Context: an optimization exercise on an open-source flow, tuned for small area, a short achievable clock period and few clock cycles. The choices shown serve that exercise and are no tape-out recipe.
In this exercise RTL edits were held to simulation tests only and were not proved equivalent to the original.
Some runs may be left out. An edit can pass the tests and still lose a function that they never use.

==> flow/design.v <==
module ysyx_22041812_Multiplier(
  input         clock,
  input         reset,
  input         io_mul_valid,
  input         io_flush,
  input         io_mulw,
  input  [1:0]  io_mul_op,
  input  [63:0] io_multilicand,
  input  [63:0] io_multiplier,
  output        io_out_valid,
  output [63:0] io_result
);
  reg [1:0] mul_state;  
  reg [63:0] multiplicand_reg;  
  reg [63:0] multiplier_reg;  
  reg [63:0] mid_result_0;  
  reg [63:0] mid_result_1;  
  reg [63:0] mid_result_2;  
  reg [63:0] mid_result_3;  
  reg  out_sign;  
  reg  out_high;  
  reg  is_w;  
  wire  _T = mul_state == 2'h1;  
  reg [4:0] index;  
  wire  wrap_wrap = index == 5'h1f;  
  wire [4:0] _wrap_value_T_1 = index + 5'h1;  
  wire [4:0] _GEN_0 = _T ? _wrap_value_T_1 : index;  
  wire  last = _T & wrap_wrap;  
  wire [31:0] src1_lo = io_multilicand[31:0];  
  wire [63:0] _src1_T_3 = {32'h0,src1_lo};  
  wire [63:0] src1 = io_mulw ? $signed(_src1_T_3) : $signed(io_multilicand);  
  wire [31:0] src2_lo = io_multiplier[31:0];  
  wire [63:0] _src2_T_3 = {32'h0,src2_lo};  
  wire [63:0] src2 = io_mulw ? $signed(_src2_T_3) : $signed(io_multiplier);  
  wire  src1_sign = io_mulw ? src1[31] : src1[63];  
  wire  src2_sign = io_mulw ? src1[31] : src2[63];  
  wire  _T_5 = io_mul_valid & ~io_flush;  
  wire  _T_7 = io_mul_op == 2'h0;  
  wire [63:0] _multiplicand_reg_T = io_mulw ? $signed(_src1_T_3) : $signed(io_multilicand);  
  wire [63:0] _multiplier_reg_T = io_mulw ? $signed(_src2_T_3) : $signed(io_multiplier);  
  wire [63:0] _multiplicand_reg_T_4 = 64'sh0 - $signed(src1);  
  wire [63:0] _multiplicand_reg_T_6 = $signed(src1) < 64'sh0 ? $signed(_multiplicand_reg_T_4) : $signed(src1);  
  wire [63:0] _multiplier_reg_T_4 = 64'sh0 - $signed(src2);  
  wire [63:0] _multiplier_reg_T_6 = $signed(src2) < 64'sh0 ? $signed(_multiplier_reg_T_4) : $signed(src2);  
  wire  _GEN_8 = io_mul_op == 2'h2 ? 1'h0 : src1_sign;  
  wire [63:0] _GEN_10 = io_mul_op == 2'h2 ? _multiplicand_reg_T : _multiplicand_reg_T_6;  
  wire [63:0] _GEN_11 = io_mul_op == 2'h2 ? _multiplier_reg_T : _multiplier_reg_T;  
  wire [1:0] _GEN_20 = last ? 2'h2 : 2'h1;  
  wire [62:0] _GEN_1 = {{31'd0}, multiplicand_reg[31:0]};  
  wire [62:0] _mid_result_0_T_2 = _GEN_1 << index;  
  wire [63:0] _mid_result_0_T_3 = multiplier_reg[0] ? {{1'd0}, _mid_result_0_T_2} : 64'h0;  
  wire [63:0] _mid_result_0_T_5 = mid_result_0 + _mid_result_0_T_3;  
  wire [63:0] _mid_result_1_T_3 = multiplier_reg[32] ? {{1'd0}, _mid_result_0_T_2} : 64'h0;  
  wire [63:0] _mid_result_1_T_5 = mid_result_1 + _mid_result_1_T_3;  
  wire [62:0] _GEN_2 = {{31'd0}, multiplicand_reg[63:32]};  
  wire [62:0] _mid_result_2_T_2 = _GEN_2 << index;  
  wire [63:0] _mid_result_2_T_3 = multiplier_reg[0] ? {{1'd0}, _mid_result_2_T_2} : 64'h0;  
  wire [63:0] _mid_result_2_T_5 = mid_result_2 + _mid_result_2_T_3;  
  wire [63:0] _mid_result_3_T_3 = multiplier_reg[32] ? {{1'd0}, _mid_result_2_T_2} : 64'h0;  
  wire [63:0] _mid_result_3_T_5 = mid_result_3 + _mid_result_3_T_3;  
  wire [63:0] _multiplier_reg_T_11 = {1'h0,multiplier_reg[63:33],1'h0,multiplier_reg[31:1]};  
  wire [127:0] _result_u_T = {mid_result_3, 64'h0};  
  wire [95:0] _result_u_T_1 = {mid_result_2, 32'h0};  
  wire [127:0] _GEN_52 = {{32'd0}, _result_u_T_1};  
  wire [127:0] _result_u_T_3 = _result_u_T + _GEN_52;  
  wire [95:0] _result_u_T_4 = {mid_result_1, 32'h0};  
  wire [127:0] _GEN_53 = {{32'd0}, _result_u_T_4};  
  wire [127:0] _result_u_T_6 = _result_u_T_3 + _GEN_53;  
  wire [127:0] _GEN_54 = {{64'd0}, mid_result_0};  
  wire [127:0] _result_u_T_8 = _result_u_T_6 + _GEN_54;  
  wire [127:0] _GEN_24 = 2'h2 == mul_state ? _result_u_T_8 : 128'h0;  
  wire [127:0] _GEN_34 = 2'h1 == mul_state ? 128'h0 : _GEN_24;  
  wire [127:0] _result_s_T = 2'h0 == mul_state ? 128'h0 : _GEN_34;  
  wire [127:0] _result_s_T_3 = 128'sh0 - $signed(_result_s_T);  
  wire [127:0] _result_s_T_5 = out_sign ? $signed(_result_s_T_3) : $signed(_result_s_T);  
  wire [127:0] _GEN_25 = 2'h2 == mul_state ? $signed(_result_s_T_5) : $signed(128'sh0);  
  wire [127:0] _GEN_35 = 2'h1 == mul_state ? $signed(128'sh0) : $signed(_GEN_25);  
  wire [127:0] result_s = 2'h0 == mul_state ? $signed(128'sh0) : $signed(_GEN_35);  
  wire [31:0] _io_result_T_1 = result_s[63:32];  
  wire [31:0] _io_result_T_3 = result_s[31:0];  
  wire [31:0] _io_result_T_4 = out_high ? $signed(_io_result_T_1) : $signed(_io_result_T_3);  
  wire [63:0] _io_result_T_6 = result_s[127:64];  
  wire [63:0] _io_result_T_8 = result_s[63:0];  
  wire [63:0] _io_result_T_9 = out_high ? $signed(_io_result_T_6) : $signed(_io_result_T_8);  
  wire [63:0] _io_result_T_10 = is_w ? $signed({{32{_io_result_T_4[31]}},_io_result_T_4}) : $signed(_io_result_T_9);  
  wire [63:0] _GEN_26 = 2'h2 == mul_state ? $signed(_io_result_T_10) : $signed(64'sh0);  
  wire  _GEN_33 = 2'h1 == mul_state ? 1'h0 : 2'h2 == mul_state;  
  wire [63:0] _GEN_36 = 2'h1 == mul_state ? $signed(64'sh0) : $signed(_GEN_26);  
  assign io_out_valid = 2'h0 == mul_state ? 1'h0 : _GEN_33;  
  assign io_result = 2'h0 == mul_state ? $signed(64'sh0) : $signed(_GEN_36);  
  always @(posedge clock) begin
    if (reset) begin  
      mul_state <= 2'h0;  
    end else if (2'h0 == mul_state) begin  
      mul_state <= {{1'd0}, _T_5};
    end else if (2'h1 == mul_state) begin  
      if (io_flush) begin  
        mul_state <= 2'h0;  
      end else begin
        mul_state <= _GEN_20;
      end
    end else begin
      mul_state <= 2'h0;
    end
    if (reset) begin  
      multiplicand_reg <= 64'h0;  
    end else if (2'h0 == mul_state) begin  
      if (_T_7) begin  
        multiplicand_reg <= _multiplicand_reg_T;  
      end else if (io_mul_op == 2'h1) begin  
        multiplicand_reg <= _multiplicand_reg_T_6;  
      end else begin
        multiplicand_reg <= _GEN_10;
      end
    end
    if (reset) begin  
      multiplier_reg <= 64'h0;  
    end else if (2'h0 == mul_state) begin  
      if (_T_7) begin  
        multiplier_reg <= _multiplier_reg_T;  
      end else if (io_mul_op == 2'h1) begin  
        multiplier_reg <= _multiplier_reg_T_6;  
      end else begin
        multiplier_reg <= _GEN_11;
      end
    end else if (2'h1 == mul_state) begin  
      multiplier_reg <= _multiplier_reg_T_11;  
    end
    if (reset) begin  
      mid_result_0 <= 64'h0;  
    end else if (2'h0 == mul_state) begin  
      if (io_mul_valid & ~io_flush) begin  
        mid_result_0 <= 64'h0;  
      end
    end else if (2'h1 == mul_state) begin  
      mid_result_0 <= _mid_result_0_T_5;  
    end
    if (reset) begin  
      mid_result_1 <= 64'h0;  
    end else if (2'h0 == mul_state) begin  
      if (io_mul_valid & ~io_flush) begin  
        mid_result_1 <= 64'h0;  
      end
    end else if (2'h1 == mul_state) begin  
      mid_result_1 <= _mid_result_1_T_5;  
    end
    if (reset) begin  
      mid_result_2 <= 64'h0;  
    end else if (2'h0 == mul_state) begin  
      if (io_mul_valid & ~io_flush) begin  
        mid_result_2 <= 64'h0;  
      end
    end else if (2'h1 == mul_state) begin  
      mid_result_2 <= _mid_result_2_T_5;  
    end
    if (reset) begin  
      mid_result_3 <= 64'h0;  
    end else if (2'h0 == mul_state) begin  
      if (io_mul_valid & ~io_flush) begin  
        mid_result_3 <= 64'h0;  
      end
    end else if (2'h1 == mul_state) begin  
      mid_result_3 <= _mid_result_3_T_5;  
    end
    if (reset) begin  
      out_sign <= 1'h0;  
    end else if (2'h0 == mul_state) begin  
      if (_T_7) begin  
        out_sign <= 1'h0;  
      end else if (io_mul_op == 2'h1) begin  
        out_sign <= src1_sign ^ src2_sign;  
      end else begin
        out_sign <= _GEN_8;
      end
    end
    if (reset) begin  
      out_high <= 1'h0;  
    end else if (2'h0 == mul_state) begin  
      if (_T_7) begin  
        out_high <= 1'h0;  
      end else begin
        out_high <= 1'h1;
      end
    end
    if (reset) begin  
      is_w <= 1'h0;  
    end else if (2'h0 == mul_state) begin  
      is_w <= io_mulw;  
    end
    if (reset) begin  
      index <= 5'h0;  
    end else if (2'h0 == mul_state) begin  
      if (io_mul_valid & ~io_flush) begin  
        index <= 5'h0;  
      end else begin
        index <= _GEN_0;
      end
    end else begin
      index <= _GEN_0;
    end
  end
endmodule
module ysyx_22041812_Divider(
  input         clock,
  input         reset,
  input  [63:0] io_dividend,
  input  [63:0] io_divisor,
  input         io_div_valid,
  input         io_divw,
  input         io_div_signed,
  input         io_flush,
  output        io_out_valid,
  output [63:0] io_quotient,
  output [63:0] io_remainder
);
  reg [127:0] dividend;  
  reg [127:0] divisor;  
  reg [63:0] result;  
  reg  sign_a;  
  reg  sign_b;  
  reg [1:0] div_state;  
  reg  is_w;  
  reg  is_sign;  
  wire  _counter_enable_T = div_state == 2'h1;  
  wire  _counter_enable_T_1 = ~is_w;  
  wire  counter_enable = div_state == 2'h1 & ~is_w;  
  wire  w_counter_enable = _counter_enable_T & is_w;  
  reg [6:0] index;  
  wire  wrap_wrap = index == 7'h40;  
  wire [6:0] _wrap_value_T_1 = index + 7'h1;  
  wire [6:0] _GEN_0 = wrap_wrap ? 7'h0 : _wrap_value_T_1;  
  wire [6:0] _GEN_1 = counter_enable ? _GEN_0 : index;  
  wire  last_calc = counter_enable & wrap_wrap;  
  reg [5:0] windex;  
  wire  wrap_wrap_1 = windex == 6'h20;  
  wire [5:0] _wrap_value_T_3 = windex + 6'h1;  
  wire [5:0] _GEN_3 = wrap_wrap_1 ? 6'h0 : _wrap_value_T_3;  
  wire [5:0] _GEN_4 = w_counter_enable ? _GEN_3 : windex;  
  wire  w_last_calc = w_counter_enable & wrap_wrap_1;  
  wire  _T_4 = io_div_valid & ~io_flush;  
  wire [31:0] _dividend_T_1 = io_dividend[31:0];  
  wire [31:0] _dividend_T_5 = 32'sh0 - $signed(_dividend_T_1);  
  wire [31:0] _dividend_T_7 = $signed(_dividend_T_1) < 32'sh0 ? $signed(_dividend_T_5) : $signed(_dividend_T_1);  
  wire [127:0] _dividend_T_8 = {96'h0,_dividend_T_7};  
  wire [63:0] _dividend_T_12 = 64'sh0 - $signed(io_dividend);  
  wire [63:0] _dividend_T_14 = $signed(io_dividend) < 64'sh0 ? $signed(_dividend_T_12) : $signed(io_dividend);  
  wire [127:0] _dividend_T_15 = {64'h0,_dividend_T_14};  
  wire [127:0] _dividend_T_16 = io_divw ? _dividend_T_8 : _dividend_T_15;  
  wire [31:0] _divisor_T_1 = io_divisor[31:0];  
  wire [31:0] _divisor_T_5 = 32'sh0 - $signed(_divisor_T_1);  
  wire [31:0] _divisor_T_7 = $signed(_divisor_T_1) < 32'sh0 ? $signed(_divisor_T_5) : $signed(_divisor_T_1);  
  wire [127:0] _divisor_T_8 = {64'h0,_divisor_T_7,32'h0};  
  wire [63:0] _divisor_T_12 = 64'sh0 - $signed(io_divisor);  
  wire [63:0] _divisor_T_14 = $signed(io_divisor) < 64'sh0 ? $signed(_divisor_T_12) : $signed(io_divisor);  
  wire [127:0] _divisor_T_15 = {_divisor_T_14,64'h0};  
  wire [127:0] _divisor_T_16 = io_divw ? _divisor_T_8 : _divisor_T_15;  
  wire [127:0] _dividend_T_18 = {96'h0,io_dividend[31:0]};  
  wire [127:0] _dividend_T_20 = {64'h0,io_dividend};  
  wire [127:0] _dividend_T_21 = io_divw ? _dividend_T_18 : _dividend_T_20;  
  wire [127:0] _divisor_T_18 = {64'h0,io_divisor[31:0],32'h0};  
  wire [127:0] _divisor_T_20 = {io_divisor,64'h0};  
  wire [127:0] _divisor_T_21 = io_divw ? _divisor_T_18 : _divisor_T_20;  
  wire [63:0] _GEN_9 = io_div_valid & ~io_flush ? 64'h0 : result;  
  wire [1:0] _GEN_18 = w_last_calc | last_calc ? 2'h2 : 2'h1;  
  wire [127:0] _mid64_result_T_1 = dividend - divisor;  
  wire [63:0] _GEN_22 = is_w ? _mid64_result_T_1[63:0] : 64'h0;  
  wire [63:0] _GEN_39 = 2'h1 == div_state ? _GEN_22 : 64'h0;  
  wire [63:0] mid64_result = 2'h0 == div_state ? 64'h0 : _GEN_39;  
  wire [127:0] _dividend_T_22 = {64'h0,mid64_result};  
  wire [64:0] _result_T = {result, 1'h0};  
  wire [64:0] _result_T_1 = _result_T | 65'h1;  
  wire [127:0] _GEN_20 = ~mid64_result[63] ? _dividend_T_22 : dividend;  
  wire [64:0] _GEN_21 = ~mid64_result[63] ? _result_T_1 : _result_T;  
  wire [63:0] _divisor_T_23 = {{1'd0}, divisor[63:1]};  
  wire [127:0] _divisor_T_24 = {64'h0,_divisor_T_23};  
  wire [127:0] _GEN_23 = is_w ? _GEN_20 : dividend;  
  wire [64:0] _GEN_24 = is_w ? _GEN_21 : {{1'd0}, result};  
  wire [127:0] _GEN_25 = is_w ? _divisor_T_24 : divisor;  
  wire [127:0] _GEN_28 = _counter_enable_T_1 ? _mid64_result_T_1 : 128'h0;  
  wire [127:0] _GEN_43 = 2'h1 == div_state ? _GEN_28 : 128'h0;  
  wire [127:0] mid128_result = 2'h0 == div_state ? 128'h0 : _GEN_43;  
  wire [127:0] _GEN_26 = ~mid128_result[127] ? mid128_result : _GEN_23;  
  wire [64:0] _GEN_27 = ~mid128_result[127] ? _result_T_1 : _result_T;  
  wire [127:0] _divisor_T_25 = {{1'd0}, divisor[127:1]};  
  wire [64:0] _GEN_30 = _counter_enable_T_1 ? _GEN_27 : _GEN_24;  
  wire [63:0] _io_quotient_T_2 = 64'h0 - result;  
  wire [63:0] _io_quotient_T_5 = sign_a ^ sign_b ? _io_quotient_T_2 : result;  
  wire [127:0] _io_remainder_T_5 = 128'h0 - dividend;  
  wire [127:0] _io_remainder_T_6 = sign_a & sign_b | sign_a & ~sign_b ? _io_remainder_T_5 : dividend;  
  wire [63:0] _io_remainder_T_8 = _io_remainder_T_6[63:0];  
  wire [63:0] _io_remainder_T_10 = dividend[63:0];  
  wire [63:0] _GEN_32 = is_sign ? $signed(_io_quotient_T_5) : $signed(result);  
  wire [63:0] _GEN_33 = is_sign ? $signed(_io_remainder_T_8) : $signed(_io_remainder_T_10);  
  wire [63:0] _GEN_35 = 2'h2 == div_state ? $signed(_GEN_32) : $signed(64'sh0);  
  wire [63:0] _GEN_36 = 2'h2 == div_state ? $signed(_GEN_33) : $signed(64'sh0);  
  wire [64:0] _GEN_41 = 2'h1 == div_state ? _GEN_30 : {{1'd0}, result};  
  wire  _GEN_44 = 2'h1 == div_state ? 1'h0 : 2'h2 == div_state;  
  wire [63:0] _GEN_45 = 2'h1 == div_state ? $signed(64'sh0) : $signed(_GEN_35);  
  wire [63:0] _GEN_46 = 2'h1 == div_state ? $signed(64'sh0) : $signed(_GEN_36);  
  wire [64:0] _GEN_48 = 2'h0 == div_state ? {{1'd0}, _GEN_9} : _GEN_41;  
  wire [64:0] _GEN_64 = reset ? 65'h0 : _GEN_48;  
  assign io_out_valid = 2'h0 == div_state ? 1'h0 : _GEN_44;  
  assign io_quotient = 2'h0 == div_state ? $signed(64'sh0) : $signed(_GEN_45);  
  assign io_remainder = 2'h0 == div_state ? $signed(64'sh0) : $signed(_GEN_46);  
  always @(posedge clock) begin
    if (reset) begin  
      dividend <= 128'h0;  
    end else if (2'h0 == div_state) begin  
      if (io_div_valid & ~io_flush) begin  
        if (io_div_signed) begin  
          dividend <= _dividend_T_16;  
        end else begin
          dividend <= _dividend_T_21;  
        end
      end
    end else if (2'h1 == div_state) begin  
      if (_counter_enable_T_1) begin  
        dividend <= _GEN_26;
      end else begin
        dividend <= _GEN_23;
      end
    end
    if (reset) begin  
      divisor <= 128'h0;  
    end else if (2'h0 == div_state) begin  
      if (io_div_valid & ~io_flush) begin  
        if (io_div_signed) begin  
          divisor <= _divisor_T_16;  
        end else begin
          divisor <= _divisor_T_21;  
        end
      end
    end else if (2'h1 == div_state) begin  
      if (_counter_enable_T_1) begin  
        divisor <= _divisor_T_25;  
      end else begin
        divisor <= _GEN_25;
      end
    end
    result <= _GEN_64[63:0];  
    if (reset) begin  
      sign_a <= 1'h0;  
    end else if (2'h0 == div_state) begin  
      if (io_div_valid & ~io_flush) begin  
        if (io_divw) begin  
          sign_a <= io_dividend[31];
        end else begin
          sign_a <= io_dividend[63];
        end
      end
    end
    if (reset) begin  
      sign_b <= 1'h0;  
    end else if (2'h0 == div_state) begin  
      if (io_div_valid & ~io_flush) begin  
        if (io_divw) begin  
          sign_b <= io_divisor[31];
        end else begin
          sign_b <= io_divisor[63];
        end
      end
    end
    if (reset) begin  
      div_state <= 2'h0;  
    end else if (2'h0 == div_state) begin  
      div_state <= {{1'd0}, _T_4};
    end else if (2'h1 == div_state) begin  
      if (io_flush) begin  
        div_state <= 2'h0;  
      end else begin
        div_state <= _GEN_18;
      end
    end else begin
      div_state <= 2'h0;
    end
    if (reset) begin  
      is_w <= 1'h0;  
    end else if (2'h0 == div_state) begin  
      if (io_div_valid & ~io_flush) begin  
        is_w <= io_divw;  
      end
    end
    if (reset) begin  
      is_sign <= 1'h0;  
    end else if (2'h0 == div_state) begin  
      if (io_div_valid & ~io_flush) begin  
        is_sign <= io_div_signed;  
      end
    end
    if (reset) begin  
      index <= 7'h0;  
    end else if (2'h0 == div_state) begin  
      if (io_div_valid & ~io_flush) begin  
        index <= 7'h0;  
      end else begin
        index <= _GEN_1;
      end
    end else begin
      index <= _GEN_1;
    end
    if (reset) begin  
      windex <= 6'h0;  
    end else if (2'h0 == div_state) begin  
      if (io_div_valid & ~io_flush) begin  
        windex <= 6'h0;  
      end else begin
        windex <= _GEN_4;
      end
    end else begin
      windex <= _GEN_4;
    end
  end
endmodule
module nicore_mdu(
  input         clock,
  input         reset,
  input         flush,
  input         mul_valid,
  input         mulw,
  input  [1:0]  mul_op,
  input  [63:0] multiplicand,
  input  [63:0] multiplier,
  output        mul_out_valid,
  output [63:0] mul_result,
  input         div_valid,
  input         divw,
  input         div_signed,
  input  [63:0] dividend,
  input  [63:0] divisor,
  output        div_out_valid,
  output [63:0] quotient,
  output [63:0] remainder
);
  ysyx_22041812_Multiplier multiplier_unit (
    .clock(clock),
    .reset(reset),
    .io_mul_valid(mul_valid),
    .io_flush(flush),
    .io_mulw(mulw),
    .io_mul_op(mul_op),
    .io_multilicand(multiplicand),
    .io_multiplier(multiplier),
    .io_out_valid(mul_out_valid),
    .io_result(mul_result)
  );
  ysyx_22041812_Divider divider_unit (
    .clock(clock),
    .reset(reset),
    .io_dividend(dividend),
    .io_divisor(divisor),
    .io_div_valid(div_valid),
    .io_divw(divw),
    .io_div_signed(div_signed),
    .io_flush(flush),
    .io_out_valid(div_out_valid),
    .io_quotient(quotient),
    .io_remainder(remainder)
  );
endmodule
==> flow/run.sh <==
#!/bin/bash
# synth_recipe.tcl (not shown) runs the flow's synth.tcl, then flattens the netlist and writes it again
# the make line also repeats each setting of config.mk as NAME=value (left out here)
make -C /OpenROAD-flow-scripts/flow DESIGN_CONFIG=/design/flow/config.mk WORK_HOME=/design/flow/orfs CLKGATE_MAP_FILE= SYNTH_SCRIPT=/design/flow/synth_recipe.tcl finish
==> flow/config.mk <==
export PLATFORM = sky130hd
export DESIGN_NAME = nicore_mdu
export DESIGN_NICKNAME = nicore_mdu
export VERILOG_FILES = /design/flow/design.v
export SDC_FILE = /design/flow/constraint.sdc
export NUM_CORES = 4
export LEC_CHECK = 0
export CAP_MARGIN = 20
export CORE_MARGIN = 2
export CORE_UTILIZATION = 40
export SLEW_MARGIN = 20
==> flow/constraint.sdc <==
create_clock -name core_clock -period 10.0 [get_ports {clock}]
set_input_delay 2.0000 -clock core_clock [delete_from_list [all_inputs] [get_ports {clock}]]
set_output_delay 2.0000 -clock core_clock [all_outputs]
set_load 0.01 [all_outputs]
==> results.toml, run 1 <==
[final_layout]
final_cell_mix = "1,369 x nor2_1, 1,013 x a21oi_1, 977 x nand2_1, 724 x dfxtp_1, 683 x o21ai_0"
final_area_mm2 = 0.0840
sh_seq_area = 0.175
top_regs = "divider_unit.dividend: 128 flops, divider_unit.divisor: 128 flops"
seqCellArea_mm2 = 0.0147
seq_cells = 733
inverters_excl_clock = 320
areaGrowthSynthToFinish_pct = 13.1
n_antenna_cell = 12
mostFrequentLayoutCell = "nor2_1"
final_util = 0.454

[placed_design]
gp_congestion = 1.01
post_dp_cell_area_mm2 = 0.0805
dp_hpwl_um = 246000
place_ws_ns = 0.927
io_buffers = 459

[setup_path]
path_cells = "fa_1 -> ha_1 -> fa_1 -> a211o_1 -> o2111ai_1 -> a211oi_2 -> o21a_1 -> a221oi_2 -> mux2i_1 -> nand2_1 -> nand4b_4 -> or3_4 -> or3_4 -> or4b_4 -> or3_4 -> o311a_1 -> a211oi_2 -> clkdlybuf4s50_1"
cp_num_buf_inv = 1
r2r_cells = 20
r2r-end = "multiplier_unit.mid_result_3[62]$_SDFFE_PP0P_"
cp_max_fo = 15
crit_required_ns = 8.00
crit_top_cell = "or3_4"
arrival_ns = 7.60

[synthesis]
synth_xor_area_frac = 0.103
synth-compound-area-share = 0.293
synth.top_cell.area_share = 0.198
async_flop_share = 0
synth_edf_count = 0
yosys.area_share.simple = 0.225
yosysTopAreaCell = "dfxtp_1"
synth_seq_area_share = 0.198
synth.avg_cell_area_um2 = 7.18
syn_area_mm2 = 0.0742

[job]
cap_violations = 0

[die]
die_x_um = 435
start_util = 0.402
fp.dieH_um = 435
dieArea_mm2 = 0.189

[global_routing]
grt_pass1_wl_um = 465000
grt_pass1_vias = 73702

[timing]
fmax_mhz = 104
final.setup.tns_ns = 0
tightest_slew_ns = 1.35
finalClockSkew_ns = 0.0533
timing.final.ws_setup_ns = 0.396
max-slew-margin-rel = 0.0769
post-route-min-period_ns = 9.60

[hold_path]
hp-class = "reg -> reg"

[route]
drt-vias-per-instance = 6.11
ant_nets = 0
remaining_drc_errors = 0

[cts]
cts.sinks = 733
numCtsBuffers = 93
cts_buffer_depth = 3
hold_buffers = 0

[run_status]
status = "timing/DRC/antenna clean"
Testbench counts for the RTL of run 1, summed over its fixed seeds: cycles 106,704.
-- run 1: layer usage --
| metal | vias up | GRT usage | wire length, um |
|---|---|---|---|
| met5 | - | 0 | 0 |
| met4 | 0 | 0.168 | 18600 |
| met3 | 594 | 0.0354 | 20500 |
| met2 | 3149 | 0.502 | 140000 |
| met1 | 37749 | 0.415 | 135000 |
| li1 | 37521 | - | - |
-- run 1: how the worst min path moves through the flow --
stage,slack (ns),depth (start not counted),startpoint,endpoint
after detailed placement,0.45,2,divider_unit.dividend[84]$_SDFFE_PP0P_,divider_unit.dividend[84]$_SDFFE_PP0P_
final,0.46,2,divider_unit.divisor[16]$_SDFFE_PP0P_,divider_unit.divisor[15]$_SDFFE_PP0P_
after global routing,0.48,2,divider_unit.divisor[6]$_SDFFE_PP0P_,divider_unit.divisor[5]$_SDFFE_PP0P_
after CTS,0.46,2,divider_unit.dividend[84]$_SDFFE_PP0P_,divider_unit.dividend[84]$_SDFFE_PP0P_
after global placement,0.44,2,divider_unit.dividend[117]$_SDFFE_PP0P_,divider_unit.dividend[117]$_SDFFE_PP0P_
after floorplan,0.43,2,divider_unit.dividend[100]$_SDFFE_PP0P_,divider_unit.dividend[100]$_SDFFE_PP0P_
**Run 1: wiring by layer**

Drawn at 1 px/um. Two of the layers only.
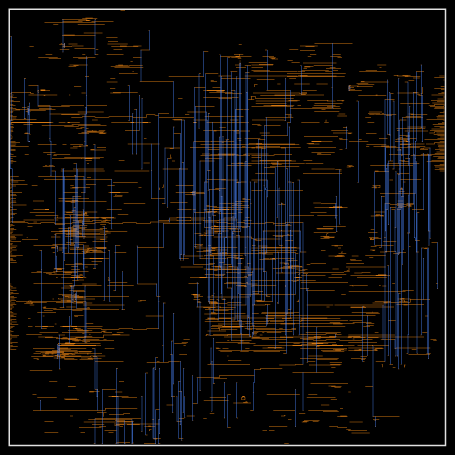
layer	colour	wire length
M3	orange	20.5 mm
M4	blue	18,600 um
Tot GR Track Use: 0.315
WL per Instance: 24.3 um
Via Count: 79.0k
total wire length: 314,000 um

**Run 1: wires after detailed routing**

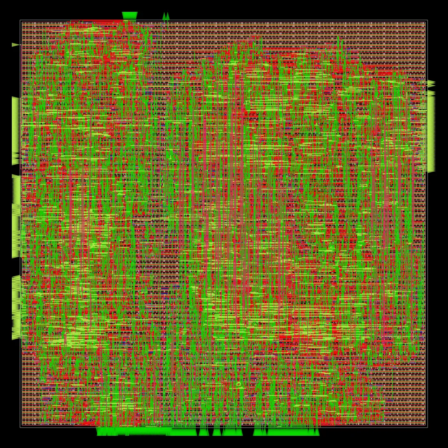
WL met1: 135,000 um
Top Metal Used: met4
met3 WL post-DR: 20,500 um
met2 WL: 140,000 um

**Run 1: wire density map**

22 x 22 tiles, from dark purple (low) to yellow (high), scaled to the fullest tile. Values are wire area over tile area, all layers added.
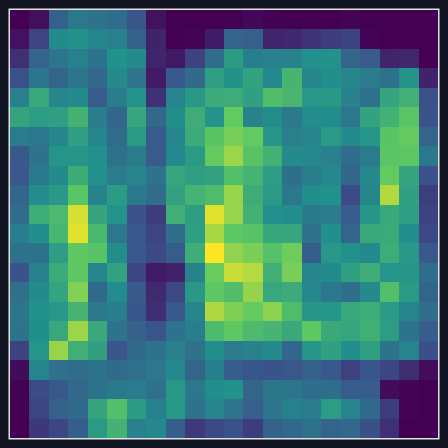
fullest tile	0.64
nearly empty tiles	6.2%
densest ninth of the die	centre

**Run 1: cells coloured by class**

Drawn at 1 px/um.
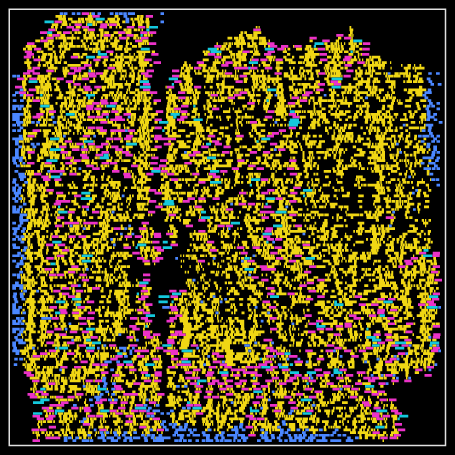

--- run 2 (changed files replaced; the others as in run 1) ---
==> flow/design.v <==
module nicore_mdu(
  input         clock,
  input         reset,
  input         flush,
  input         mul_valid,
  input         mulw,
  input  [1:0]  mul_op,
  input  [63:0] multiplicand,
  input  [63:0] multiplier,
  output        mul_out_valid,
  output [63:0] mul_result,
  input         div_valid,
  input         divw,
  input         div_signed,
  input  [63:0] dividend,
  input  [63:0] divisor,
  output        div_out_valid,
  output [63:0] quotient,
  output [63:0] remainder
);
  localparam [3:0] S_IDLE   = 4'd0,
                   S_MUL    = 4'd1,
                   S_MCORR  = 4'd2,
                   S_DSETUP = 4'd3,
                   S_DSHIFT = 4'd4,
                   S_DITER  = 4'd5,
                   S_DCORR  = 4'd6,
                   S_DNEGR  = 4'd7,
                   S_DNEGQ  = 4'd8,
                   S_DONE   = 4'd9;
  reg [3:0]  st;
  reg [65:0] H;
  reg [63:0] L;
  reg [64:0] M;
  reg [6:0]  cnt;
  reg [6:0]  tsh;
  reg        prev;
  reg        isdiv, w, hi, sgn, corr, sa, sb, full, psign;
  function [6:0] lzc64(input [63:0] v);
    reg [31:0] z1; reg [31:0] c1;
    reg [15:0] z2; reg [31:0] c2;
    reg [7:0]  z3; reg [23:0] c3;
    reg [3:0]  z4; reg [15:0] c4;
    reg [1:0]  z5; reg [9:0]  c5;
    reg        z6; reg [5:0]  c6;
    integer k;
    begin
      for (k = 0; k < 32; k = k + 1) begin
        z1[k] = ~(v[2*k+1] | v[2*k]);
        c1[k] = ~v[2*k+1];
      end
      for (k = 0; k < 16; k = k + 1) begin
        z2[k] = z1[2*k+1] & z1[2*k];
        c2[2*k +: 2] = z1[2*k+1] ? {1'b1, c1[2*k]} : {1'b0, c1[2*k+1]};
      end
      for (k = 0; k < 8; k = k + 1) begin
        z3[k] = z2[2*k+1] & z2[2*k];
        c3[3*k +: 3] = z2[2*k+1] ? {1'b1, c2[2*(2*k) +: 2]} : {1'b0, c2[2*(2*k+1) +: 2]};
      end
      for (k = 0; k < 4; k = k + 1) begin
        z4[k] = z3[2*k+1] & z3[2*k];
        c4[4*k +: 4] = z3[2*k+1] ? {1'b1, c3[3*(2*k) +: 3]} : {1'b0, c3[3*(2*k+1) +: 3]};
      end
      for (k = 0; k < 2; k = k + 1) begin
        z5[k] = z4[2*k+1] & z4[2*k];
        c5[5*k +: 5] = z4[2*k+1] ? {1'b1, c4[4*(2*k) +: 4]} : {1'b0, c4[4*(2*k+1) +: 4]};
      end
      z6 = z5[1] & z5[0];
      c6 = z5[1] ? {1'b1, c5[4:0]} : {1'b0, c5[9:5]};
      lzc64 = z6 ? 7'd64 : {1'b0, c6};
    end
  endfunction
  reg  [69:0] X;
  reg         d0n, d0m1, d0m2, d1n, d1m1, d1m2;
  reg         cin;
  wire [69:0] Me  = {{5{M[64]}}, M};
  wire [69:0] Me2 = {Me[68:0], 1'b0};
  wire [69:0] pp0 = (({70{d0m1}} & Me) | ({70{d0m2}} & Me2)) ^ {70{d0n}};
  wire [69:0] pp1 = (({70{d1m1}} & Me) | ({70{d1m2}} & Me2)) ^ {70{d1n}};
  wire [69:0] p1s = {pp1[67:0], 2'b00};
  wire [69:0] cs_s = X ^ pp0 ^ p1s;
  wire [69:0] cs_c = {(X[68:0] & pp0[68:0]) | (X[68:0] & p1s[68:0]) | (pp0[68:0] & p1s[68:0]), 1'b0};
  wire [69:0] sum  = cs_s + cs_c + {69'd0, cin};
  wire b0n  = L[1];
  wire b0m1 = L[0] ^ prev;
  wire b0m2 = (L[1] & ~L[0] & ~prev) | (~L[1] & L[0] & prev);
  wire b1n  = L[3];
  wire b1m1 = L[2] ^ L[1];
  wire b1m2 = (L[3] & ~L[2] & ~L[1]) | (~L[3] & L[2] & L[1]);
  wire subM = ~psign ^ sb;    
  always @(*) begin
    X = 70'd0;
    d0n = 1'b0; d0m1 = 1'b0; d0m2 = 1'b0;
    d1n = 1'b0; d1m1 = 1'b0; d1m2 = 1'b0;
    cin = 1'b0;
    case (st)
      S_MUL: begin
        X = {{4{H[65]}}, H};
        d0n = b0n; d0m1 = b0m1; d0m2 = b0m2;
        d1n = b1n; d1m1 = b1m1; d1m2 = b1m2;
      end
      S_MCORR: begin
        X = {{4{H[65]}}, H};
        d0m1 = 1'b1;
      end
      S_DSETUP: begin
        if (sgn & L[63]) begin
          X = {6'h3f, ~L};
          cin = 1'b1;
        end else begin
          d0m1 = 1'b1; d0n = 1'b1;
          cin = 1'b1;
        end
      end
      S_DITER: begin
        X = {{4{H[64]}}, H[64:0], L[63]};
        d0m1 = 1'b1; d0n = subM;
        cin = subM;
      end
      S_DCORR: begin
        X = {{4{H[65]}}, H};
        d0m1 = 1'b1; d0n = sb;
        cin = sb;
      end
      S_DNEGR: begin
        X = ~{{4{H[65]}}, H};
        cin = 1'b1;
      end
      S_DNEGQ: begin
        X = {6'h3f, ~L};
        cin = 1'b1;
      end
      default: ;
    endcase
  end
  wire        sa_n  = sgn & L[63];
  wire        sb_n  = sgn & M[64];
  wire        bzero = (M[63:0] == 64'd0);
  wire        wrapU = ~sgn & (w ? (M[31] & (|M[30:0])) : (M[63] & (|M[62:0])));
  wire        full_n = bzero | wrapU;
  wire [6:0]  lzA   = lzc64(sa_n ? ~L : L);
  wire [6:0]  lzB   = lzc64(sb_n ? ~M[63:0] : M[63:0]);
  wire [6:0]  lzAe  = (sa_n && lzA != 7'd0) ? lzA - 7'd1 : lzA;
  wire [7:0]  dd    = {1'b0, lzB} - {1'b0, lzAe};           
  reg  [6:0]  t_n, n_n;
  always @(*) begin
    if (full_n) begin
      t_n = 7'd0; n_n = w ? 7'd32 : 7'd64;
    end else if (dd[7]) begin
      t_n = 7'd64; n_n = 7'd0;
    end else if (dd[6:0] >= 7'd63) begin
      t_n = 7'd0; n_n = 7'd64;
    end else begin
      t_n = 7'd63 - dd[6:0]; n_n = dd[6:0] + 7'd1;
    end
  end
  wire [63:0] r0 = tsh[0] ? {L[62:0],  L[63]}     : L;
  wire [63:0] r1 = tsh[1] ? {r0[61:0], r0[63:62]} : r0;
  wire [63:0] r2 = tsh[2] ? {r1[59:0], r1[63:60]} : r1;
  wire [63:0] r3 = tsh[3] ? {r2[55:0], r2[63:56]} : r2;
  wire [63:0] r4 = tsh[4] ? {r3[47:0], r3[63:48]} : r3;
  wire [63:0] r5 = tsh[5] ? {r4[31:0], r4[63:32]} : r4;
  reg  [63:0] lowmask;
  integer i;
  always @(*) begin
    for (i = 0; i < 64; i = i + 1) lowmask[i] = ({1'b0, tsh} > i);
  end
  wire negq = sa ^ sb;
  wire psn  = sum[65];
  reg [3:0] post_iter, post_corr, post_negr;
  always @(*) begin
    post_negr = negq ? S_DNEGQ : S_DONE;
    post_corr = sa ? S_DNEGR : post_negr;
    post_iter = psign ? S_DCORR : post_corr;
  end
  wire [63:0] kpre;
  genvar g;
  generate
    for (g = 0; g < 32; g = g + 1) begin : gk
      assign kpre[2*g]   = multiplier[2*g+1];
      assign kpre[2*g+1] = 1'b0;
    end
  endgenerate
  always @(posedge clock) begin
    if (reset) begin
      st <= S_IDLE;
    end else begin
      case (st)
        S_IDLE: begin
          if (mul_valid & ~flush) st <= S_MUL;
          else if (div_valid & ~flush) st <= S_DSETUP;
        end
        S_MUL:    if (flush) st <= S_IDLE;
                  else if (cnt == 7'd1) st <= corr ? S_MCORR : S_DONE;
        S_MCORR:  st <= flush ? S_IDLE : S_DONE;
        S_DSETUP: st <= flush ? S_IDLE : S_DSHIFT;
        S_DSHIFT: if (flush) st <= S_IDLE;
                  else if (cnt == 7'd0) st <= post_corr;
                  else st <= S_DITER;
        S_DITER:  if (flush) st <= S_IDLE;
                  else if (cnt == 7'd1) st <= psn ? S_DCORR : post_corr;
        S_DCORR:  st <= flush ? S_IDLE : post_corr;
        S_DNEGR:  st <= flush ? S_IDLE : post_negr;
        S_DNEGQ:  st <= flush ? S_IDLE : S_DONE;
        default:  st <= S_IDLE;
      endcase
    end
  end
  always @(posedge clock) begin
    case (st)
      S_IDLE: begin
        H <= {2'b00, kpre};
        prev <= 1'b0;
        if (mul_valid) begin
          isdiv <= 1'b0;
          w     <= mulw;
          hi    <= ~mulw & (mul_op != 2'd0);
          corr  <= ~mulw & mul_op[1] & multiplier[63];
          L     <= multiplier;
          M     <= {mul_op[0] & multiplicand[63], multiplicand};
          cnt   <= mulw ? 7'd8 : 7'd16;
        end else begin
          isdiv <= 1'b1;
          w     <= divw;
          sgn   <= div_signed;
          L     <= divw ? {{32{div_signed & dividend[31]}}, dividend[31:0]} : dividend;
          M     <= divw ? {{33{div_signed & divisor[31]}}, divisor[31:0]}
                        : {div_signed & divisor[63], divisor};
        end
      end
      S_MUL: begin
        H    <= sum[69:4];
        L    <= {sum[3:0], L[63:4]};
        prev <= L[3];
        cnt  <= cnt - 7'd1;
      end
      S_MCORR: begin
        H <= sum[65:0];
      end
      S_DSETUP: begin
        sa   <= sa_n;
        sb   <= sb_n;
        full <= full_n;
        tsh  <= t_n;
        cnt  <= n_n;
        if (sa_n) begin
          L <= sum[63:0];
          H <= 66'd0;
        end else begin
          H <= w ? {34'd0, sum[31:0]} : {2'b00, sum[63:0]};
        end
      end
      S_DSHIFT: begin
        psign <= 1'b0;
        if (full) begin
          if (w) L <= {L[31:0], 31'd0, 1'b1};
        end else begin
          H <= {2'b00, r5 & lowmask};
          L <= r5 & ~lowmask;
        end
      end
      S_DITER: begin
        H     <= sum[65:0];
        L     <= {L[62:0], ~psn};
        psign <= psn;
        cnt   <= cnt - 7'd1;
      end
      S_DCORR: H <= sum[65:0];
      S_DNEGR: H <= sum[65:0];
      S_DNEGQ: L <= sum[63:0];
      default: ;
    endcase
  end
  wire done = (st == S_DONE);
  assign mul_out_valid = done & ~isdiv;
  assign div_out_valid = done & isdiv;
  assign mul_result    = w ? {{32{L[63]}}, L[63:32]} : (hi ? H[63:0] : L);
  assign quotient      = L;
  assign remainder     = H[63:0];
endmodule
**Run 2: cells coloured by class**

Drawn at 1.5 px/um.
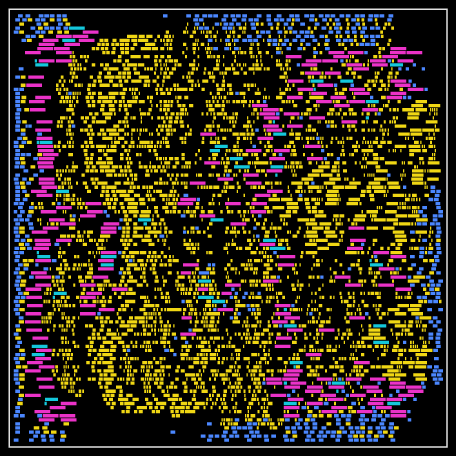
class	colour	cells	share of their area
clock drivers and dummy loads	cyan	52	2.7%
registers	magenta	223	18%
remaining buffers and delay cells	blue	569	14%
remaining logic cells	yellow	3,273	65%

**Run 2: wiring by layer**

Drawn at 1.5 px/um. Two of the layers only.
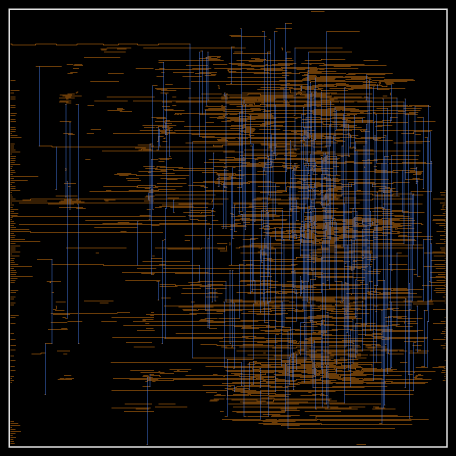
layer	colour	wire length
M4	blue	13,200 um
M3	orange	24.3 mm
Tot GR Track Use: 0.404
Via Count: 36.3k
total wire length: 178,000 um

==> results.toml, run 2 <==
[run_status]
status = "timing/DRC/antenna clean"

[final_layout]
seqCellArea_mm2 = 0.00666
dominant-cell-class = "multi-input gates"
clkbuf_count = 37
clk_share = 0.0265
largest_register_ffs = 66
final_cell_mix = "457 x clkdlybuf4s50_1, 362 x o21ai_0, 355 x nand2_1, 292 x a21oi_1, 219 x edfxtp_1"
seq_cells = 223
final_util = 0.475
multi_input_cells = 3132
final_area_mm2 = 0.0389
sh_seq_area = 0.171
top_regs = "H: 66 flops, M: 65 flops, L: 64 flops"
n_antenna_cell = 7
inverters_excl_clock = 141
areaGrowthSynthToFinish_pct = 18.0

[timing]
max-slew-margin-rel = 0.180
final.setup.tns_ns = 0
fmax_mhz = 129
post-route-min-period_ns = 7.74
setup_viol = 0
timing.final.ws_setup_ns = 2.26
finalClockSkew_ns = 0.0491
tightest_slew_ns = 1.22

[route]
met2_length_um = 72800
remaining_drc_errors = 0
wl_per_cell_um = 34.2
met1_length_um = 67100
drt-vias-per-instance = 7.00
ant_nets = 0
firstDrtPassIters = 9

[die]
start_util = 0.402
fp.dieH_um = 291
dieArea_mm2 = 0.0846
io_pins = 460
die_x_um = 291

[setup_path]
cp_num_buf_inv = 2
r2r-end = "L[48]$_DFFE_PP_"
crit_required_ns = 10.30
r2r_cells = 17
timing.rr.start = "st[0]$_SDFFE_PP0P_"
cp_max_fo = 45
arrival_ns = 8.04
path_cells = "nand3_1 -> inv_2 -> nand2b_1 -> o221ai_4 -> buf_4 -> xnor2_1 -> fa_1 -> ha_1 -> and2_1 -> and3_1 -> a221oi_1 -> o22ai_1 -> nor2_1 -> o21bai_1 -> xor2_1 -> a2111oi_0 -> a21oi_1"

[synthesis]
async_flop_share = 0
yosysTopAreaCell = "edfxtp_1"
synth_seq_area_share = 0.202
synth.top_cell.area_share = 0.200
synth.avg_cell_area_um2 = 8.33
syn_area_mm2 = 0.0329

[cts]
numCtsBuffers = 29
cts.sinks = 223
cts_buffer_depth = 3
hold_buffers = 0
cts_resized = 0

[placed_design]
io_buffers = 459
place_ws_ns = 2.57
gp_congestion = 1.12
dp_hpwl_um = 131000
post_dp_cell_area_mm2 = 0.0378

[global_routing]
grt_max_degree = 120
grt_util_met3 = 0.129
groute.layer.met1.usage = 0.527
top_usage_layer = "met2"
grt_pass1_vias = 33752
gr-usage-met2 = 0.580
grt_pass1_wl_um = 250000
overflow = 0

[hold_path]
hold_start = "cnt[0]$_DFFE_PP_"
hp-class = "reg -> reg"
worstHoldEndpoint = "cnt[0]$_DFFE_PP_"
hold-path-cell-count = 1

[job]
cap_violations = 0
Testbench counts for the RTL of run 2, summed over its fixed seeds: cycles 42,515.
**Run 2: logic cells by family**

Drawn at 2 px/um.
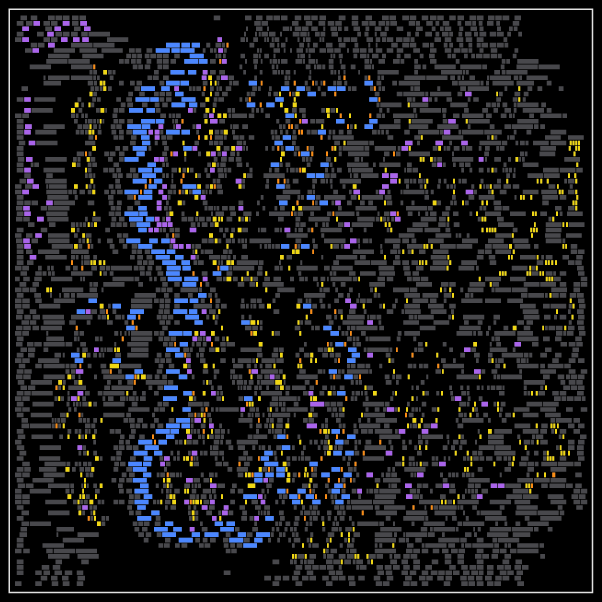
family	colour	cells
non-inverting ao/oa cells	purple	165
nand cells	yellow	493
inv cells	orange	141
fa/ha/maj cells	blue	214
most common cell after layout, fill and taps aside: clkdlybuf4s50_1
Non-Filler Instances: 5,194
multi-input gate share of total cell area: 0.614

**Run 2: wire density map**

Drawn at 1 px/um. 29 x 29 tiles, from dark purple (low) to yellow (high), scaled to the fullest tile. Values are wire area over tile area, all layers added.
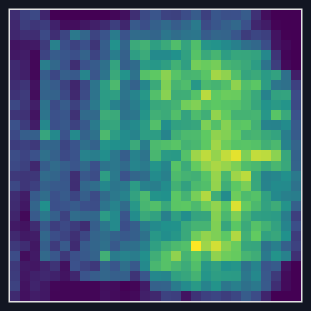
densest ninth of the die	east
tiles over half the peak	37%
nearly empty tiles	4.6%
mean over tiles	0.38

[run 2: kinds of logic after synthesis]
group           synth area share
flops                      0.202
fa+ha+maj                 0.0968
buf+inv                   0.0778
compound gates             0.286
mux                        0.136
simple gates               0.145
xor+xnor                  0.0564
[run 2: worst max path at each step]
| stage | from | end | slack [ns] |
|---|---|---|---|
| 6_report | st[0]$_SDFFE_PP0P_ | L[48]$_DFFE_PP_ | 2.26 |
| 4_1_cts | st[0]$_SDFFE_PP0P_ | L[48]$_DFFE_PP_ | 2.49 |
| 3_5_place_dp | st[0]$_SDFFE_PP0P_ | L[48]$_DFFE_PP_ | 2.57 |
| 5_1_grt | st[0]$_SDFFE_PP0P_ | L[56]$_DFFE_PP_ | 1.90 |
| 2_1_floorplan | st[0]$_SDFFE_PP0P_ | L[0]$_DFFE_PP_ | 0.30 |
| 3_3_place_gp | st[0]$_SDFFE_PP0P_ | L[48]$_DFFE_PP_ | 2.56 |
**Run 2: wires after detailed routing**

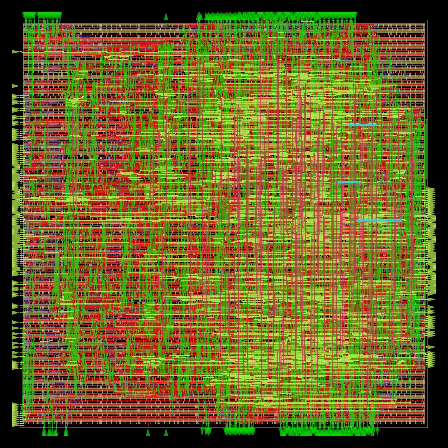

==> run 3: a larger rewrite; changed files in full <==
==> flow/design.v <==
module nicore_mdu(
  input         clock,
  input         reset,
  input         flush,
  input         mul_valid,
  input         mulw,
  input  [1:0]  mul_op,
  input  [63:0] multiplicand,
  input  [63:0] multiplier,
  output        mul_out_valid,
  output [63:0] mul_result,
  input         div_valid,
  input         divw,
  input         div_signed,
  input  [63:0] dividend,
  input  [63:0] divisor,
  output        div_out_valid,
  output [63:0] quotient,
  output [63:0] remainder
);
  reg sMUL, sMCORR, sDSETUP, sDSHIFT, sDITER, sDCORR, sDNEGR, sDNEGQ, sDONE;
  reg [65:0] H;
  reg [63:0] L;
  reg [64:0] M;
  reg [6:0]  cnt;
  reg [6:0]  tsh;
  reg        prev;
  reg        isdiv, w, hi, sgn, corr, sa, sb, full, noit;
  reg cx_H, cx_HL, cx_nH, cx_nL;
  reg c0n, c0m1, c0m2, c1n, c1m1, c1m2, ccin, cinj0, cskip;
  function [6:0] lzc64(input [63:0] v);
    reg [31:0] z1; reg [31:0] c1;
    reg [15:0] z2; reg [31:0] c2;
    reg [7:0]  z3; reg [23:0] c3;
    reg [3:0]  z4; reg [15:0] c4;
    reg [1:0]  z5; reg [9:0]  c5;
    reg        z6; reg [5:0]  c6;
    integer k;
    begin
      for (k = 0; k < 32; k = k + 1) begin
        z1[k] = ~(v[2*k+1] | v[2*k]);
        c1[k] = ~v[2*k+1];
      end
      for (k = 0; k < 16; k = k + 1) begin
        z2[k] = z1[2*k+1] & z1[2*k];
        c2[2*k +: 2] = z1[2*k+1] ? {1'b1, c1[2*k]} : {1'b0, c1[2*k+1]};
      end
      for (k = 0; k < 8; k = k + 1) begin
        z3[k] = z2[2*k+1] & z2[2*k];
        c3[3*k +: 3] = z2[2*k+1] ? {1'b1, c2[2*(2*k) +: 2]} : {1'b0, c2[2*(2*k+1) +: 2]};
      end
      for (k = 0; k < 4; k = k + 1) begin
        z4[k] = z3[2*k+1] & z3[2*k];
        c4[4*k +: 4] = z3[2*k+1] ? {1'b1, c3[3*(2*k) +: 3]} : {1'b0, c3[3*(2*k+1) +: 3]};
      end
      for (k = 0; k < 2; k = k + 1) begin
        z5[k] = z4[2*k+1] & z4[2*k];
        c5[5*k +: 5] = z4[2*k+1] ? {1'b1, c4[4*(2*k) +: 4]} : {1'b0, c4[4*(2*k+1) +: 4]};
      end
      z6 = z5[1] & z5[0];
      c6 = z5[1] ? {1'b1, c5[4:0]} : {1'b0, c5[9:5]};
      lzc64 = z6 ? 7'd64 : {1'b0, c6};
    end
  endfunction
  function [2:0] booth(input [2:0] b);
    booth = {b[2], b[1] ^ b[0], (b[2] & ~b[1] & ~b[0]) | (~b[2] & b[1] & b[0])};
  endfunction
  wire [69:0] Hs  = {{4{H[65]}}, H};
  wire [69:0] X   = ({70{cx_H}}  &  Hs)
                  | ({70{cx_HL}} &  {{4{H[64]}}, H[64:0], L[63]})
                  | ({70{cx_nH}} & ~Hs)
                  | ({70{cx_nL}} &  {6'h3f, ~L});
  wire [69:0] Me  = {{5{M[64]}}, M};
  wire [69:0] Me2 = {Me[68:0], 1'b0};
  wire [69:0] pp0 = (({70{c0m1}} & Me) | ({70{c0m2}} & Me2)) ^ {70{c0n}};
  wire [69:0] pp1 = (({70{c1m1}} & Me) | ({70{c1m2}} & Me2)) ^ {70{c1n}};
  wire        inj1 = sMUL & c1n;
  wire        inj0 = (sMUL & c0n) | cinj0;
  wire [69:0] p1s = {pp1[67:0], inj1, inj1};
  wire [69:0] cs_s = X ^ pp0 ^ p1s;
  wire [69:0] cs_c = {(X[68:0] & pp0[68:0]) | (X[68:0] & p1s[68:0]) | (pp0[68:0] & p1s[68:0]), inj0};
  wire [70:0] sumx = {cs_s, 1'b1} + {cs_c, ccin};
  wire [69:0] sum  = sumx[70:1];
  wire        psn  = sum[65];
  wire        bzero  = (M[63:0] == 64'd0);
  wire        wrapU  = ~sgn & (w ? (M[31] & (|M[30:0])) : (M[63] & (|M[62:0])));
  wire        full_n = bzero | wrapU;
  wire [6:0]  lzAp   = lzc64(L);
  wire [6:0]  lzAn   = lzc64({~L[62:0], 1'b1});
  wire [6:0]  lzBp   = lzc64(M[63:0]);
  wire [6:0]  lzBn   = lzc64(~M[63:0]);
  wire [6:0]  lzA    = sa ? lzAn : lzAp;
  wire [6:0]  lzB    = sb ? lzBn : lzBp;
  wire [7:0]  dd     = {1'b0, lzB} - {1'b0, lzA};    
  wire        dbig   = dd[6] | (&dd[5:0]);
  reg  [6:0]  t_n, n_n;
  reg         noit_n;
  always @(*) begin
    noit_n = 1'b0;
    if (full_n) begin
      t_n = 7'd0; n_n = w ? 7'd31 : 7'd63;
    end else if (dd[7]) begin
      t_n = 7'd64; n_n = 7'd0; noit_n = 1'b1;
    end else if (dbig) begin
      t_n = 7'd0; n_n = 7'd63;
    end else begin
      t_n = {1'b0, ~dd[5:0]}; n_n = dd[6:0];
    end
  end
  wire [63:0] r0 = tsh[0] ? {L[62:0],  L[63]}     : L;
  wire [63:0] r1 = tsh[1] ? {r0[61:0], r0[63:62]} : r0;
  wire [63:0] r2 = tsh[2] ? {r1[59:0], r1[63:60]} : r1;
  wire [63:0] r3 = tsh[3] ? {r2[55:0], r2[63:56]} : r2;
  wire [63:0] r4 = tsh[4] ? {r3[47:0], r3[63:48]} : r3;
  wire [63:0] r5 = tsh[5] ? {r4[31:0], r4[63:32]} : r4;
  reg  [63:0] lowmask;
  integer i;
  always @(*) begin
    for (i = 0; i < 64; i = i + 1) lowmask[i] = ({1'b0, tsh} > i);
  end
  wire idle      = ~(sMUL | sMCORR | sDSETUP | sDSHIFT | sDITER | sDCORR | sDNEGR | sDNEGQ | sDONE);
  wire start_mul = idle & mul_valid & ~flush;
  wire start_div = idle & ~mul_valid & div_valid & ~flush;
  wire go        = ~flush;
  wire negq      = sa ^ sb;
  wire [6:0] cnt_m    = cnt - (cskip ? 7'd4 : 7'd1);
  wire       mul_last = (cnt_m == 7'd0);
  wire       cnt_z    = (cnt == 7'd0);
  wire       cnt_1    = (cnt == 7'd1);
  wire goto_post = go & ((sDSHIFT & noit) | (sDITER & cnt_z & ~psn));
  wire nMUL   = start_mul | (sMUL & go & ~mul_last);
  wire nMCORR = sMUL & go & mul_last & corr;
  wire nDSETUP = start_div;
  wire nDSHIFT = sDSETUP & go;
  wire nDITER = go & ((sDSHIFT & ~noit) | (sDITER & ~cnt_z));
  wire nDCORR = go & sDITER & cnt_z & psn;
  wire nDNEGR = goto_post & sa;
  wire post_q = (goto_post & ~sa) | (go & (sDNEGR | sDCORR));    
  wire nDNEGQ = post_q & negq;
  wire nDONE  = (sMUL & go & mul_last & ~corr) | (sMCORR & go) | (post_q & ~negq) | (go & sDNEGQ);
  wire [16:0] mwin = start_mul ? {multiplier[15:0], 1'b0}
                   : (cskip ? L[31:15] : L[19:3]);
  wire [2:0]  nb0  = booth(mwin[2:0]);
  wire [2:0]  nb1  = booth(mwin[4:2]);
  wire [6:0]  cnt_mn = start_mul ? (mulw ? 7'd8 : 7'd16) : cnt_m;
  wire        skip_n = (mwin == 17'd0 || mwin == {17{1'b1}}) && (cnt_mn >= 7'd4);
  wire psign_n = sDITER & psn;
  wire subM_n  = ~psign_n ^ sb;
  wire sa_in   = div_signed & (divw ? dividend[31] : dividend[63]);
  wire sb_in   = div_signed & (divw ? divisor[31] : divisor[63]);
  always @(posedge clock) begin
    if (reset) begin
      sMUL <= 1'b0; sMCORR <= 1'b0; sDSETUP <= 1'b0; sDSHIFT <= 1'b0; sDITER <= 1'b0;
      sDCORR <= 1'b0; sDNEGR <= 1'b0; sDNEGQ <= 1'b0; sDONE <= 1'b0;
    end else begin
      sMUL <= nMUL; sMCORR <= nMCORR; sDSETUP <= nDSETUP; sDSHIFT <= nDSHIFT; sDITER <= nDITER;
      sDCORR <= nDCORR; sDNEGR <= nDNEGR; sDNEGQ <= nDNEGQ; sDONE <= nDONE;
    end
  end
  always @(posedge clock) begin
    cx_H  <= nMUL | nMCORR | (nDCORR & ~sa);
    cx_HL <= nDITER;
    cx_nH <= nDNEGR | (nDCORR & sa);
    cx_nL <= nDNEGQ | (nDSETUP & sa_in);
    c0m1  <= (nMUL & nb0[1]) | nMCORR | nDITER | nDCORR | (nDSETUP & ~sa_in);
    c0m2  <= nMUL & nb0[0];
    c0n   <= (nMUL & nb0[2]) | (nDITER & subM_n) | (nDCORR & (sb ^ sa)) | (nDSETUP & ~sa_in);
    c1m1  <= nMUL & nb1[1];
    c1m2  <= nMUL & nb1[0];
    c1n   <= nMUL & nb1[2];
    ccin  <= (nMUL & nb1[2]) | (nDITER & subM_n) | (nDCORR & (sb | sa)) | nDSETUP | nDNEGR | nDNEGQ;
    cinj0 <= nDCORR & sa & ~sb;
    cskip <= nMUL & skip_n;
  end
  always @(posedge clock) begin
    if (idle) begin
      H    <= 66'd0;
      prev <= 1'b0;
      cnt  <= mulw ? 7'd8 : 7'd16;
      if (mul_valid) begin
        isdiv <= 1'b0;
        w     <= mulw;
        hi    <= ~mulw & (mul_op != 2'd0);
        corr  <= ~mulw & mul_op[1] & multiplier[63];
        L     <= multiplier;
        M     <= {mul_op[0] & multiplicand[63], multiplicand};
      end else begin
        isdiv <= 1'b1;
        w     <= divw;
        sgn   <= div_signed;
        sa    <= sa_in;
        sb    <= sb_in;
        L     <= divw ? {{32{div_signed & dividend[31]}}, dividend[31:0]} : dividend;
        M     <= divw ? {{33{div_signed & divisor[31]}}, divisor[31:0]}
                      : {div_signed & divisor[63], divisor};
      end
    end
    if (sMUL) begin
      if (cskip) begin
        H    <= {{16{H[65]}}, H[65:16]};
        L    <= {H[15:0], L[63:16]};
        prev <= L[15];
      end else begin
        H    <= sum[69:4];
        L    <= {sum[3:0], L[63:4]};
        prev <= L[3];
      end
      cnt <= cnt_m;
    end
    if (sMCORR | sDCORR | sDNEGR) H <= sum[65:0];
    if (sDSETUP) begin
      full <= full_n;
      noit <= noit_n;
      tsh  <= t_n;
      cnt  <= n_n;
      if (sa) begin
        L <= sum[63:0];
        H <= 66'd0;
      end else begin
        H <= w ? {34'd0, sum[31:0]} : {2'b00, sum[63:0]};
      end
    end
    if (sDSHIFT) begin
      if (full) begin
        if (w) L <= {L[31:0], 31'd0, 1'b1};
      end else begin
        H <= {2'b00, r5 & lowmask};
        L <= r5 & ~lowmask;
      end
    end
    if (sDITER) begin
      H     <= sum[65:0];
      L     <= {L[62:0], ~psn};
      cnt   <= cnt - 7'd1;
    end
    if (sDNEGQ) L <= sum[63:0];
  end
  assign mul_out_valid = sDONE & ~isdiv;
  assign div_out_valid = sDONE & isdiv;
  assign mul_result    = w ? {{32{L[63]}}, L[63:32]} : (hi ? H[63:0] : L);
  assign quotient      = L;
  assign remainder     = H[63:0];
endmodule
==> flow/config.mk <==
export PLATFORM = sky130hd
export DESIGN_NAME = nicore_mdu
export DESIGN_NICKNAME = nicore_mdu
export VERILOG_FILES = /design/flow/design.v
export SDC_FILE = /design/flow/constraint.sdc
export NUM_CORES = 4
export LEC_CHECK = 0
export ABC_AREA = 1
export CAP_MARGIN = 20
export CORE_MARGIN = 2
export CORE_UTILIZATION = 30
export SETUP_SLACK_MARGIN = 5
export SLEW_MARGIN = 20
**Run 3: wires after detailed routing**

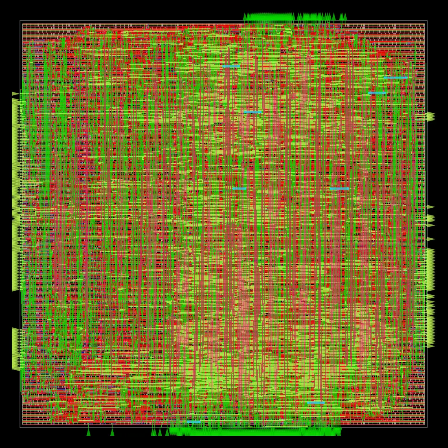
Tot GR Track Use: 0.487
Top Metal Used: met5
WL per Instance: 37.5 um

**Run 3: wiring by layer**

Drawn at 1 px/um. Two of the layers only.
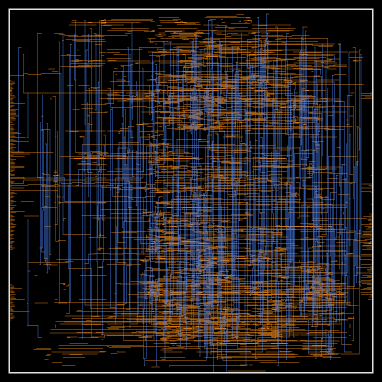
layer	colour	wire length
M4	blue	38.0 mm
M3	orange	39.8 mm
total wire length: 332,000 um
Via Count: 56.0k

==> results.toml, run 3 <==
[route]
met1_length_um = 119000
met2_length_um = 135000
drtIter0Drc = 8941
ant_nets = 0
drt-vias-per-instance = 6.32
firstDrtPassIters = 7
remaining_drc_errors = 0

[placed_design]
dp_hpwl_um = 257000
io_buffers = 459
dpl.cell_count = 8698
gp_congestion = 1.16
post_dp_cell_area_mm2 = 0.0445

[global_routing]
grt_util_met3 = 0.154
overflow = 0
grt_max_degree = 115
groute.layer.met1.usage = 0.567
grt_pass1_vias = 50895
grt_pass1_wl_um = 439000
top_usage_layer = "met2"
gr-usage-met2 = 0.715

[cts]
cts_buffer_depth = 3
cts.sinks = 239
cts-root-buf = "clkbuf_16"
clkTransAtPathRegs_ns = 0.06
numCtsBuffers = 35

[hold_path]
hp-class = "reg -> reg"
worstHoldEndpoint = "sMCORR$_SDFF_PP0_"
hold_start = "corr$_DFFE_PP_"
hold-path-cell-count = 2

[synthesis]
postSynthCellCount = 6866
synth.top_cell.area_share = 0.188
synthTopCellsByCount = "1,931 x nand2_1, 761 x inv_1, 687 x o21ai_0, 657 x nand3_1, 498 x a21oi_1"
synth_edf_count = 87
synth.avg_cell_area_um2 = 5.60
yosysTopAreaCell = "nand2_1"
async_flop_share = 0
syn_nets = 7288
synth_seq_area_share = 0.147
syn_area_mm2 = 0.0385
synth_most_common_cell = "nand2_1"

[timing]
tightest_slew_ns = 1.29
final.setup.tns_ns = 0
finalClockSkew_ns = 0.0417
post-route-min-period_ns = 5.11
fmax_mhz = 196
max-slew-margin-rel = 0.134
setup_viol = 0

[final_layout]
multi_input_area_mm2 = 0.0290
drive_above_1_share = 0.0862
n_antenna_cell = 38
final_util = 0.377
top_regs = "H: 66 flops, M: 65 flops, L: 64 flops"
areaGrowthSynthToFinish_pct = 24.8
dominant-cell-class = "multi-input gates"
largest_register_ffs = 66
sh_seq_area = 0.119
clkbuf_count = 45
final_area_mm2 = 0.0480
fill_cells = 14405
final_cell_mix = "1,907 x nand2_1, 733 x inv_1, 651 x o21ai_0, 647 x nand3_1, 478 x a21oi_1"
multi_input_cells = 5364
seqCellArea_mm2 = 0.00572
clk_share = 0.0246
seq_cells = 239
inverters_excl_clock = 788

[die]
fp-row-count = 131
tap-cell-count = 1662
fp.dieH_um = 362
io_pins = 460
die_x_um = 362
dieArea_mm2 = 0.131
start_util = 0.302

[setup_path]
path_cells = "inv_1 -> o21ai_0 -> nor2_1 -> a31oi_1 -> nand2_1 -> nand3_1 -> nand2_1 -> o21a_1 -> nand2_1 -> o21ai_0 -> a21oi_1 -> nand2_1 -> nand2_1"
crit_top_cell = "nand2_1"
cp.depth = 13
r2r-end = "H[7]$_DFF_P_"
crit_required_ns = 10.57
r2r_cells = 13
crit_type = "reg -> reg"
cp_max_fo = 8
timing.rr.start = "L[15]$_DFF_P_"
arrival_ns = 5.68
crit_path_end = "H[7]$_DFF_P_"
rrSetupSlack_ns = 4.89
cp_num_buf_inv = 1
cp-start-kind = "flop"
startpoint = "L[15]$_DFF_P_"
critPathMaxStageDelay_ns = 1.08
cpLargestDelayFamily = "compound AO/OA/AOI/OAI gates"

[job]
cap_violations = 0

[run_status]
status = "timing/DRC/antenna clean"
Testbench counts for the RTL of run 3, summed over its fixed seeds: cycles 39,640.
**Run 3: wire density map**

Drawn at 1 px/um. 36 x 36 tiles, from dark purple (low) to yellow (high), scaled to the fullest tile. Values are wire area over tile area, all layers added.
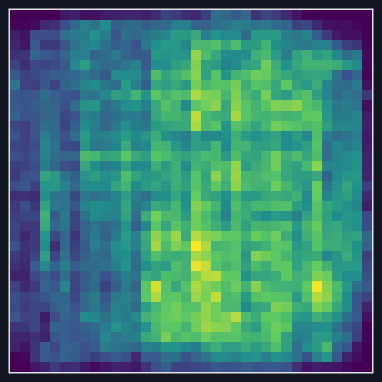
tiles over half the peak	46%
fullest tile	1.0
nearly empty tiles	2.0%

**Run 3: logic cells by family**

Drawn at 1.5 px/um.
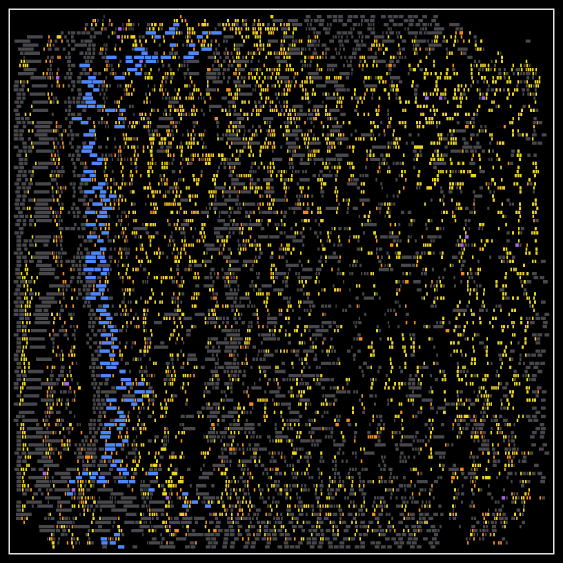
family	colour	cells	where
non-inverting ao/oa cells	purple	15	widely spread
nand cells	yellow	2,653	widely spread
inv cells	orange	788	widely spread
fa/ha/maj cells	blue	156	a column on the left
Non-Filler Instances: 8,857
most common cell after layout, fill and taps aside: nand2_1
multi-input gate share of total cell area: 0.605

==> run 3: changes by cell type after synthesis, moves of 121 or more <==
| cell | before | now |
|---|---|---|
| a21oi_1 | 294 | 498 |
| a22oi_1 | 213 | 56 |
| dfxtp_1 | 4 | 152 |
| edfxtp_1 | 219 | 87 |
| inv_1 | 137 | 761 |
| nand2_1 | 359 | 1931 |
| nand3_1 | 53 | 657 |
| nor2_1 | 220 | 439 |
| o21ai_0 | 365 | 687 |
| o22ai_1 | 53 | 174 |
==> run 3: logic make-up after synthesis <==
logic type,synth area share
and+or+nand+nor,0.347
AOI/OAI and AO/OA,0.268
buffers and inverters,0.131
DFF,0.147
xor gates and xnor gates,0.0383
adders and majority gates,0.0644
muxes,0.00390
==> run 3: metrics by stage <==
step / hold slack [ns] / setup WS [ns]
final: 0.582 / 4.89
after global routing: 0.618 / 4.87
after CTS: 0.580 / 4.96
after detailed placement: 0.568 / 3.53
after global placement: 0.554 / 3.53
after floorplan: 0.501 / 5.98
==> run 3: timing repair <==
action,in CTS,in global routing
gates cloned,2,2
setup buffers,17,33
hold buffers,0,0
endpoints found under the setup margin,210,125
pin swaps,2,15
resized for setup,169,207
**Run 3: cells coloured by class**

Drawn at 1 px/um.
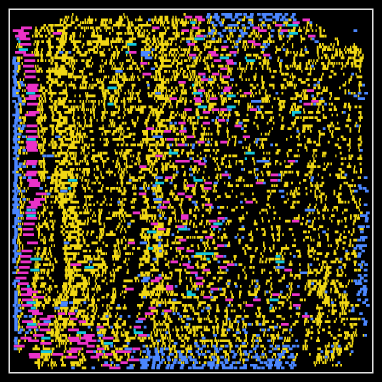

## Run 4: what changed since run 3
--- a/flow/design.v
+++ b/flow/design.v
@@ -105,9 +105,8 @@
       t_n = 7'd0; n_n = 7'd63;
     end else begin
-      t_n = {1'b0, ~dd[5:0]}; n_n = dd[6:0];
-    end
-  end
-  wire [63:0] r0 = tsh[0] ? {L[62:0],  L[63]}     : L;
-  wire [63:0] r1 = tsh[1] ? {r0[61:0], r0[63:62]} : r0;
+      t_n = {1'b0, ~dd[5:2], 2'b00}; n_n = {dd[6:2], 2'b11};
+    end
+  end
+  wire [63:0] r1 = L;
   wire [63:0] r2 = tsh[2] ? {r1[59:0], r1[63:60]} : r1;
   wire [63:0] r3 = tsh[3] ? {r2[55:0], r2[63:56]} : r2;
==> flow/flow/run.sh (new file) <==
#!/bin/bash
# The standard layout, with a small buffer (buf_1) on every input and output
# port instead of the resizer's default choice. Everything else, synthesis
# included, is the standard flow (standard.sh).
set -euo pipefail
export BUFFER_PORTS_ARGS="-buffer_cell sky130_fd_sc_hd__buf_1"
bash standard.sh finish > standard.log 2>&1
==> flow/standard.sh (new file) <==
#!/bin/bash
# synth_recipe.tcl (not shown) runs the flow's synth.tcl, then flattens the netlist and writes it again
# the make line also repeats each setting of config.mk as NAME=value (left out here)
make -C /OpenROAD-flow-scripts/flow DESIGN_CONFIG=/design/flow/config.mk WORK_HOME=/design/flow/orfs CLKGATE_MAP_FILE= SYNTH_SCRIPT=/design/flow/synth_recipe.tcl "${@:-finish}"
--- a/flow/config.mk
+++ b/flow/config.mk
@@ -6,8 +6,7 @@
 export NUM_CORES = 4
 export LEC_CHECK = 0
-export ABC_AREA = 1
 export CAP_MARGIN = 20
 export CORE_MARGIN = 2
-export CORE_UTILIZATION = 30
+export CORE_UTILIZATION = 40
 export SETUP_SLACK_MARGIN = 5
 export SLEW_MARGIN = 20
removed: flow/run.sh
**Run 4: cells coloured by class**

Drawn at 1.5 px/um.
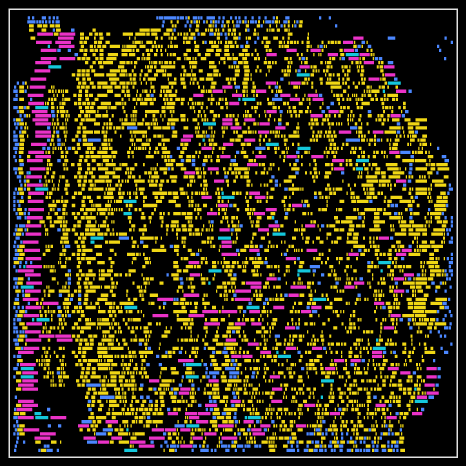
class	colour	cells	share of their area
clock drivers and dummy loads	cyan	58	2.7%
remaining logic cells	yellow	3,849	73%
registers	magenta	237	15%
remaining buffers and delay cells	blue	698	10%
core area: 0.0853 mm2
Final Instance Area: 0.0398 mm2

**Run 4: logic cells by family**

Drawn at 2 px/um.
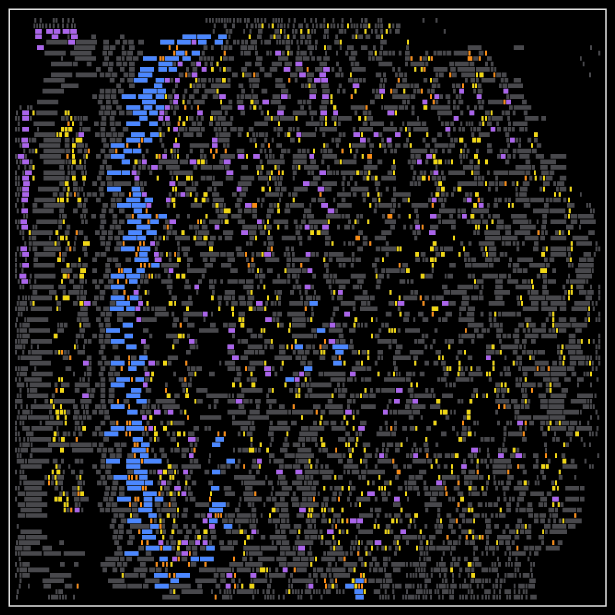
family	colour	cells
nand cells	yellow	632
inv cells	orange	218
fa/ha/maj cells	blue	156
non-inverting ao/oa cells	purple	221

**Run 4: wires after detailed routing**

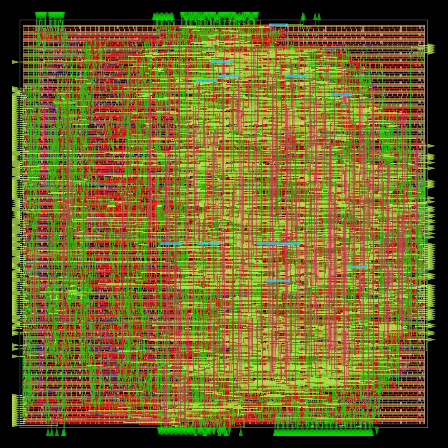
WL met1: 80,400 um
total wire length: 215,000 um
met2 WL: 81,900 um

**Run 4: wire density map**

Drawn at 1 px/um. 30 x 30 tiles, from dark purple (low) to yellow (high), scaled to the fullest tile. Values are wire area over tile area, all layers added.
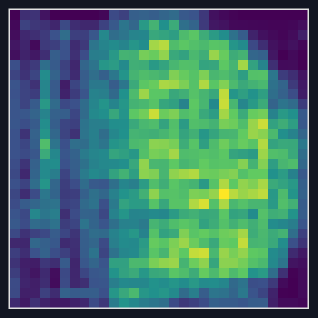
nearly empty tiles	3.3%
fullest tile	1.0
mean over tiles	0.45

==> results.toml, run 4 <==
[setup_path]
crit_type = "reg -> reg"
cpLargestDelayFamily = "compound AO/OA/AOI/OAI gates"
startpoint = "L[54]$_DFF_P_"
r2r_cells = 20
crit_path_end = "cnt[4]$_DFFE_PP_"
crit_required_ns = 10.30
r2r-end = "cnt[4]$_DFFE_PP_"
cp_num_buf_inv = 1

[cts]
hold_buffers = 0
numCtsBuffers = 34
cts.sinks = 237

[final_layout]
areaGrowthSynthToFinish_pct = 15.5
drive_above_1_share = 0.158
top_regs = "H: 66 flops, M: 65 flops, L: 64 flops"
final_util = 0.467
largest_register_ffs = 66
instances_no_fill = 5995

[route]
drtIter0Drc = 7103
ant_nets = 0
via_count = 42793
drt-vias-per-instance = 7.14
firstDrtPassIters = 9
wl_per_cell_um = 35.9

[global_routing]
overflow = 0
grt_pass1_wl_um = 294000
grt_pass1_vias = 38639
grt_max_degree = 115

[synthesis]
synth_seq_area_share = 0.162
synth_edf_count = 85
async_flop_share = 0
synth-compound-area-share = 0.331
yosysTopAreaCell = "dfxtp_1"
synthTopCellsByCount = "465 x nand2_1, 432 x a21oi_1, 417 x o21ai_0, 384 x clkbuf_1, 293 x nor2_1"
syn_nets = 5048
synthAdderAreaFrac = 0.0718
muxShareOfSynthArea = 0.140

[placed_design]
dp_hpwl_um = 158000
io_buffers = 459
gp_congestion = 1.14
dpl.cell_count = 5840
post_dp_cell_area_mm2 = 0.0366

[run_status]
status = "timing/DRC/antenna clean"

[timing]
final.setup.tns_ns = 0
setup_viol = 0
timing.final.ws_setup_ns = 4.97
finalClockSkew_ns = 0.0472
tightest_slew_ns = 1.41

[die]
io_pins = 460
die_x_um = 298
fp-row-count = 107

[hold_path]
hp-class = "reg -> reg"
worstHoldEndpoint = "L[0]$_DFF_P_"
hold_start = "sDNEGQ$_SDFF_PP0_"

[job]
cap_violations = 0
Testbench counts for the RTL of run 4, summed over its fixed seeds: cycles 40,663.
run 4: cell count changes after synthesis, sizes merged, moves of 110 or more:
| cell | previous run | this run |
|---|---|---|
| o22ai | 174 | 47 |
| nor2 | 445 | 295 |
| inv | 777 | 216 |
| nand2 | 1933 | 466 |
| mux2 | 0 | 141 |
| o21ai | 721 | 421 |
| mux2i | 15 | 179 |
| nand3 | 658 | 71 |
| a22oi | 56 | 166 |
| xnor2 | 3 | 117 |
run 4: layer usage:
layer / global-route usage / wire [um] / vias to the layer above / share of wire
li1: - / - / 17538 / -
met1: 0.584 / 80400 / 20468 / 0.37
met2: 0.619 / 81900 / 3739 / 0.38
met3: 0.190 / 32600 / 1026 / 0.15
met4: 0.327 / 20200 / 22 / 0.094
met5: 0.00108 / 165 / - / 0.00077
run 4: timing repair:
item,4_1_cts,5_1_grt
cloned,0,1
pin swaps,11,28
buffers inserted,23,63
setup endpoints to repair,149,81
gates resized for setup,137,171
run 4: final cells by class:
cell class,count,area [um2]
Clock inverter,16,115
Multi-Input combinational cell,3631,27000
Tap cell,1144,1430
Clock buffer,42,922
Sequential cell,237,5690
Antenna cell,9,22.5
Fill cell,8872,45500
Timing Repair Buffer,698,3820
Inverter,218,840
**Run 4: wiring by layer**

Drawn at 1.5 px/um. Two of the layers only.
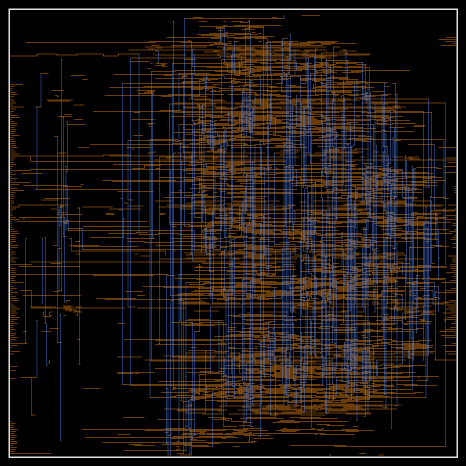

## Run 5: what changed since run 4
--- a/flow/design.v
+++ b/flow/design.v
@@ -19,12 +19,12 @@
   output [63:0] remainder
 );
-  reg sMUL, sMCORR, sDSETUP, sDSHIFT, sDITER, sDCORR, sDNEGR, sDNEGQ, sDONE;
+  reg sMUL, sMCORR, sDSETUP, sDSHR, sDITER, sDCORR, sDNEGR, sDNEGQ, sDONE;
   reg [65:0] H;
   reg [63:0] L;
   reg [64:0] M;
   reg [6:0]  cnt;
-  reg [6:0]  tsh;
+  reg [4:0]  rsh;      
   reg        prev;
-  reg        isdiv, w, hi, sgn, corr, sa, sb, full, noit;
+  reg        isdiv, w, hi, sgn, corr, sa, sb, full;
   reg cx_H, cx_HL, cx_nH, cx_nL;
   reg c0n, c0m1, c0m2, c1n, c1m1, c1m2, ccin, cinj0, cskip;
@@ -94,29 +94,21 @@
   wire [7:0]  dd     = {1'b0, lzB} - {1'b0, lzA};    
   wire        dbig   = dd[6] | (&dd[5:0]);
-  reg  [6:0]  t_n, n_n;
+  reg  [6:0]  n_n;
+  reg  [4:0]  rsh_n;
   reg         noit_n;
   always @(*) begin
     noit_n = 1'b0;
     if (full_n) begin
-      t_n = 7'd0; n_n = w ? 7'd31 : 7'd63;
+      n_n = w ? 7'd31 : 7'd63; rsh_n = 5'd0;
     end else if (dd[7]) begin
-      t_n = 7'd64; n_n = 7'd0; noit_n = 1'b1;
+      n_n = 7'd0; rsh_n = 5'd0; noit_n = 1'b1;
     end else if (dbig) begin
-      t_n = 7'd0; n_n = 7'd63;
+      n_n = 7'd63; rsh_n = 5'd16;
     end else begin
-      t_n = {1'b0, ~dd[5:2], 2'b00}; n_n = {dd[6:2], 2'b11};
-    end
-  end
-  wire [63:0] r1 = L;
-  wire [63:0] r2 = tsh[2] ? {r1[59:0], r1[63:60]} : r1;
-  wire [63:0] r3 = tsh[3] ? {r2[55:0], r2[63:56]} : r2;
-  wire [63:0] r4 = tsh[4] ? {r3[47:0], r3[63:48]} : r3;
-  wire [63:0] r5 = tsh[5] ? {r4[31:0], r4[63:32]} : r4;
-  reg  [63:0] lowmask;
-  integer i;
-  always @(*) begin
-    for (i = 0; i < 64; i = i + 1) lowmask[i] = ({1'b0, tsh} > i);
-  end
-  wire idle      = ~(sMUL | sMCORR | sDSETUP | sDSHIFT | sDITER | sDCORR | sDNEGR | sDNEGQ | sDONE);
+      n_n = {dd[6:2], 2'b11}; rsh_n = {1'b0, dd[5:2]} + 5'd1;
+    end
+  end
+  wire [4:0] rsh_m = rsh - (cskip ? 5'd4 : 5'd1);
+  wire idle      = ~(sMUL | sMCORR | sDSETUP | sDSHR | sDITER | sDCORR | sDNEGR | sDNEGQ | sDONE);
   wire start_mul = idle & mul_valid & ~flush;
   wire start_div = idle & ~mul_valid & div_valid & ~flush;
@@ -127,10 +119,10 @@
   wire       cnt_z    = (cnt == 7'd0);
   wire       cnt_1    = (cnt == 7'd1);
-  wire goto_post = go & ((sDSHIFT & noit) | (sDITER & cnt_z & ~psn));
+  wire goto_post = go & ((sDSETUP & noit_n) | (sDITER & cnt_z & ~psn));
   wire nMUL   = start_mul | (sMUL & go & ~mul_last);
   wire nMCORR = sMUL & go & mul_last & corr;
   wire nDSETUP = start_div;
-  wire nDSHIFT = sDSETUP & go;
-  wire nDITER = go & ((sDSHIFT & ~noit) | (sDITER & ~cnt_z));
+  wire nDSHR  = go & ((sDSETUP & ~full_n & ~noit_n) | (sDSHR & (rsh_m != 5'd0)));
+  wire nDITER = go & ((sDSETUP & full_n) | (sDSHR & (rsh_m == 5'd0)) | (sDITER & ~cnt_z));
   wire nDCORR = go & sDITER & cnt_z & psn;
   wire nDNEGR = goto_post & sa;
@@ -150,13 +142,13 @@
   always @(posedge clock) begin
     if (reset) begin
-      sMUL <= 1'b0; sMCORR <= 1'b0; sDSETUP <= 1'b0; sDSHIFT <= 1'b0; sDITER <= 1'b0;
+      sMUL <= 1'b0; sMCORR <= 1'b0; sDSETUP <= 1'b0; sDSHR <= 1'b0; sDITER <= 1'b0;
       sDCORR <= 1'b0; sDNEGR <= 1'b0; sDNEGQ <= 1'b0; sDONE <= 1'b0;
     end else begin
-      sMUL <= nMUL; sMCORR <= nMCORR; sDSETUP <= nDSETUP; sDSHIFT <= nDSHIFT; sDITER <= nDITER;
+      sMUL <= nMUL; sMCORR <= nMCORR; sDSETUP <= nDSETUP; sDSHR <= nDSHR; sDITER <= nDITER;
       sDCORR <= nDCORR; sDNEGR <= nDNEGR; sDNEGQ <= nDNEGQ; sDONE <= nDONE;
     end
   end
   always @(posedge clock) begin
-    cx_H  <= nMUL | nMCORR | (nDCORR & ~sa);
+    cx_H  <= nMUL | nMCORR | nDSHR | (nDCORR & ~sa);
     cx_HL <= nDITER;
     cx_nH <= nDNEGR | (nDCORR & sa);
@@ -170,9 +162,9 @@
     ccin  <= (nMUL & nb1[2]) | (nDITER & subM_n) | (nDCORR & (sb | sa)) | nDSETUP | nDNEGR | nDNEGQ;
     cinj0 <= nDCORR & sa & ~sb;
-    cskip <= nMUL & skip_n;
+    cskip <= (nMUL & skip_n) | (nDSHR & ((sDSETUP ? rsh_n : rsh_m) >= 5'd4));
   end
   always @(posedge clock) begin
     if (idle) begin
-      H    <= 66'd0;
+      H    <= mul_valid ? 66'd0 : {2'b00, divw ? {{32{div_signed & dividend[31]}}, dividend[31:0]} : dividend};
       prev <= 1'b0;
       cnt  <= mulw ? 7'd8 : 7'd16;
@@ -195,5 +187,5 @@
       end
     end
-    if (sMUL) begin
+    if (sMUL | sDSHR) begin
       if (cskip) begin
         H    <= {{16{H[65]}}, H[65:16]};
@@ -205,25 +197,23 @@
         prev <= L[3];
       end
-      cnt <= cnt_m;
-    end
+    end
+    if (sMUL) cnt <= cnt_m;
+    if (sDSHR) rsh <= rsh_m;
     if (sMCORR | sDCORR | sDNEGR) H <= sum[65:0];
     if (sDSETUP) begin
       full <= full_n;
-      noit <= noit_n;
-      tsh  <= t_n;
+      rsh  <= rsh_n;
       cnt  <= n_n;
-      if (sa) begin
-        L <= sum[63:0];
-        H <= 66'd0;
+      if (full_n) begin
+        if (sa) begin
+          H <= 66'd0;
+          L <= w ? {sum[31:0], 31'd0, 1'b1} : sum[63:0];
+        end else begin
+          H <= w ? {34'd0, sum[31:0]} : {2'b00, sum[63:0]};
+          if (w) L <= {L[31:0], 31'd0, 1'b1};
+        end
       end else begin
-        H <= w ? {34'd0, sum[31:0]} : {2'b00, sum[63:0]};
-      end
-    end
-    if (sDSHIFT) begin
-      if (full) begin
-        if (w) L <= {L[31:0], 31'd0, 1'b1};
-      end else begin
-        H <= {2'b00, r5 & lowmask};
-        L <= r5 & ~lowmask;
+        if (sa) H <= {2'b00, sum[63:0]};
+        L <= 64'd0;
       end
     end
**Run 5: wiring by layer**

Drawn at 1.5 px/um. Two of the layers only.
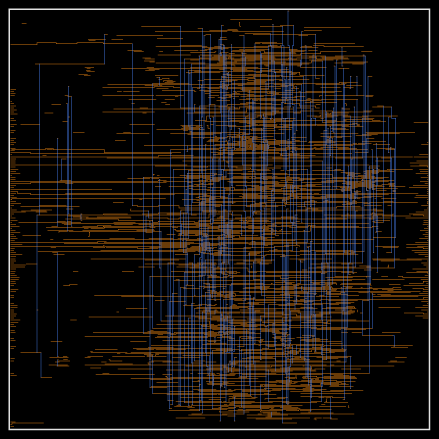
layer	colour	wire length
M4	blue	14,600 um
M3	orange	25.8 mm

**Run 5: logic cells by family**

Drawn at 2 px/um.
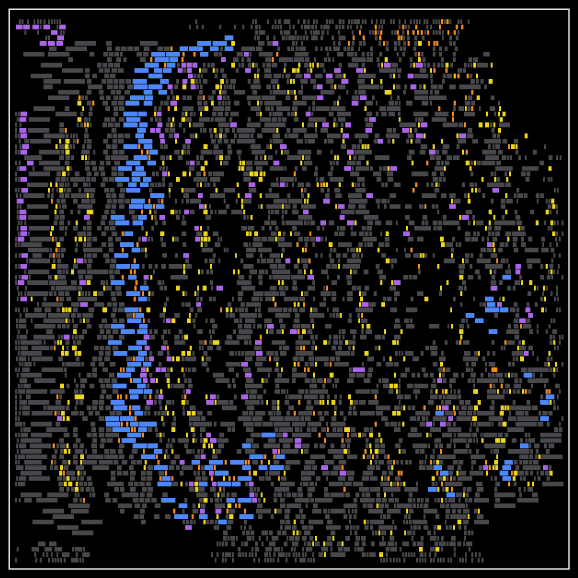
family	colour	cells	where
non-inverting ao/oa cells	purple	183	widely spread
nand cells	yellow	550	widely spread
fa/ha/maj cells	blue	160	widely spread
inv cells	orange	215	widely spread
most common cell after layout, fill and taps aside: buf_1
multi-input gate share of total cell area: 0.652
Non-Filler Instances: 5,263

**Run 5: cells coloured by class**

Drawn at 1.5 px/um.
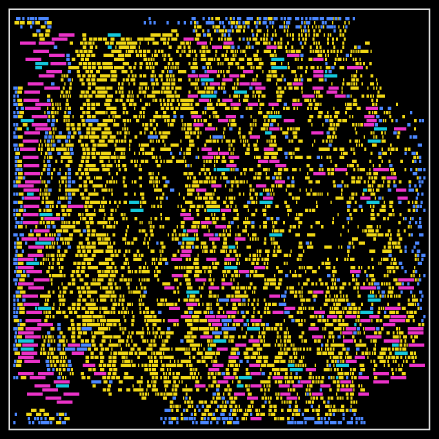
class	colour	cells	share of their area
registers	magenta	236	17%
remaining buffers and delay cells	blue	648	9.9%
clock drivers and dummy loads	cyan	58	3.3%
remaining logic cells	yellow	3,347	70%

**Run 5: wire density map**

Drawn at 1.5 px/um. 28 x 28 tiles, from dark purple (low) to yellow (high), scaled to the fullest tile. Values are wire area over tile area, all layers added.
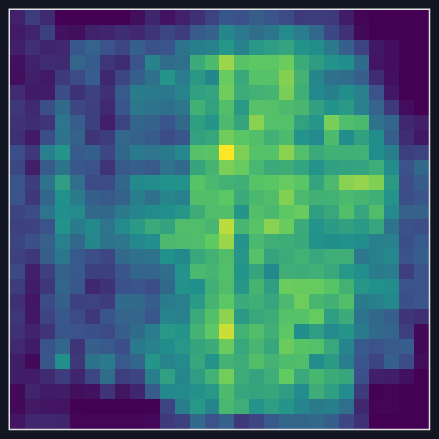
nearly empty tiles	6.0%
tiles over half the peak	36%
mean over tiles	0.42
fullest tile	1.1
densest ninth of the die	centre
Tot GR Track Use: 0.427
WL per Instance: 33.5 um
Via Count: 36.3k
total wire length: 176,000 um

==> results.toml, run 5 <==
[run_status]
status = "timing/DRC/antenna clean"

[final_layout]
inverters_excl_clock = 215
top_regs = "H: 66 flops, M: 65 flops, L: 64 flops"
largest_register_ffs = 66
dominant-cell-class = "multi-input gates"
clk_share = 0.0322
seqCellArea_mm2 = 0.00569
areaGrowthSynthToFinish_pct = 15.7
n_antenna_cell = 5
final_area_mm2 = 0.0350
sh_seq_area = 0.162

[die]
die_x_um = 279
fp-row-count = 100
core_mm2 = 0.0747
io_pins = 460

[placed_design]
io_buffers = 459
gp_congestion = 1.12
post_dp_cell_area_mm2 = 0.0319
dp_hpwl_um = 133000
dpl.cell_count = 5106

[setup_path]
crit_path_end = "L[48]$_DFF_P_"
r2r_cells = 13
crit_type = "reg -> reg"
r2r-end = "L[48]$_DFF_P_"
crit_required_ns = 10.48

[synthesis]
async_flop_share = 0
synth_edf_count = 84
synth_seq_area_share = 0.184

[timing]
setup_viol = 0
finalClockSkew_ns = 0.0472
tightest_slew_ns = 1.33

[route]
drtIter0Drc = 6163
ant_nets = 0

[global_routing]
grt_util_met3 = 0.168
grt_pass1_vias = 32477
grt_pass1_wl_um = 241000
grt_max_degree = 78

[cts]
cts.sinks = 236
Testbench counts for the RTL of run 5, summed over its fixed seeds: cycles 40,753.
run 5: changes by cell type in the layout (fill, tap and decap cells not counted), moves of 45 or more:
cell	previous run	this run
mux4_2	64	0
and3_1	15	64
o21ai_0	397	247
a21oi_1	416	340
nand2_1	463	368
mux2_2	141	96
run 5: per-layer routing:
metal	routed length [um]	vias up
met5	97	-
met4	14600	10
met3	25800	753
met2	70200	2974
met1	65600	17164
li1	-	15382
run 5: worst max-delay path: stages, from the launching register on:
cell      delay (ns)
dfxtp_1         0.66
mux2_2          0.39
a221o_1         0.33
fa_1            0.45
ha_1            0.48
nand4_1         0.19
or2_2           0.36
o221ai_1        0.36
o22ai_1         0.16
nor2_1          0.15
a211oi_1        0.09
xnor2_1         0.65
a21oi_1         0.14
nor3_1          0.52
run 5: cells by family after synthesis:
family / count (synthesis) / share of synthesized area
mux: 243 / 0.0843
buf+inv: 699 / 0.0976
fa+ha+maj: 160 / 0.0835
flops: 236 / 0.184
compound gates: 1428 / 0.320
xor+xnor: 208 / 0.0602
simple gates: 1093 / 0.171
**Run 5: wires after detailed routing**

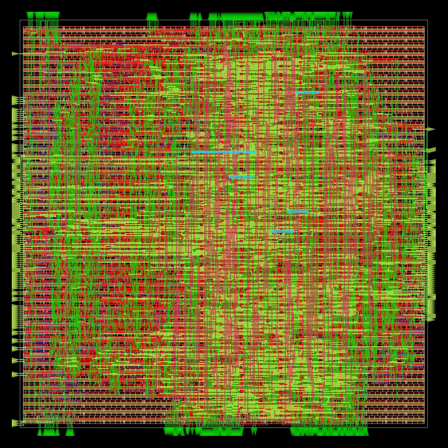

## Run 6: files that changed since run 5, shown whole
==> flow/design.v <==
module nicore_mdu(
  input         clock,
  input         reset,
  input         flush,
  input         mul_valid,
  input         mulw,
  input  [1:0]  mul_op,
  input  [63:0] multiplicand,
  input  [63:0] multiplier,
  output        mul_out_valid,
  output [63:0] mul_result,
  input         div_valid,
  input         divw,
  input         div_signed,
  input  [63:0] dividend,
  input  [63:0] divisor,
  output        div_out_valid,
  output [63:0] quotient,
  output [63:0] remainder
);
  reg sMUL, sDSETUP, sDSHIFT, sDITER, sDCORR, sDNEGR, sDNEGQ, sDONE;
  reg [65:0] H;
  reg [65:0] L;
  reg [64:0] M;
  reg [6:0]  cnt;
  reg [6:0]  tsh;
  reg        prev;
  reg        isdiv, w, hi, sgn, sa, sb, full, noit;
  reg cx_H, cx_HL, cx_nH, cx_nL;
  reg c0n, c0m1, c0m2, c1n, c1m1, c1m2, c2n, c2m1, c2m2, ccin, cinj0, cskip;
  function [6:0] lzc64(input [63:0] v);
    reg [31:0] z1; reg [31:0] c1;
    reg [15:0] z2; reg [31:0] c2;
    reg [7:0]  z3; reg [23:0] c3;
    reg [3:0]  z4; reg [15:0] c4;
    reg [1:0]  z5; reg [9:0]  c5;
    reg        z6; reg [5:0]  c6;
    integer k;
    begin
      for (k = 0; k < 32; k = k + 1) begin
        z1[k] = ~(v[2*k+1] | v[2*k]);
        c1[k] = ~v[2*k+1];
      end
      for (k = 0; k < 16; k = k + 1) begin
        z2[k] = z1[2*k+1] & z1[2*k];
        c2[2*k +: 2] = z1[2*k+1] ? {1'b1, c1[2*k]} : {1'b0, c1[2*k+1]};
      end
      for (k = 0; k < 8; k = k + 1) begin
        z3[k] = z2[2*k+1] & z2[2*k];
        c3[3*k +: 3] = z2[2*k+1] ? {1'b1, c2[2*(2*k) +: 2]} : {1'b0, c2[2*(2*k+1) +: 2]};
      end
      for (k = 0; k < 4; k = k + 1) begin
        z4[k] = z3[2*k+1] & z3[2*k];
        c4[4*k +: 4] = z3[2*k+1] ? {1'b1, c3[3*(2*k) +: 3]} : {1'b0, c3[3*(2*k+1) +: 3]};
      end
      for (k = 0; k < 2; k = k + 1) begin
        z5[k] = z4[2*k+1] & z4[2*k];
        c5[5*k +: 5] = z4[2*k+1] ? {1'b1, c4[4*(2*k) +: 4]} : {1'b0, c4[4*(2*k+1) +: 4]};
      end
      z6 = z5[1] & z5[0];
      c6 = z5[1] ? {1'b1, c5[4:0]} : {1'b0, c5[9:5]};
      lzc64 = z6 ? 7'd64 : {1'b0, c6};
    end
  endfunction
  function [2:0] booth(input [2:0] b);
    booth = {b[2], b[1] ^ b[0], (b[2] & ~b[1] & ~b[0]) | (~b[2] & b[1] & b[0])};
  endfunction
  wire [71:0] Hs  = {{6{H[65]}}, H};
  wire [71:0] X   = ({72{cx_H}}  &  Hs)
                  | ({72{cx_HL}} &  {{6{H[64]}}, H[64:0], L[63]})
                  | ({72{cx_nH}} & ~Hs)
                  | ({72{cx_nL}} &  {8'hff, ~L[63:0]});
  wire [71:0] Me  = {{7{M[64]}}, M};
  wire [71:0] Me2 = {Me[70:0], 1'b0};
  wire [71:0] pp0 = (({72{c0m1}} & Me) | ({72{c0m2}} & Me2)) ^ {72{c0n}};
  wire [71:0] pp1 = (({72{c1m1}} & Me) | ({72{c1m2}} & Me2)) ^ {72{c1n}};
  wire [71:0] pp2 = (({72{c2m1}} & Me) | ({72{c2m2}} & Me2)) ^ {72{c2n}};
  wire        inj1 = sMUL & c1n;
  wire        inj2 = sMUL & c2n;
  wire [71:0] p1s = {pp1[69:0], inj1, inj1 | cinj0};
  wire [71:0] p2s = {pp2[67:0], {4{inj2}}};
  wire [71:0] s1  = pp0 ^ p1s ^ p2s;
  wire [71:0] c1  = {(pp0[70:0] & p1s[70:0]) | (pp0[70:0] & p2s[70:0]) | (p1s[70:0] & p2s[70:0]), inj1};
  wire [71:0] cs_s = X ^ s1 ^ c1;
  wire [71:0] cs_c = {(X[70:0] & s1[70:0]) | (X[70:0] & c1[70:0]) | (s1[70:0] & c1[70:0]), inj2};
  wire [72:0] sumx = {cs_s, 1'b1} + {cs_c, ccin};
  wire [71:0] sum  = sumx[72:1];
  wire        psn  = sum[65];
  wire        bzero  = (M[63:0] == 64'd0);
  wire        wrapU  = ~sgn & (w ? (M[31] & (|M[30:0])) : (M[63] & (|M[62:0])));
  wire        full_n = bzero | wrapU;
  wire [6:0]  lzAp   = lzc64(L[63:0]);
  wire [6:0]  lzAn   = lzc64({~L[62:0], 1'b1});
  wire [6:0]  lzBp   = lzc64(M[63:0]);
  wire [6:0]  lzBn   = lzc64(~M[63:0]);
  wire [6:0]  lzA    = sa ? lzAn : lzAp;
  wire [6:0]  lzB    = sb ? lzBn : lzBp;
  wire [7:0]  dd     = {1'b0, lzB} - {1'b0, lzA};    
  wire        dbig   = dd[6] | (&dd[5:0]);
  reg  [6:0]  t_n, n_n;
  reg         noit_n;
  always @(*) begin
    noit_n = 1'b0;
    if (full_n) begin
      t_n = 7'd0; n_n = w ? 7'd31 : 7'd63;
    end else if (dd[7]) begin
      t_n = 7'd64; n_n = 7'd0; noit_n = 1'b1;
    end else if (dbig) begin
      t_n = 7'd0; n_n = 7'd63;
    end else begin
      t_n = {1'b0, ~dd[5:0]}; n_n = dd[6:0];
    end
  end
  wire [63:0] r0 = tsh[0] ? {L[62:0],  L[63]}     : L[63:0];
  wire [63:0] r1 = tsh[1] ? {r0[61:0], r0[63:62]} : r0;
  wire [63:0] r2 = tsh[2] ? {r1[59:0], r1[63:60]} : r1;
  wire [63:0] r3 = tsh[3] ? {r2[55:0], r2[63:56]} : r2;
  wire [63:0] r4 = tsh[4] ? {r3[47:0], r3[63:48]} : r3;
  wire [63:0] r5 = tsh[5] ? {r4[31:0], r4[63:32]} : r4;
  reg  [63:0] lowmask;
  integer i;
  always @(*) begin
    for (i = 0; i < 64; i = i + 1) lowmask[i] = ({1'b0, tsh} > i);
  end
  wire idle      = ~(sMUL | sDSETUP | sDSHIFT | sDITER | sDCORR | sDNEGR | sDNEGQ | sDONE);
  wire start_mul = idle & mul_valid & ~flush;
  wire start_div = idle & ~mul_valid & div_valid & ~flush;
  wire go        = ~flush;
  wire negq      = sa ^ sb;
  wire [6:0] cnt_m    = cnt - (cskip ? 7'd3 : 7'd1);
  wire       mul_last = (cnt_m == 7'd0);
  wire       cnt_z    = (cnt == 7'd0);
  wire       cnt_1    = (cnt == 7'd1);
  wire goto_post = go & ((sDSHIFT & noit) | (sDITER & cnt_z & ~psn));
  wire nMUL   = start_mul | (sMUL & go & ~mul_last);
  wire nDSETUP = start_div;
  wire nDSHIFT = sDSETUP & go;
  wire nDITER = go & ((sDSHIFT & ~noit) | (sDITER & ~cnt_z));
  wire nDCORR = go & sDITER & cnt_z & psn;
  wire nDNEGR = goto_post & sa;
  wire post_q = (goto_post & ~sa) | (go & (sDNEGR | sDCORR));    
  wire nDNEGQ = post_q & negq;
  wire nDONE  = (sMUL & go & mul_last) | (post_q & ~negq) | (go & sDNEGQ);
  wire [18:0] mwin = start_mul ? {multiplier[17:0], 1'b0}
                   : (cskip ? L[35:17] : L[23:5]);
  wire [2:0]  nb0  = booth(mwin[2:0]);
  wire [2:0]  nb1  = booth(mwin[4:2]);
  wire [2:0]  nb2  = booth(mwin[6:4]);
  wire [6:0]  cnt_mn = start_mul ? (mulw ? 7'd6 : 7'd11) : cnt_m;
  wire        skip_n = (mwin == 19'd0 || mwin == {19{1'b1}}) && (cnt_mn >= 7'd3);
  wire psign_n = sDITER & psn;
  wire subM_n  = ~psign_n ^ sb;
  wire sa_in   = div_signed & (divw ? dividend[31] : dividend[63]);
  wire sb_in   = div_signed & (divw ? divisor[31] : divisor[63]);
  always @(posedge clock) begin
    if (reset) begin
      sMUL <= 1'b0; sDSETUP <= 1'b0; sDSHIFT <= 1'b0; sDITER <= 1'b0;
      sDCORR <= 1'b0; sDNEGR <= 1'b0; sDNEGQ <= 1'b0; sDONE <= 1'b0;
    end else begin
      sMUL <= nMUL; sDSETUP <= nDSETUP; sDSHIFT <= nDSHIFT; sDITER <= nDITER;
      sDCORR <= nDCORR; sDNEGR <= nDNEGR; sDNEGQ <= nDNEGQ; sDONE <= nDONE;
    end
  end
  always @(posedge clock) begin
    cx_H  <= nMUL | (nDCORR & ~sa);
    cx_HL <= nDITER;
    cx_nH <= nDNEGR | (nDCORR & sa);
    cx_nL <= nDNEGQ | (nDSETUP & sa_in);
    c0m1  <= (nMUL & nb0[1]) | nDITER | nDCORR | (nDSETUP & ~sa_in);
    c0m2  <= nMUL & nb0[0];
    c0n   <= (nMUL & nb0[2]) | (nDITER & subM_n) | (nDCORR & (sb ^ sa)) | (nDSETUP & ~sa_in);
    c1m1  <= nMUL & nb1[1];
    c1m2  <= nMUL & nb1[0];
    c1n   <= nMUL & nb1[2];
    c2m1  <= nMUL & nb2[1];
    c2m2  <= nMUL & nb2[0];
    c2n   <= nMUL & nb2[2];
    ccin  <= (nMUL & nb0[2]) | (nDITER & subM_n) | (nDCORR & (sb | sa)) | nDSETUP | nDNEGR | nDNEGQ;
    cinj0 <= nDCORR & sa & ~sb;
    cskip <= nMUL & skip_n;
  end
  always @(posedge clock) begin
    if (idle) begin
      H    <= 66'd0;
      prev <= 1'b0;
      cnt  <= mulw ? 7'd6 : 7'd11;
      if (mul_valid) begin
        isdiv <= 1'b0;
        w     <= mulw;
        hi    <= ~mulw & (mul_op != 2'd0);
        L     <= {{2{mul_op == 2'd1 & multiplier[63]}}, multiplier};
        M     <= {mul_op[0] & multiplicand[63], multiplicand};
      end else begin
        isdiv <= 1'b1;
        w     <= divw;
        sgn   <= div_signed;
        sa    <= sa_in;
        sb    <= sb_in;
        L     <= {2'b00, divw ? {{32{div_signed & dividend[31]}}, dividend[31:0]} : dividend};
        M     <= divw ? {{33{div_signed & divisor[31]}}, divisor[31:0]}
                      : {div_signed & divisor[63], divisor};
      end
    end
    if (sMUL) begin
      if (cskip) begin
        H    <= {{18{H[65]}}, H[65:18]};
        L    <= {H[17:0], L[65:18]};
        prev <= L[17];
      end else begin
        H    <= sum[71:6];
        L    <= {sum[5:0], L[65:6]};
        prev <= L[5];
      end
      cnt <= cnt_m;
    end
    if (sDCORR | sDNEGR) H <= sum[65:0];
    if (sDSETUP) begin
      full <= full_n;
      noit <= noit_n;
      tsh  <= t_n;
      cnt  <= n_n;
      if (sa) begin
        L[63:0] <= sum[63:0];
        H <= 66'd0;
      end else begin
        H <= w ? {34'd0, sum[31:0]} : {2'b00, sum[63:0]};
      end
    end
    if (sDSHIFT) begin
      if (full) begin
        if (w) L[63:0] <= {L[31:0], 31'd0, 1'b1};
      end else begin
        H <= {2'b00, r5 & lowmask};
        L[63:0] <= r5 & ~lowmask;
      end
    end
    if (sDITER) begin
      H     <= sum[65:0];
      L[63:0] <= {L[62:0], ~psn};
      cnt   <= cnt - 7'd1;
    end
    if (sDNEGQ) L[63:0] <= sum[63:0];
  end
  assign mul_out_valid = sDONE & ~isdiv;
  assign div_out_valid = sDONE & isdiv;
  assign mul_result    = w ? {{32{L[61]}}, L[61:30]} : (hi ? {H[61:0], L[65:64]} : L[63:0]);
  assign quotient      = L[63:0];
  assign remainder     = H[63:0];
endmodule
==> flow/config.mk <==
export PLATFORM = sky130hd
export DESIGN_NAME = nicore_mdu
export DESIGN_NICKNAME = nicore_mdu
export VERILOG_FILES = /design/flow/design.v
export SDC_FILE = /design/flow/constraint.sdc
export NUM_CORES = 4
export LEC_CHECK = 0
export ABC_AREA = 1
export CAP_MARGIN = 20
export CORE_MARGIN = 2
export CORE_UTILIZATION = 30
export SETUP_SLACK_MARGIN = 5
export SLEW_MARGIN = 20
**Run 6: wires after detailed routing**

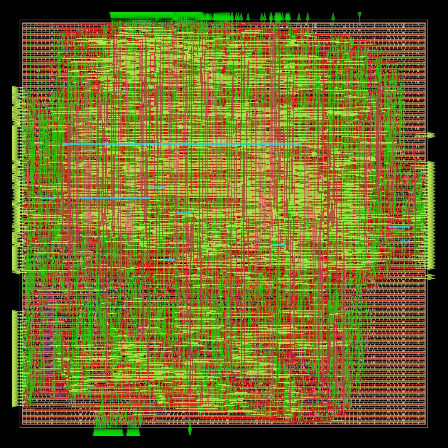
total wire length: 330,000 um
met3 WL post-DR: 47,800 um
Via Count: 59.8k

**Run 6: wire density map**

Drawn at 1 px/um. 38 x 38 tiles, from dark purple (low) to yellow (high), scaled to the fullest tile. Values are wire area over tile area, all layers added.
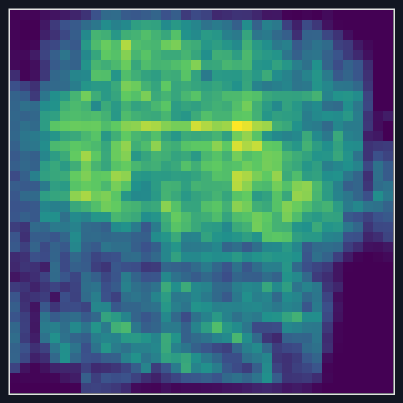
nearly empty tiles	10%
mean over tiles	0.41
emptiest ninth of the die	south-east
fullest tile	1.0

**Run 6: cells coloured by class**

Drawn at 1 px/um.
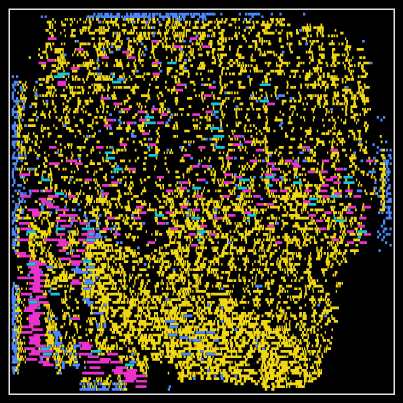
class	colour	cells	share of their area
remaining buffers and delay cells	blue	722	8.8%
remaining logic cells	yellow	6,751	76%
clock drivers and dummy loads	cyan	66	2.7%
registers	magenta	242	12%
fraction of area in registers: 0.115
num rows: 139
Final Instance Area: 0.0504 mm2

**Run 6: logic cells by family**

Drawn at 1.5 px/um.
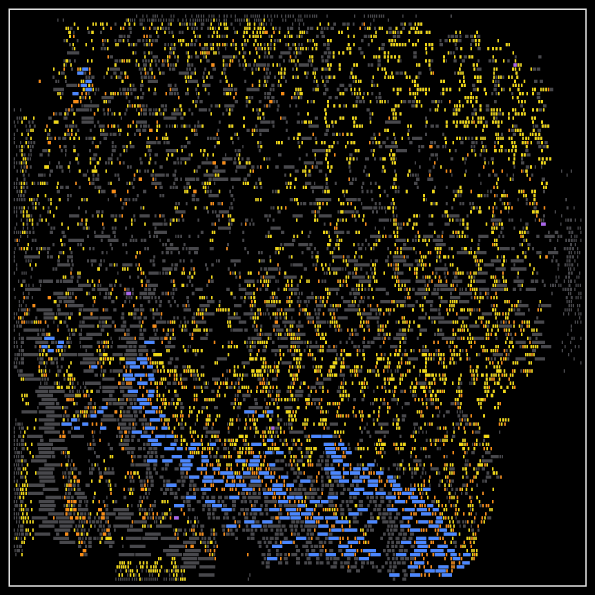
family	colour	cells
non-inverting ao/oa cells	purple	5
fa/ha/maj cells	blue	233
nand cells	yellow	2,859
inv cells	orange	1,045

==> results.toml, run 6 <==
[run_status]
status = "timing/DRC/antenna clean"

[placed_design]
dpl.cell_count = 9522
gp_congestion = 1.13
post_dp_cell_area_mm2 = 0.0459
dp_hpwl_um = 258000
io_buffers = 459

[final_layout]
dominant-cell-class = "multi-input gates"
clk_share = 0.0260
n_antenna_cell = 29
seqCellArea_mm2 = 0.00578
instances_no_fill = 9713
top_regs = "H: 66 flops, L: 66 flops, M: 65 flops"
areaGrowthSynthToFinish_pct = 16.6
mostFrequentLayoutCell = "nand2_1"
inverters_excl_clock = 1045

[setup_path]
crit_path_top_delay_cell = "buf_4"
path_cells = "inv_2 -> buf_4 -> o21ai_0 -> a21oi_1 -> a21oi_1 -> buf_1"
crit_top_cell = "a21oi_1"
cp_num_buf_inv = 3
crit_required_ns = 8.00
critPathMaxStageDelay_ns = 0.62

[route]
ant_nets = 0
drtIter0Drc = 10255
wl_per_cell_um = 34.0

[global_routing]
grt_pass1_vias = 53127
track_usage = 0.425

[die]
io_pins = 460
die_x_um = 383
core_mm2 = 0.143

[cts]
numCtsBuffers = 38
cts_buffer_depth = 3
cts.sinks = 242

[synthesis]
synth_seq_area_share = 0.133
async_flop_share = 0
synth_edf_count = 88

[timing]
tightest_slew_ns = 1.36
finalClockSkew_ns = 0.0668
Testbench counts for the RTL of run 6, summed over its fixed seeds: cycles 34,900.
==> run 6: logic make-up after synthesis <==
kind of cell	count (synthesis)	synth area share
and+or+nand+nor	3413	0.328
AOI/OAI and AO/OA	1823	0.244
buffers and inverters	1611	0.154
DFF	242	0.133
xor gates and xnor gates	235	0.0480
adders and majority gates	233	0.0925
muxes	2	0.000463
==> run 6: path summary, 6_finish.rpt <==
check / slack [ns] / from / cells past startpoint / to
setup reg to reg: 5.02 / L[48]$_DFF_P_ / 17 / tsh[4]$_SDFFCE_PP0P_
hold / removal: 0.65 / sDITER$_SDFF_PP0_ / 2 / H[13]$_DFF_P_
hold reg to reg: 0.65 / sDITER$_SDFF_PP0_ / 2 / H[13]$_DFF_P_
setup / recovery: 4.92 / w$_DFFE_PN_ / 6 / mul_result[28]
==> run 6: routing by layer <==
| metal | vias to the layer above | global-route usage | part of all wire |
|---|---|---|---|
| met5 | - | 0.0107 | 0.0011 |
| met3 | 987 | 0.163 | 0.14 |
| met4 | 18 | 0.268 | 0.076 |
| met2 | 4870 | 0.574 | 0.38 |
| met1 | 28653 | 0.558 | 0.40 |
| li1 | 25284 | - | - |

[separate check: timing with driven ports]
The flow's constraints put no driver on any port. The routed layouts listed below were extracted and timed again, unchanged, in two steps. Step 1, drivers: a clkbuf_16 drives clock and a buf_2 each remaining input, both assumed. Step 2, shift: input delay + t, output delay - t, t = (earliest + latest rising clock arrival at the registers) / 2. This alone moves slack from input paths to output paths. Slacks: ideal / step 1 / step 2; pairs: ideal / step 1.
run | t (ns) | setup WS [ns] | hold slack, ns
run 1 | 0.824 | 0.396 / 0.303 / 1.126 | 0.462 / 0.462 / 0.462
run 2 | 0.673 | 2.263 / 2.263 / 2.263 | 0.679 / 0.679 / 0.679
run 3 | 0.697 | 4.890 / 4.890 / 4.220 | 0.582 / 0.582 / 0.582
run 4 | 0.653 | 4.968 / 4.945 / 4.509 | 0.544 / 0.544 / 0.544
run 5 | 0.710 | 4.923 / 4.917 / 4.377 | 0.564 / 0.564 / 0.564
run 6 | 0.722 | 4.918 / 4.825 / 4.510 | 0.653 / 0.653 / 0.653
After both steps setup and hold are still met in every run listed. The setup slack of run 3, which loses most, moves by 0.000 ns with the drivers and by -0.670 ns with both steps.
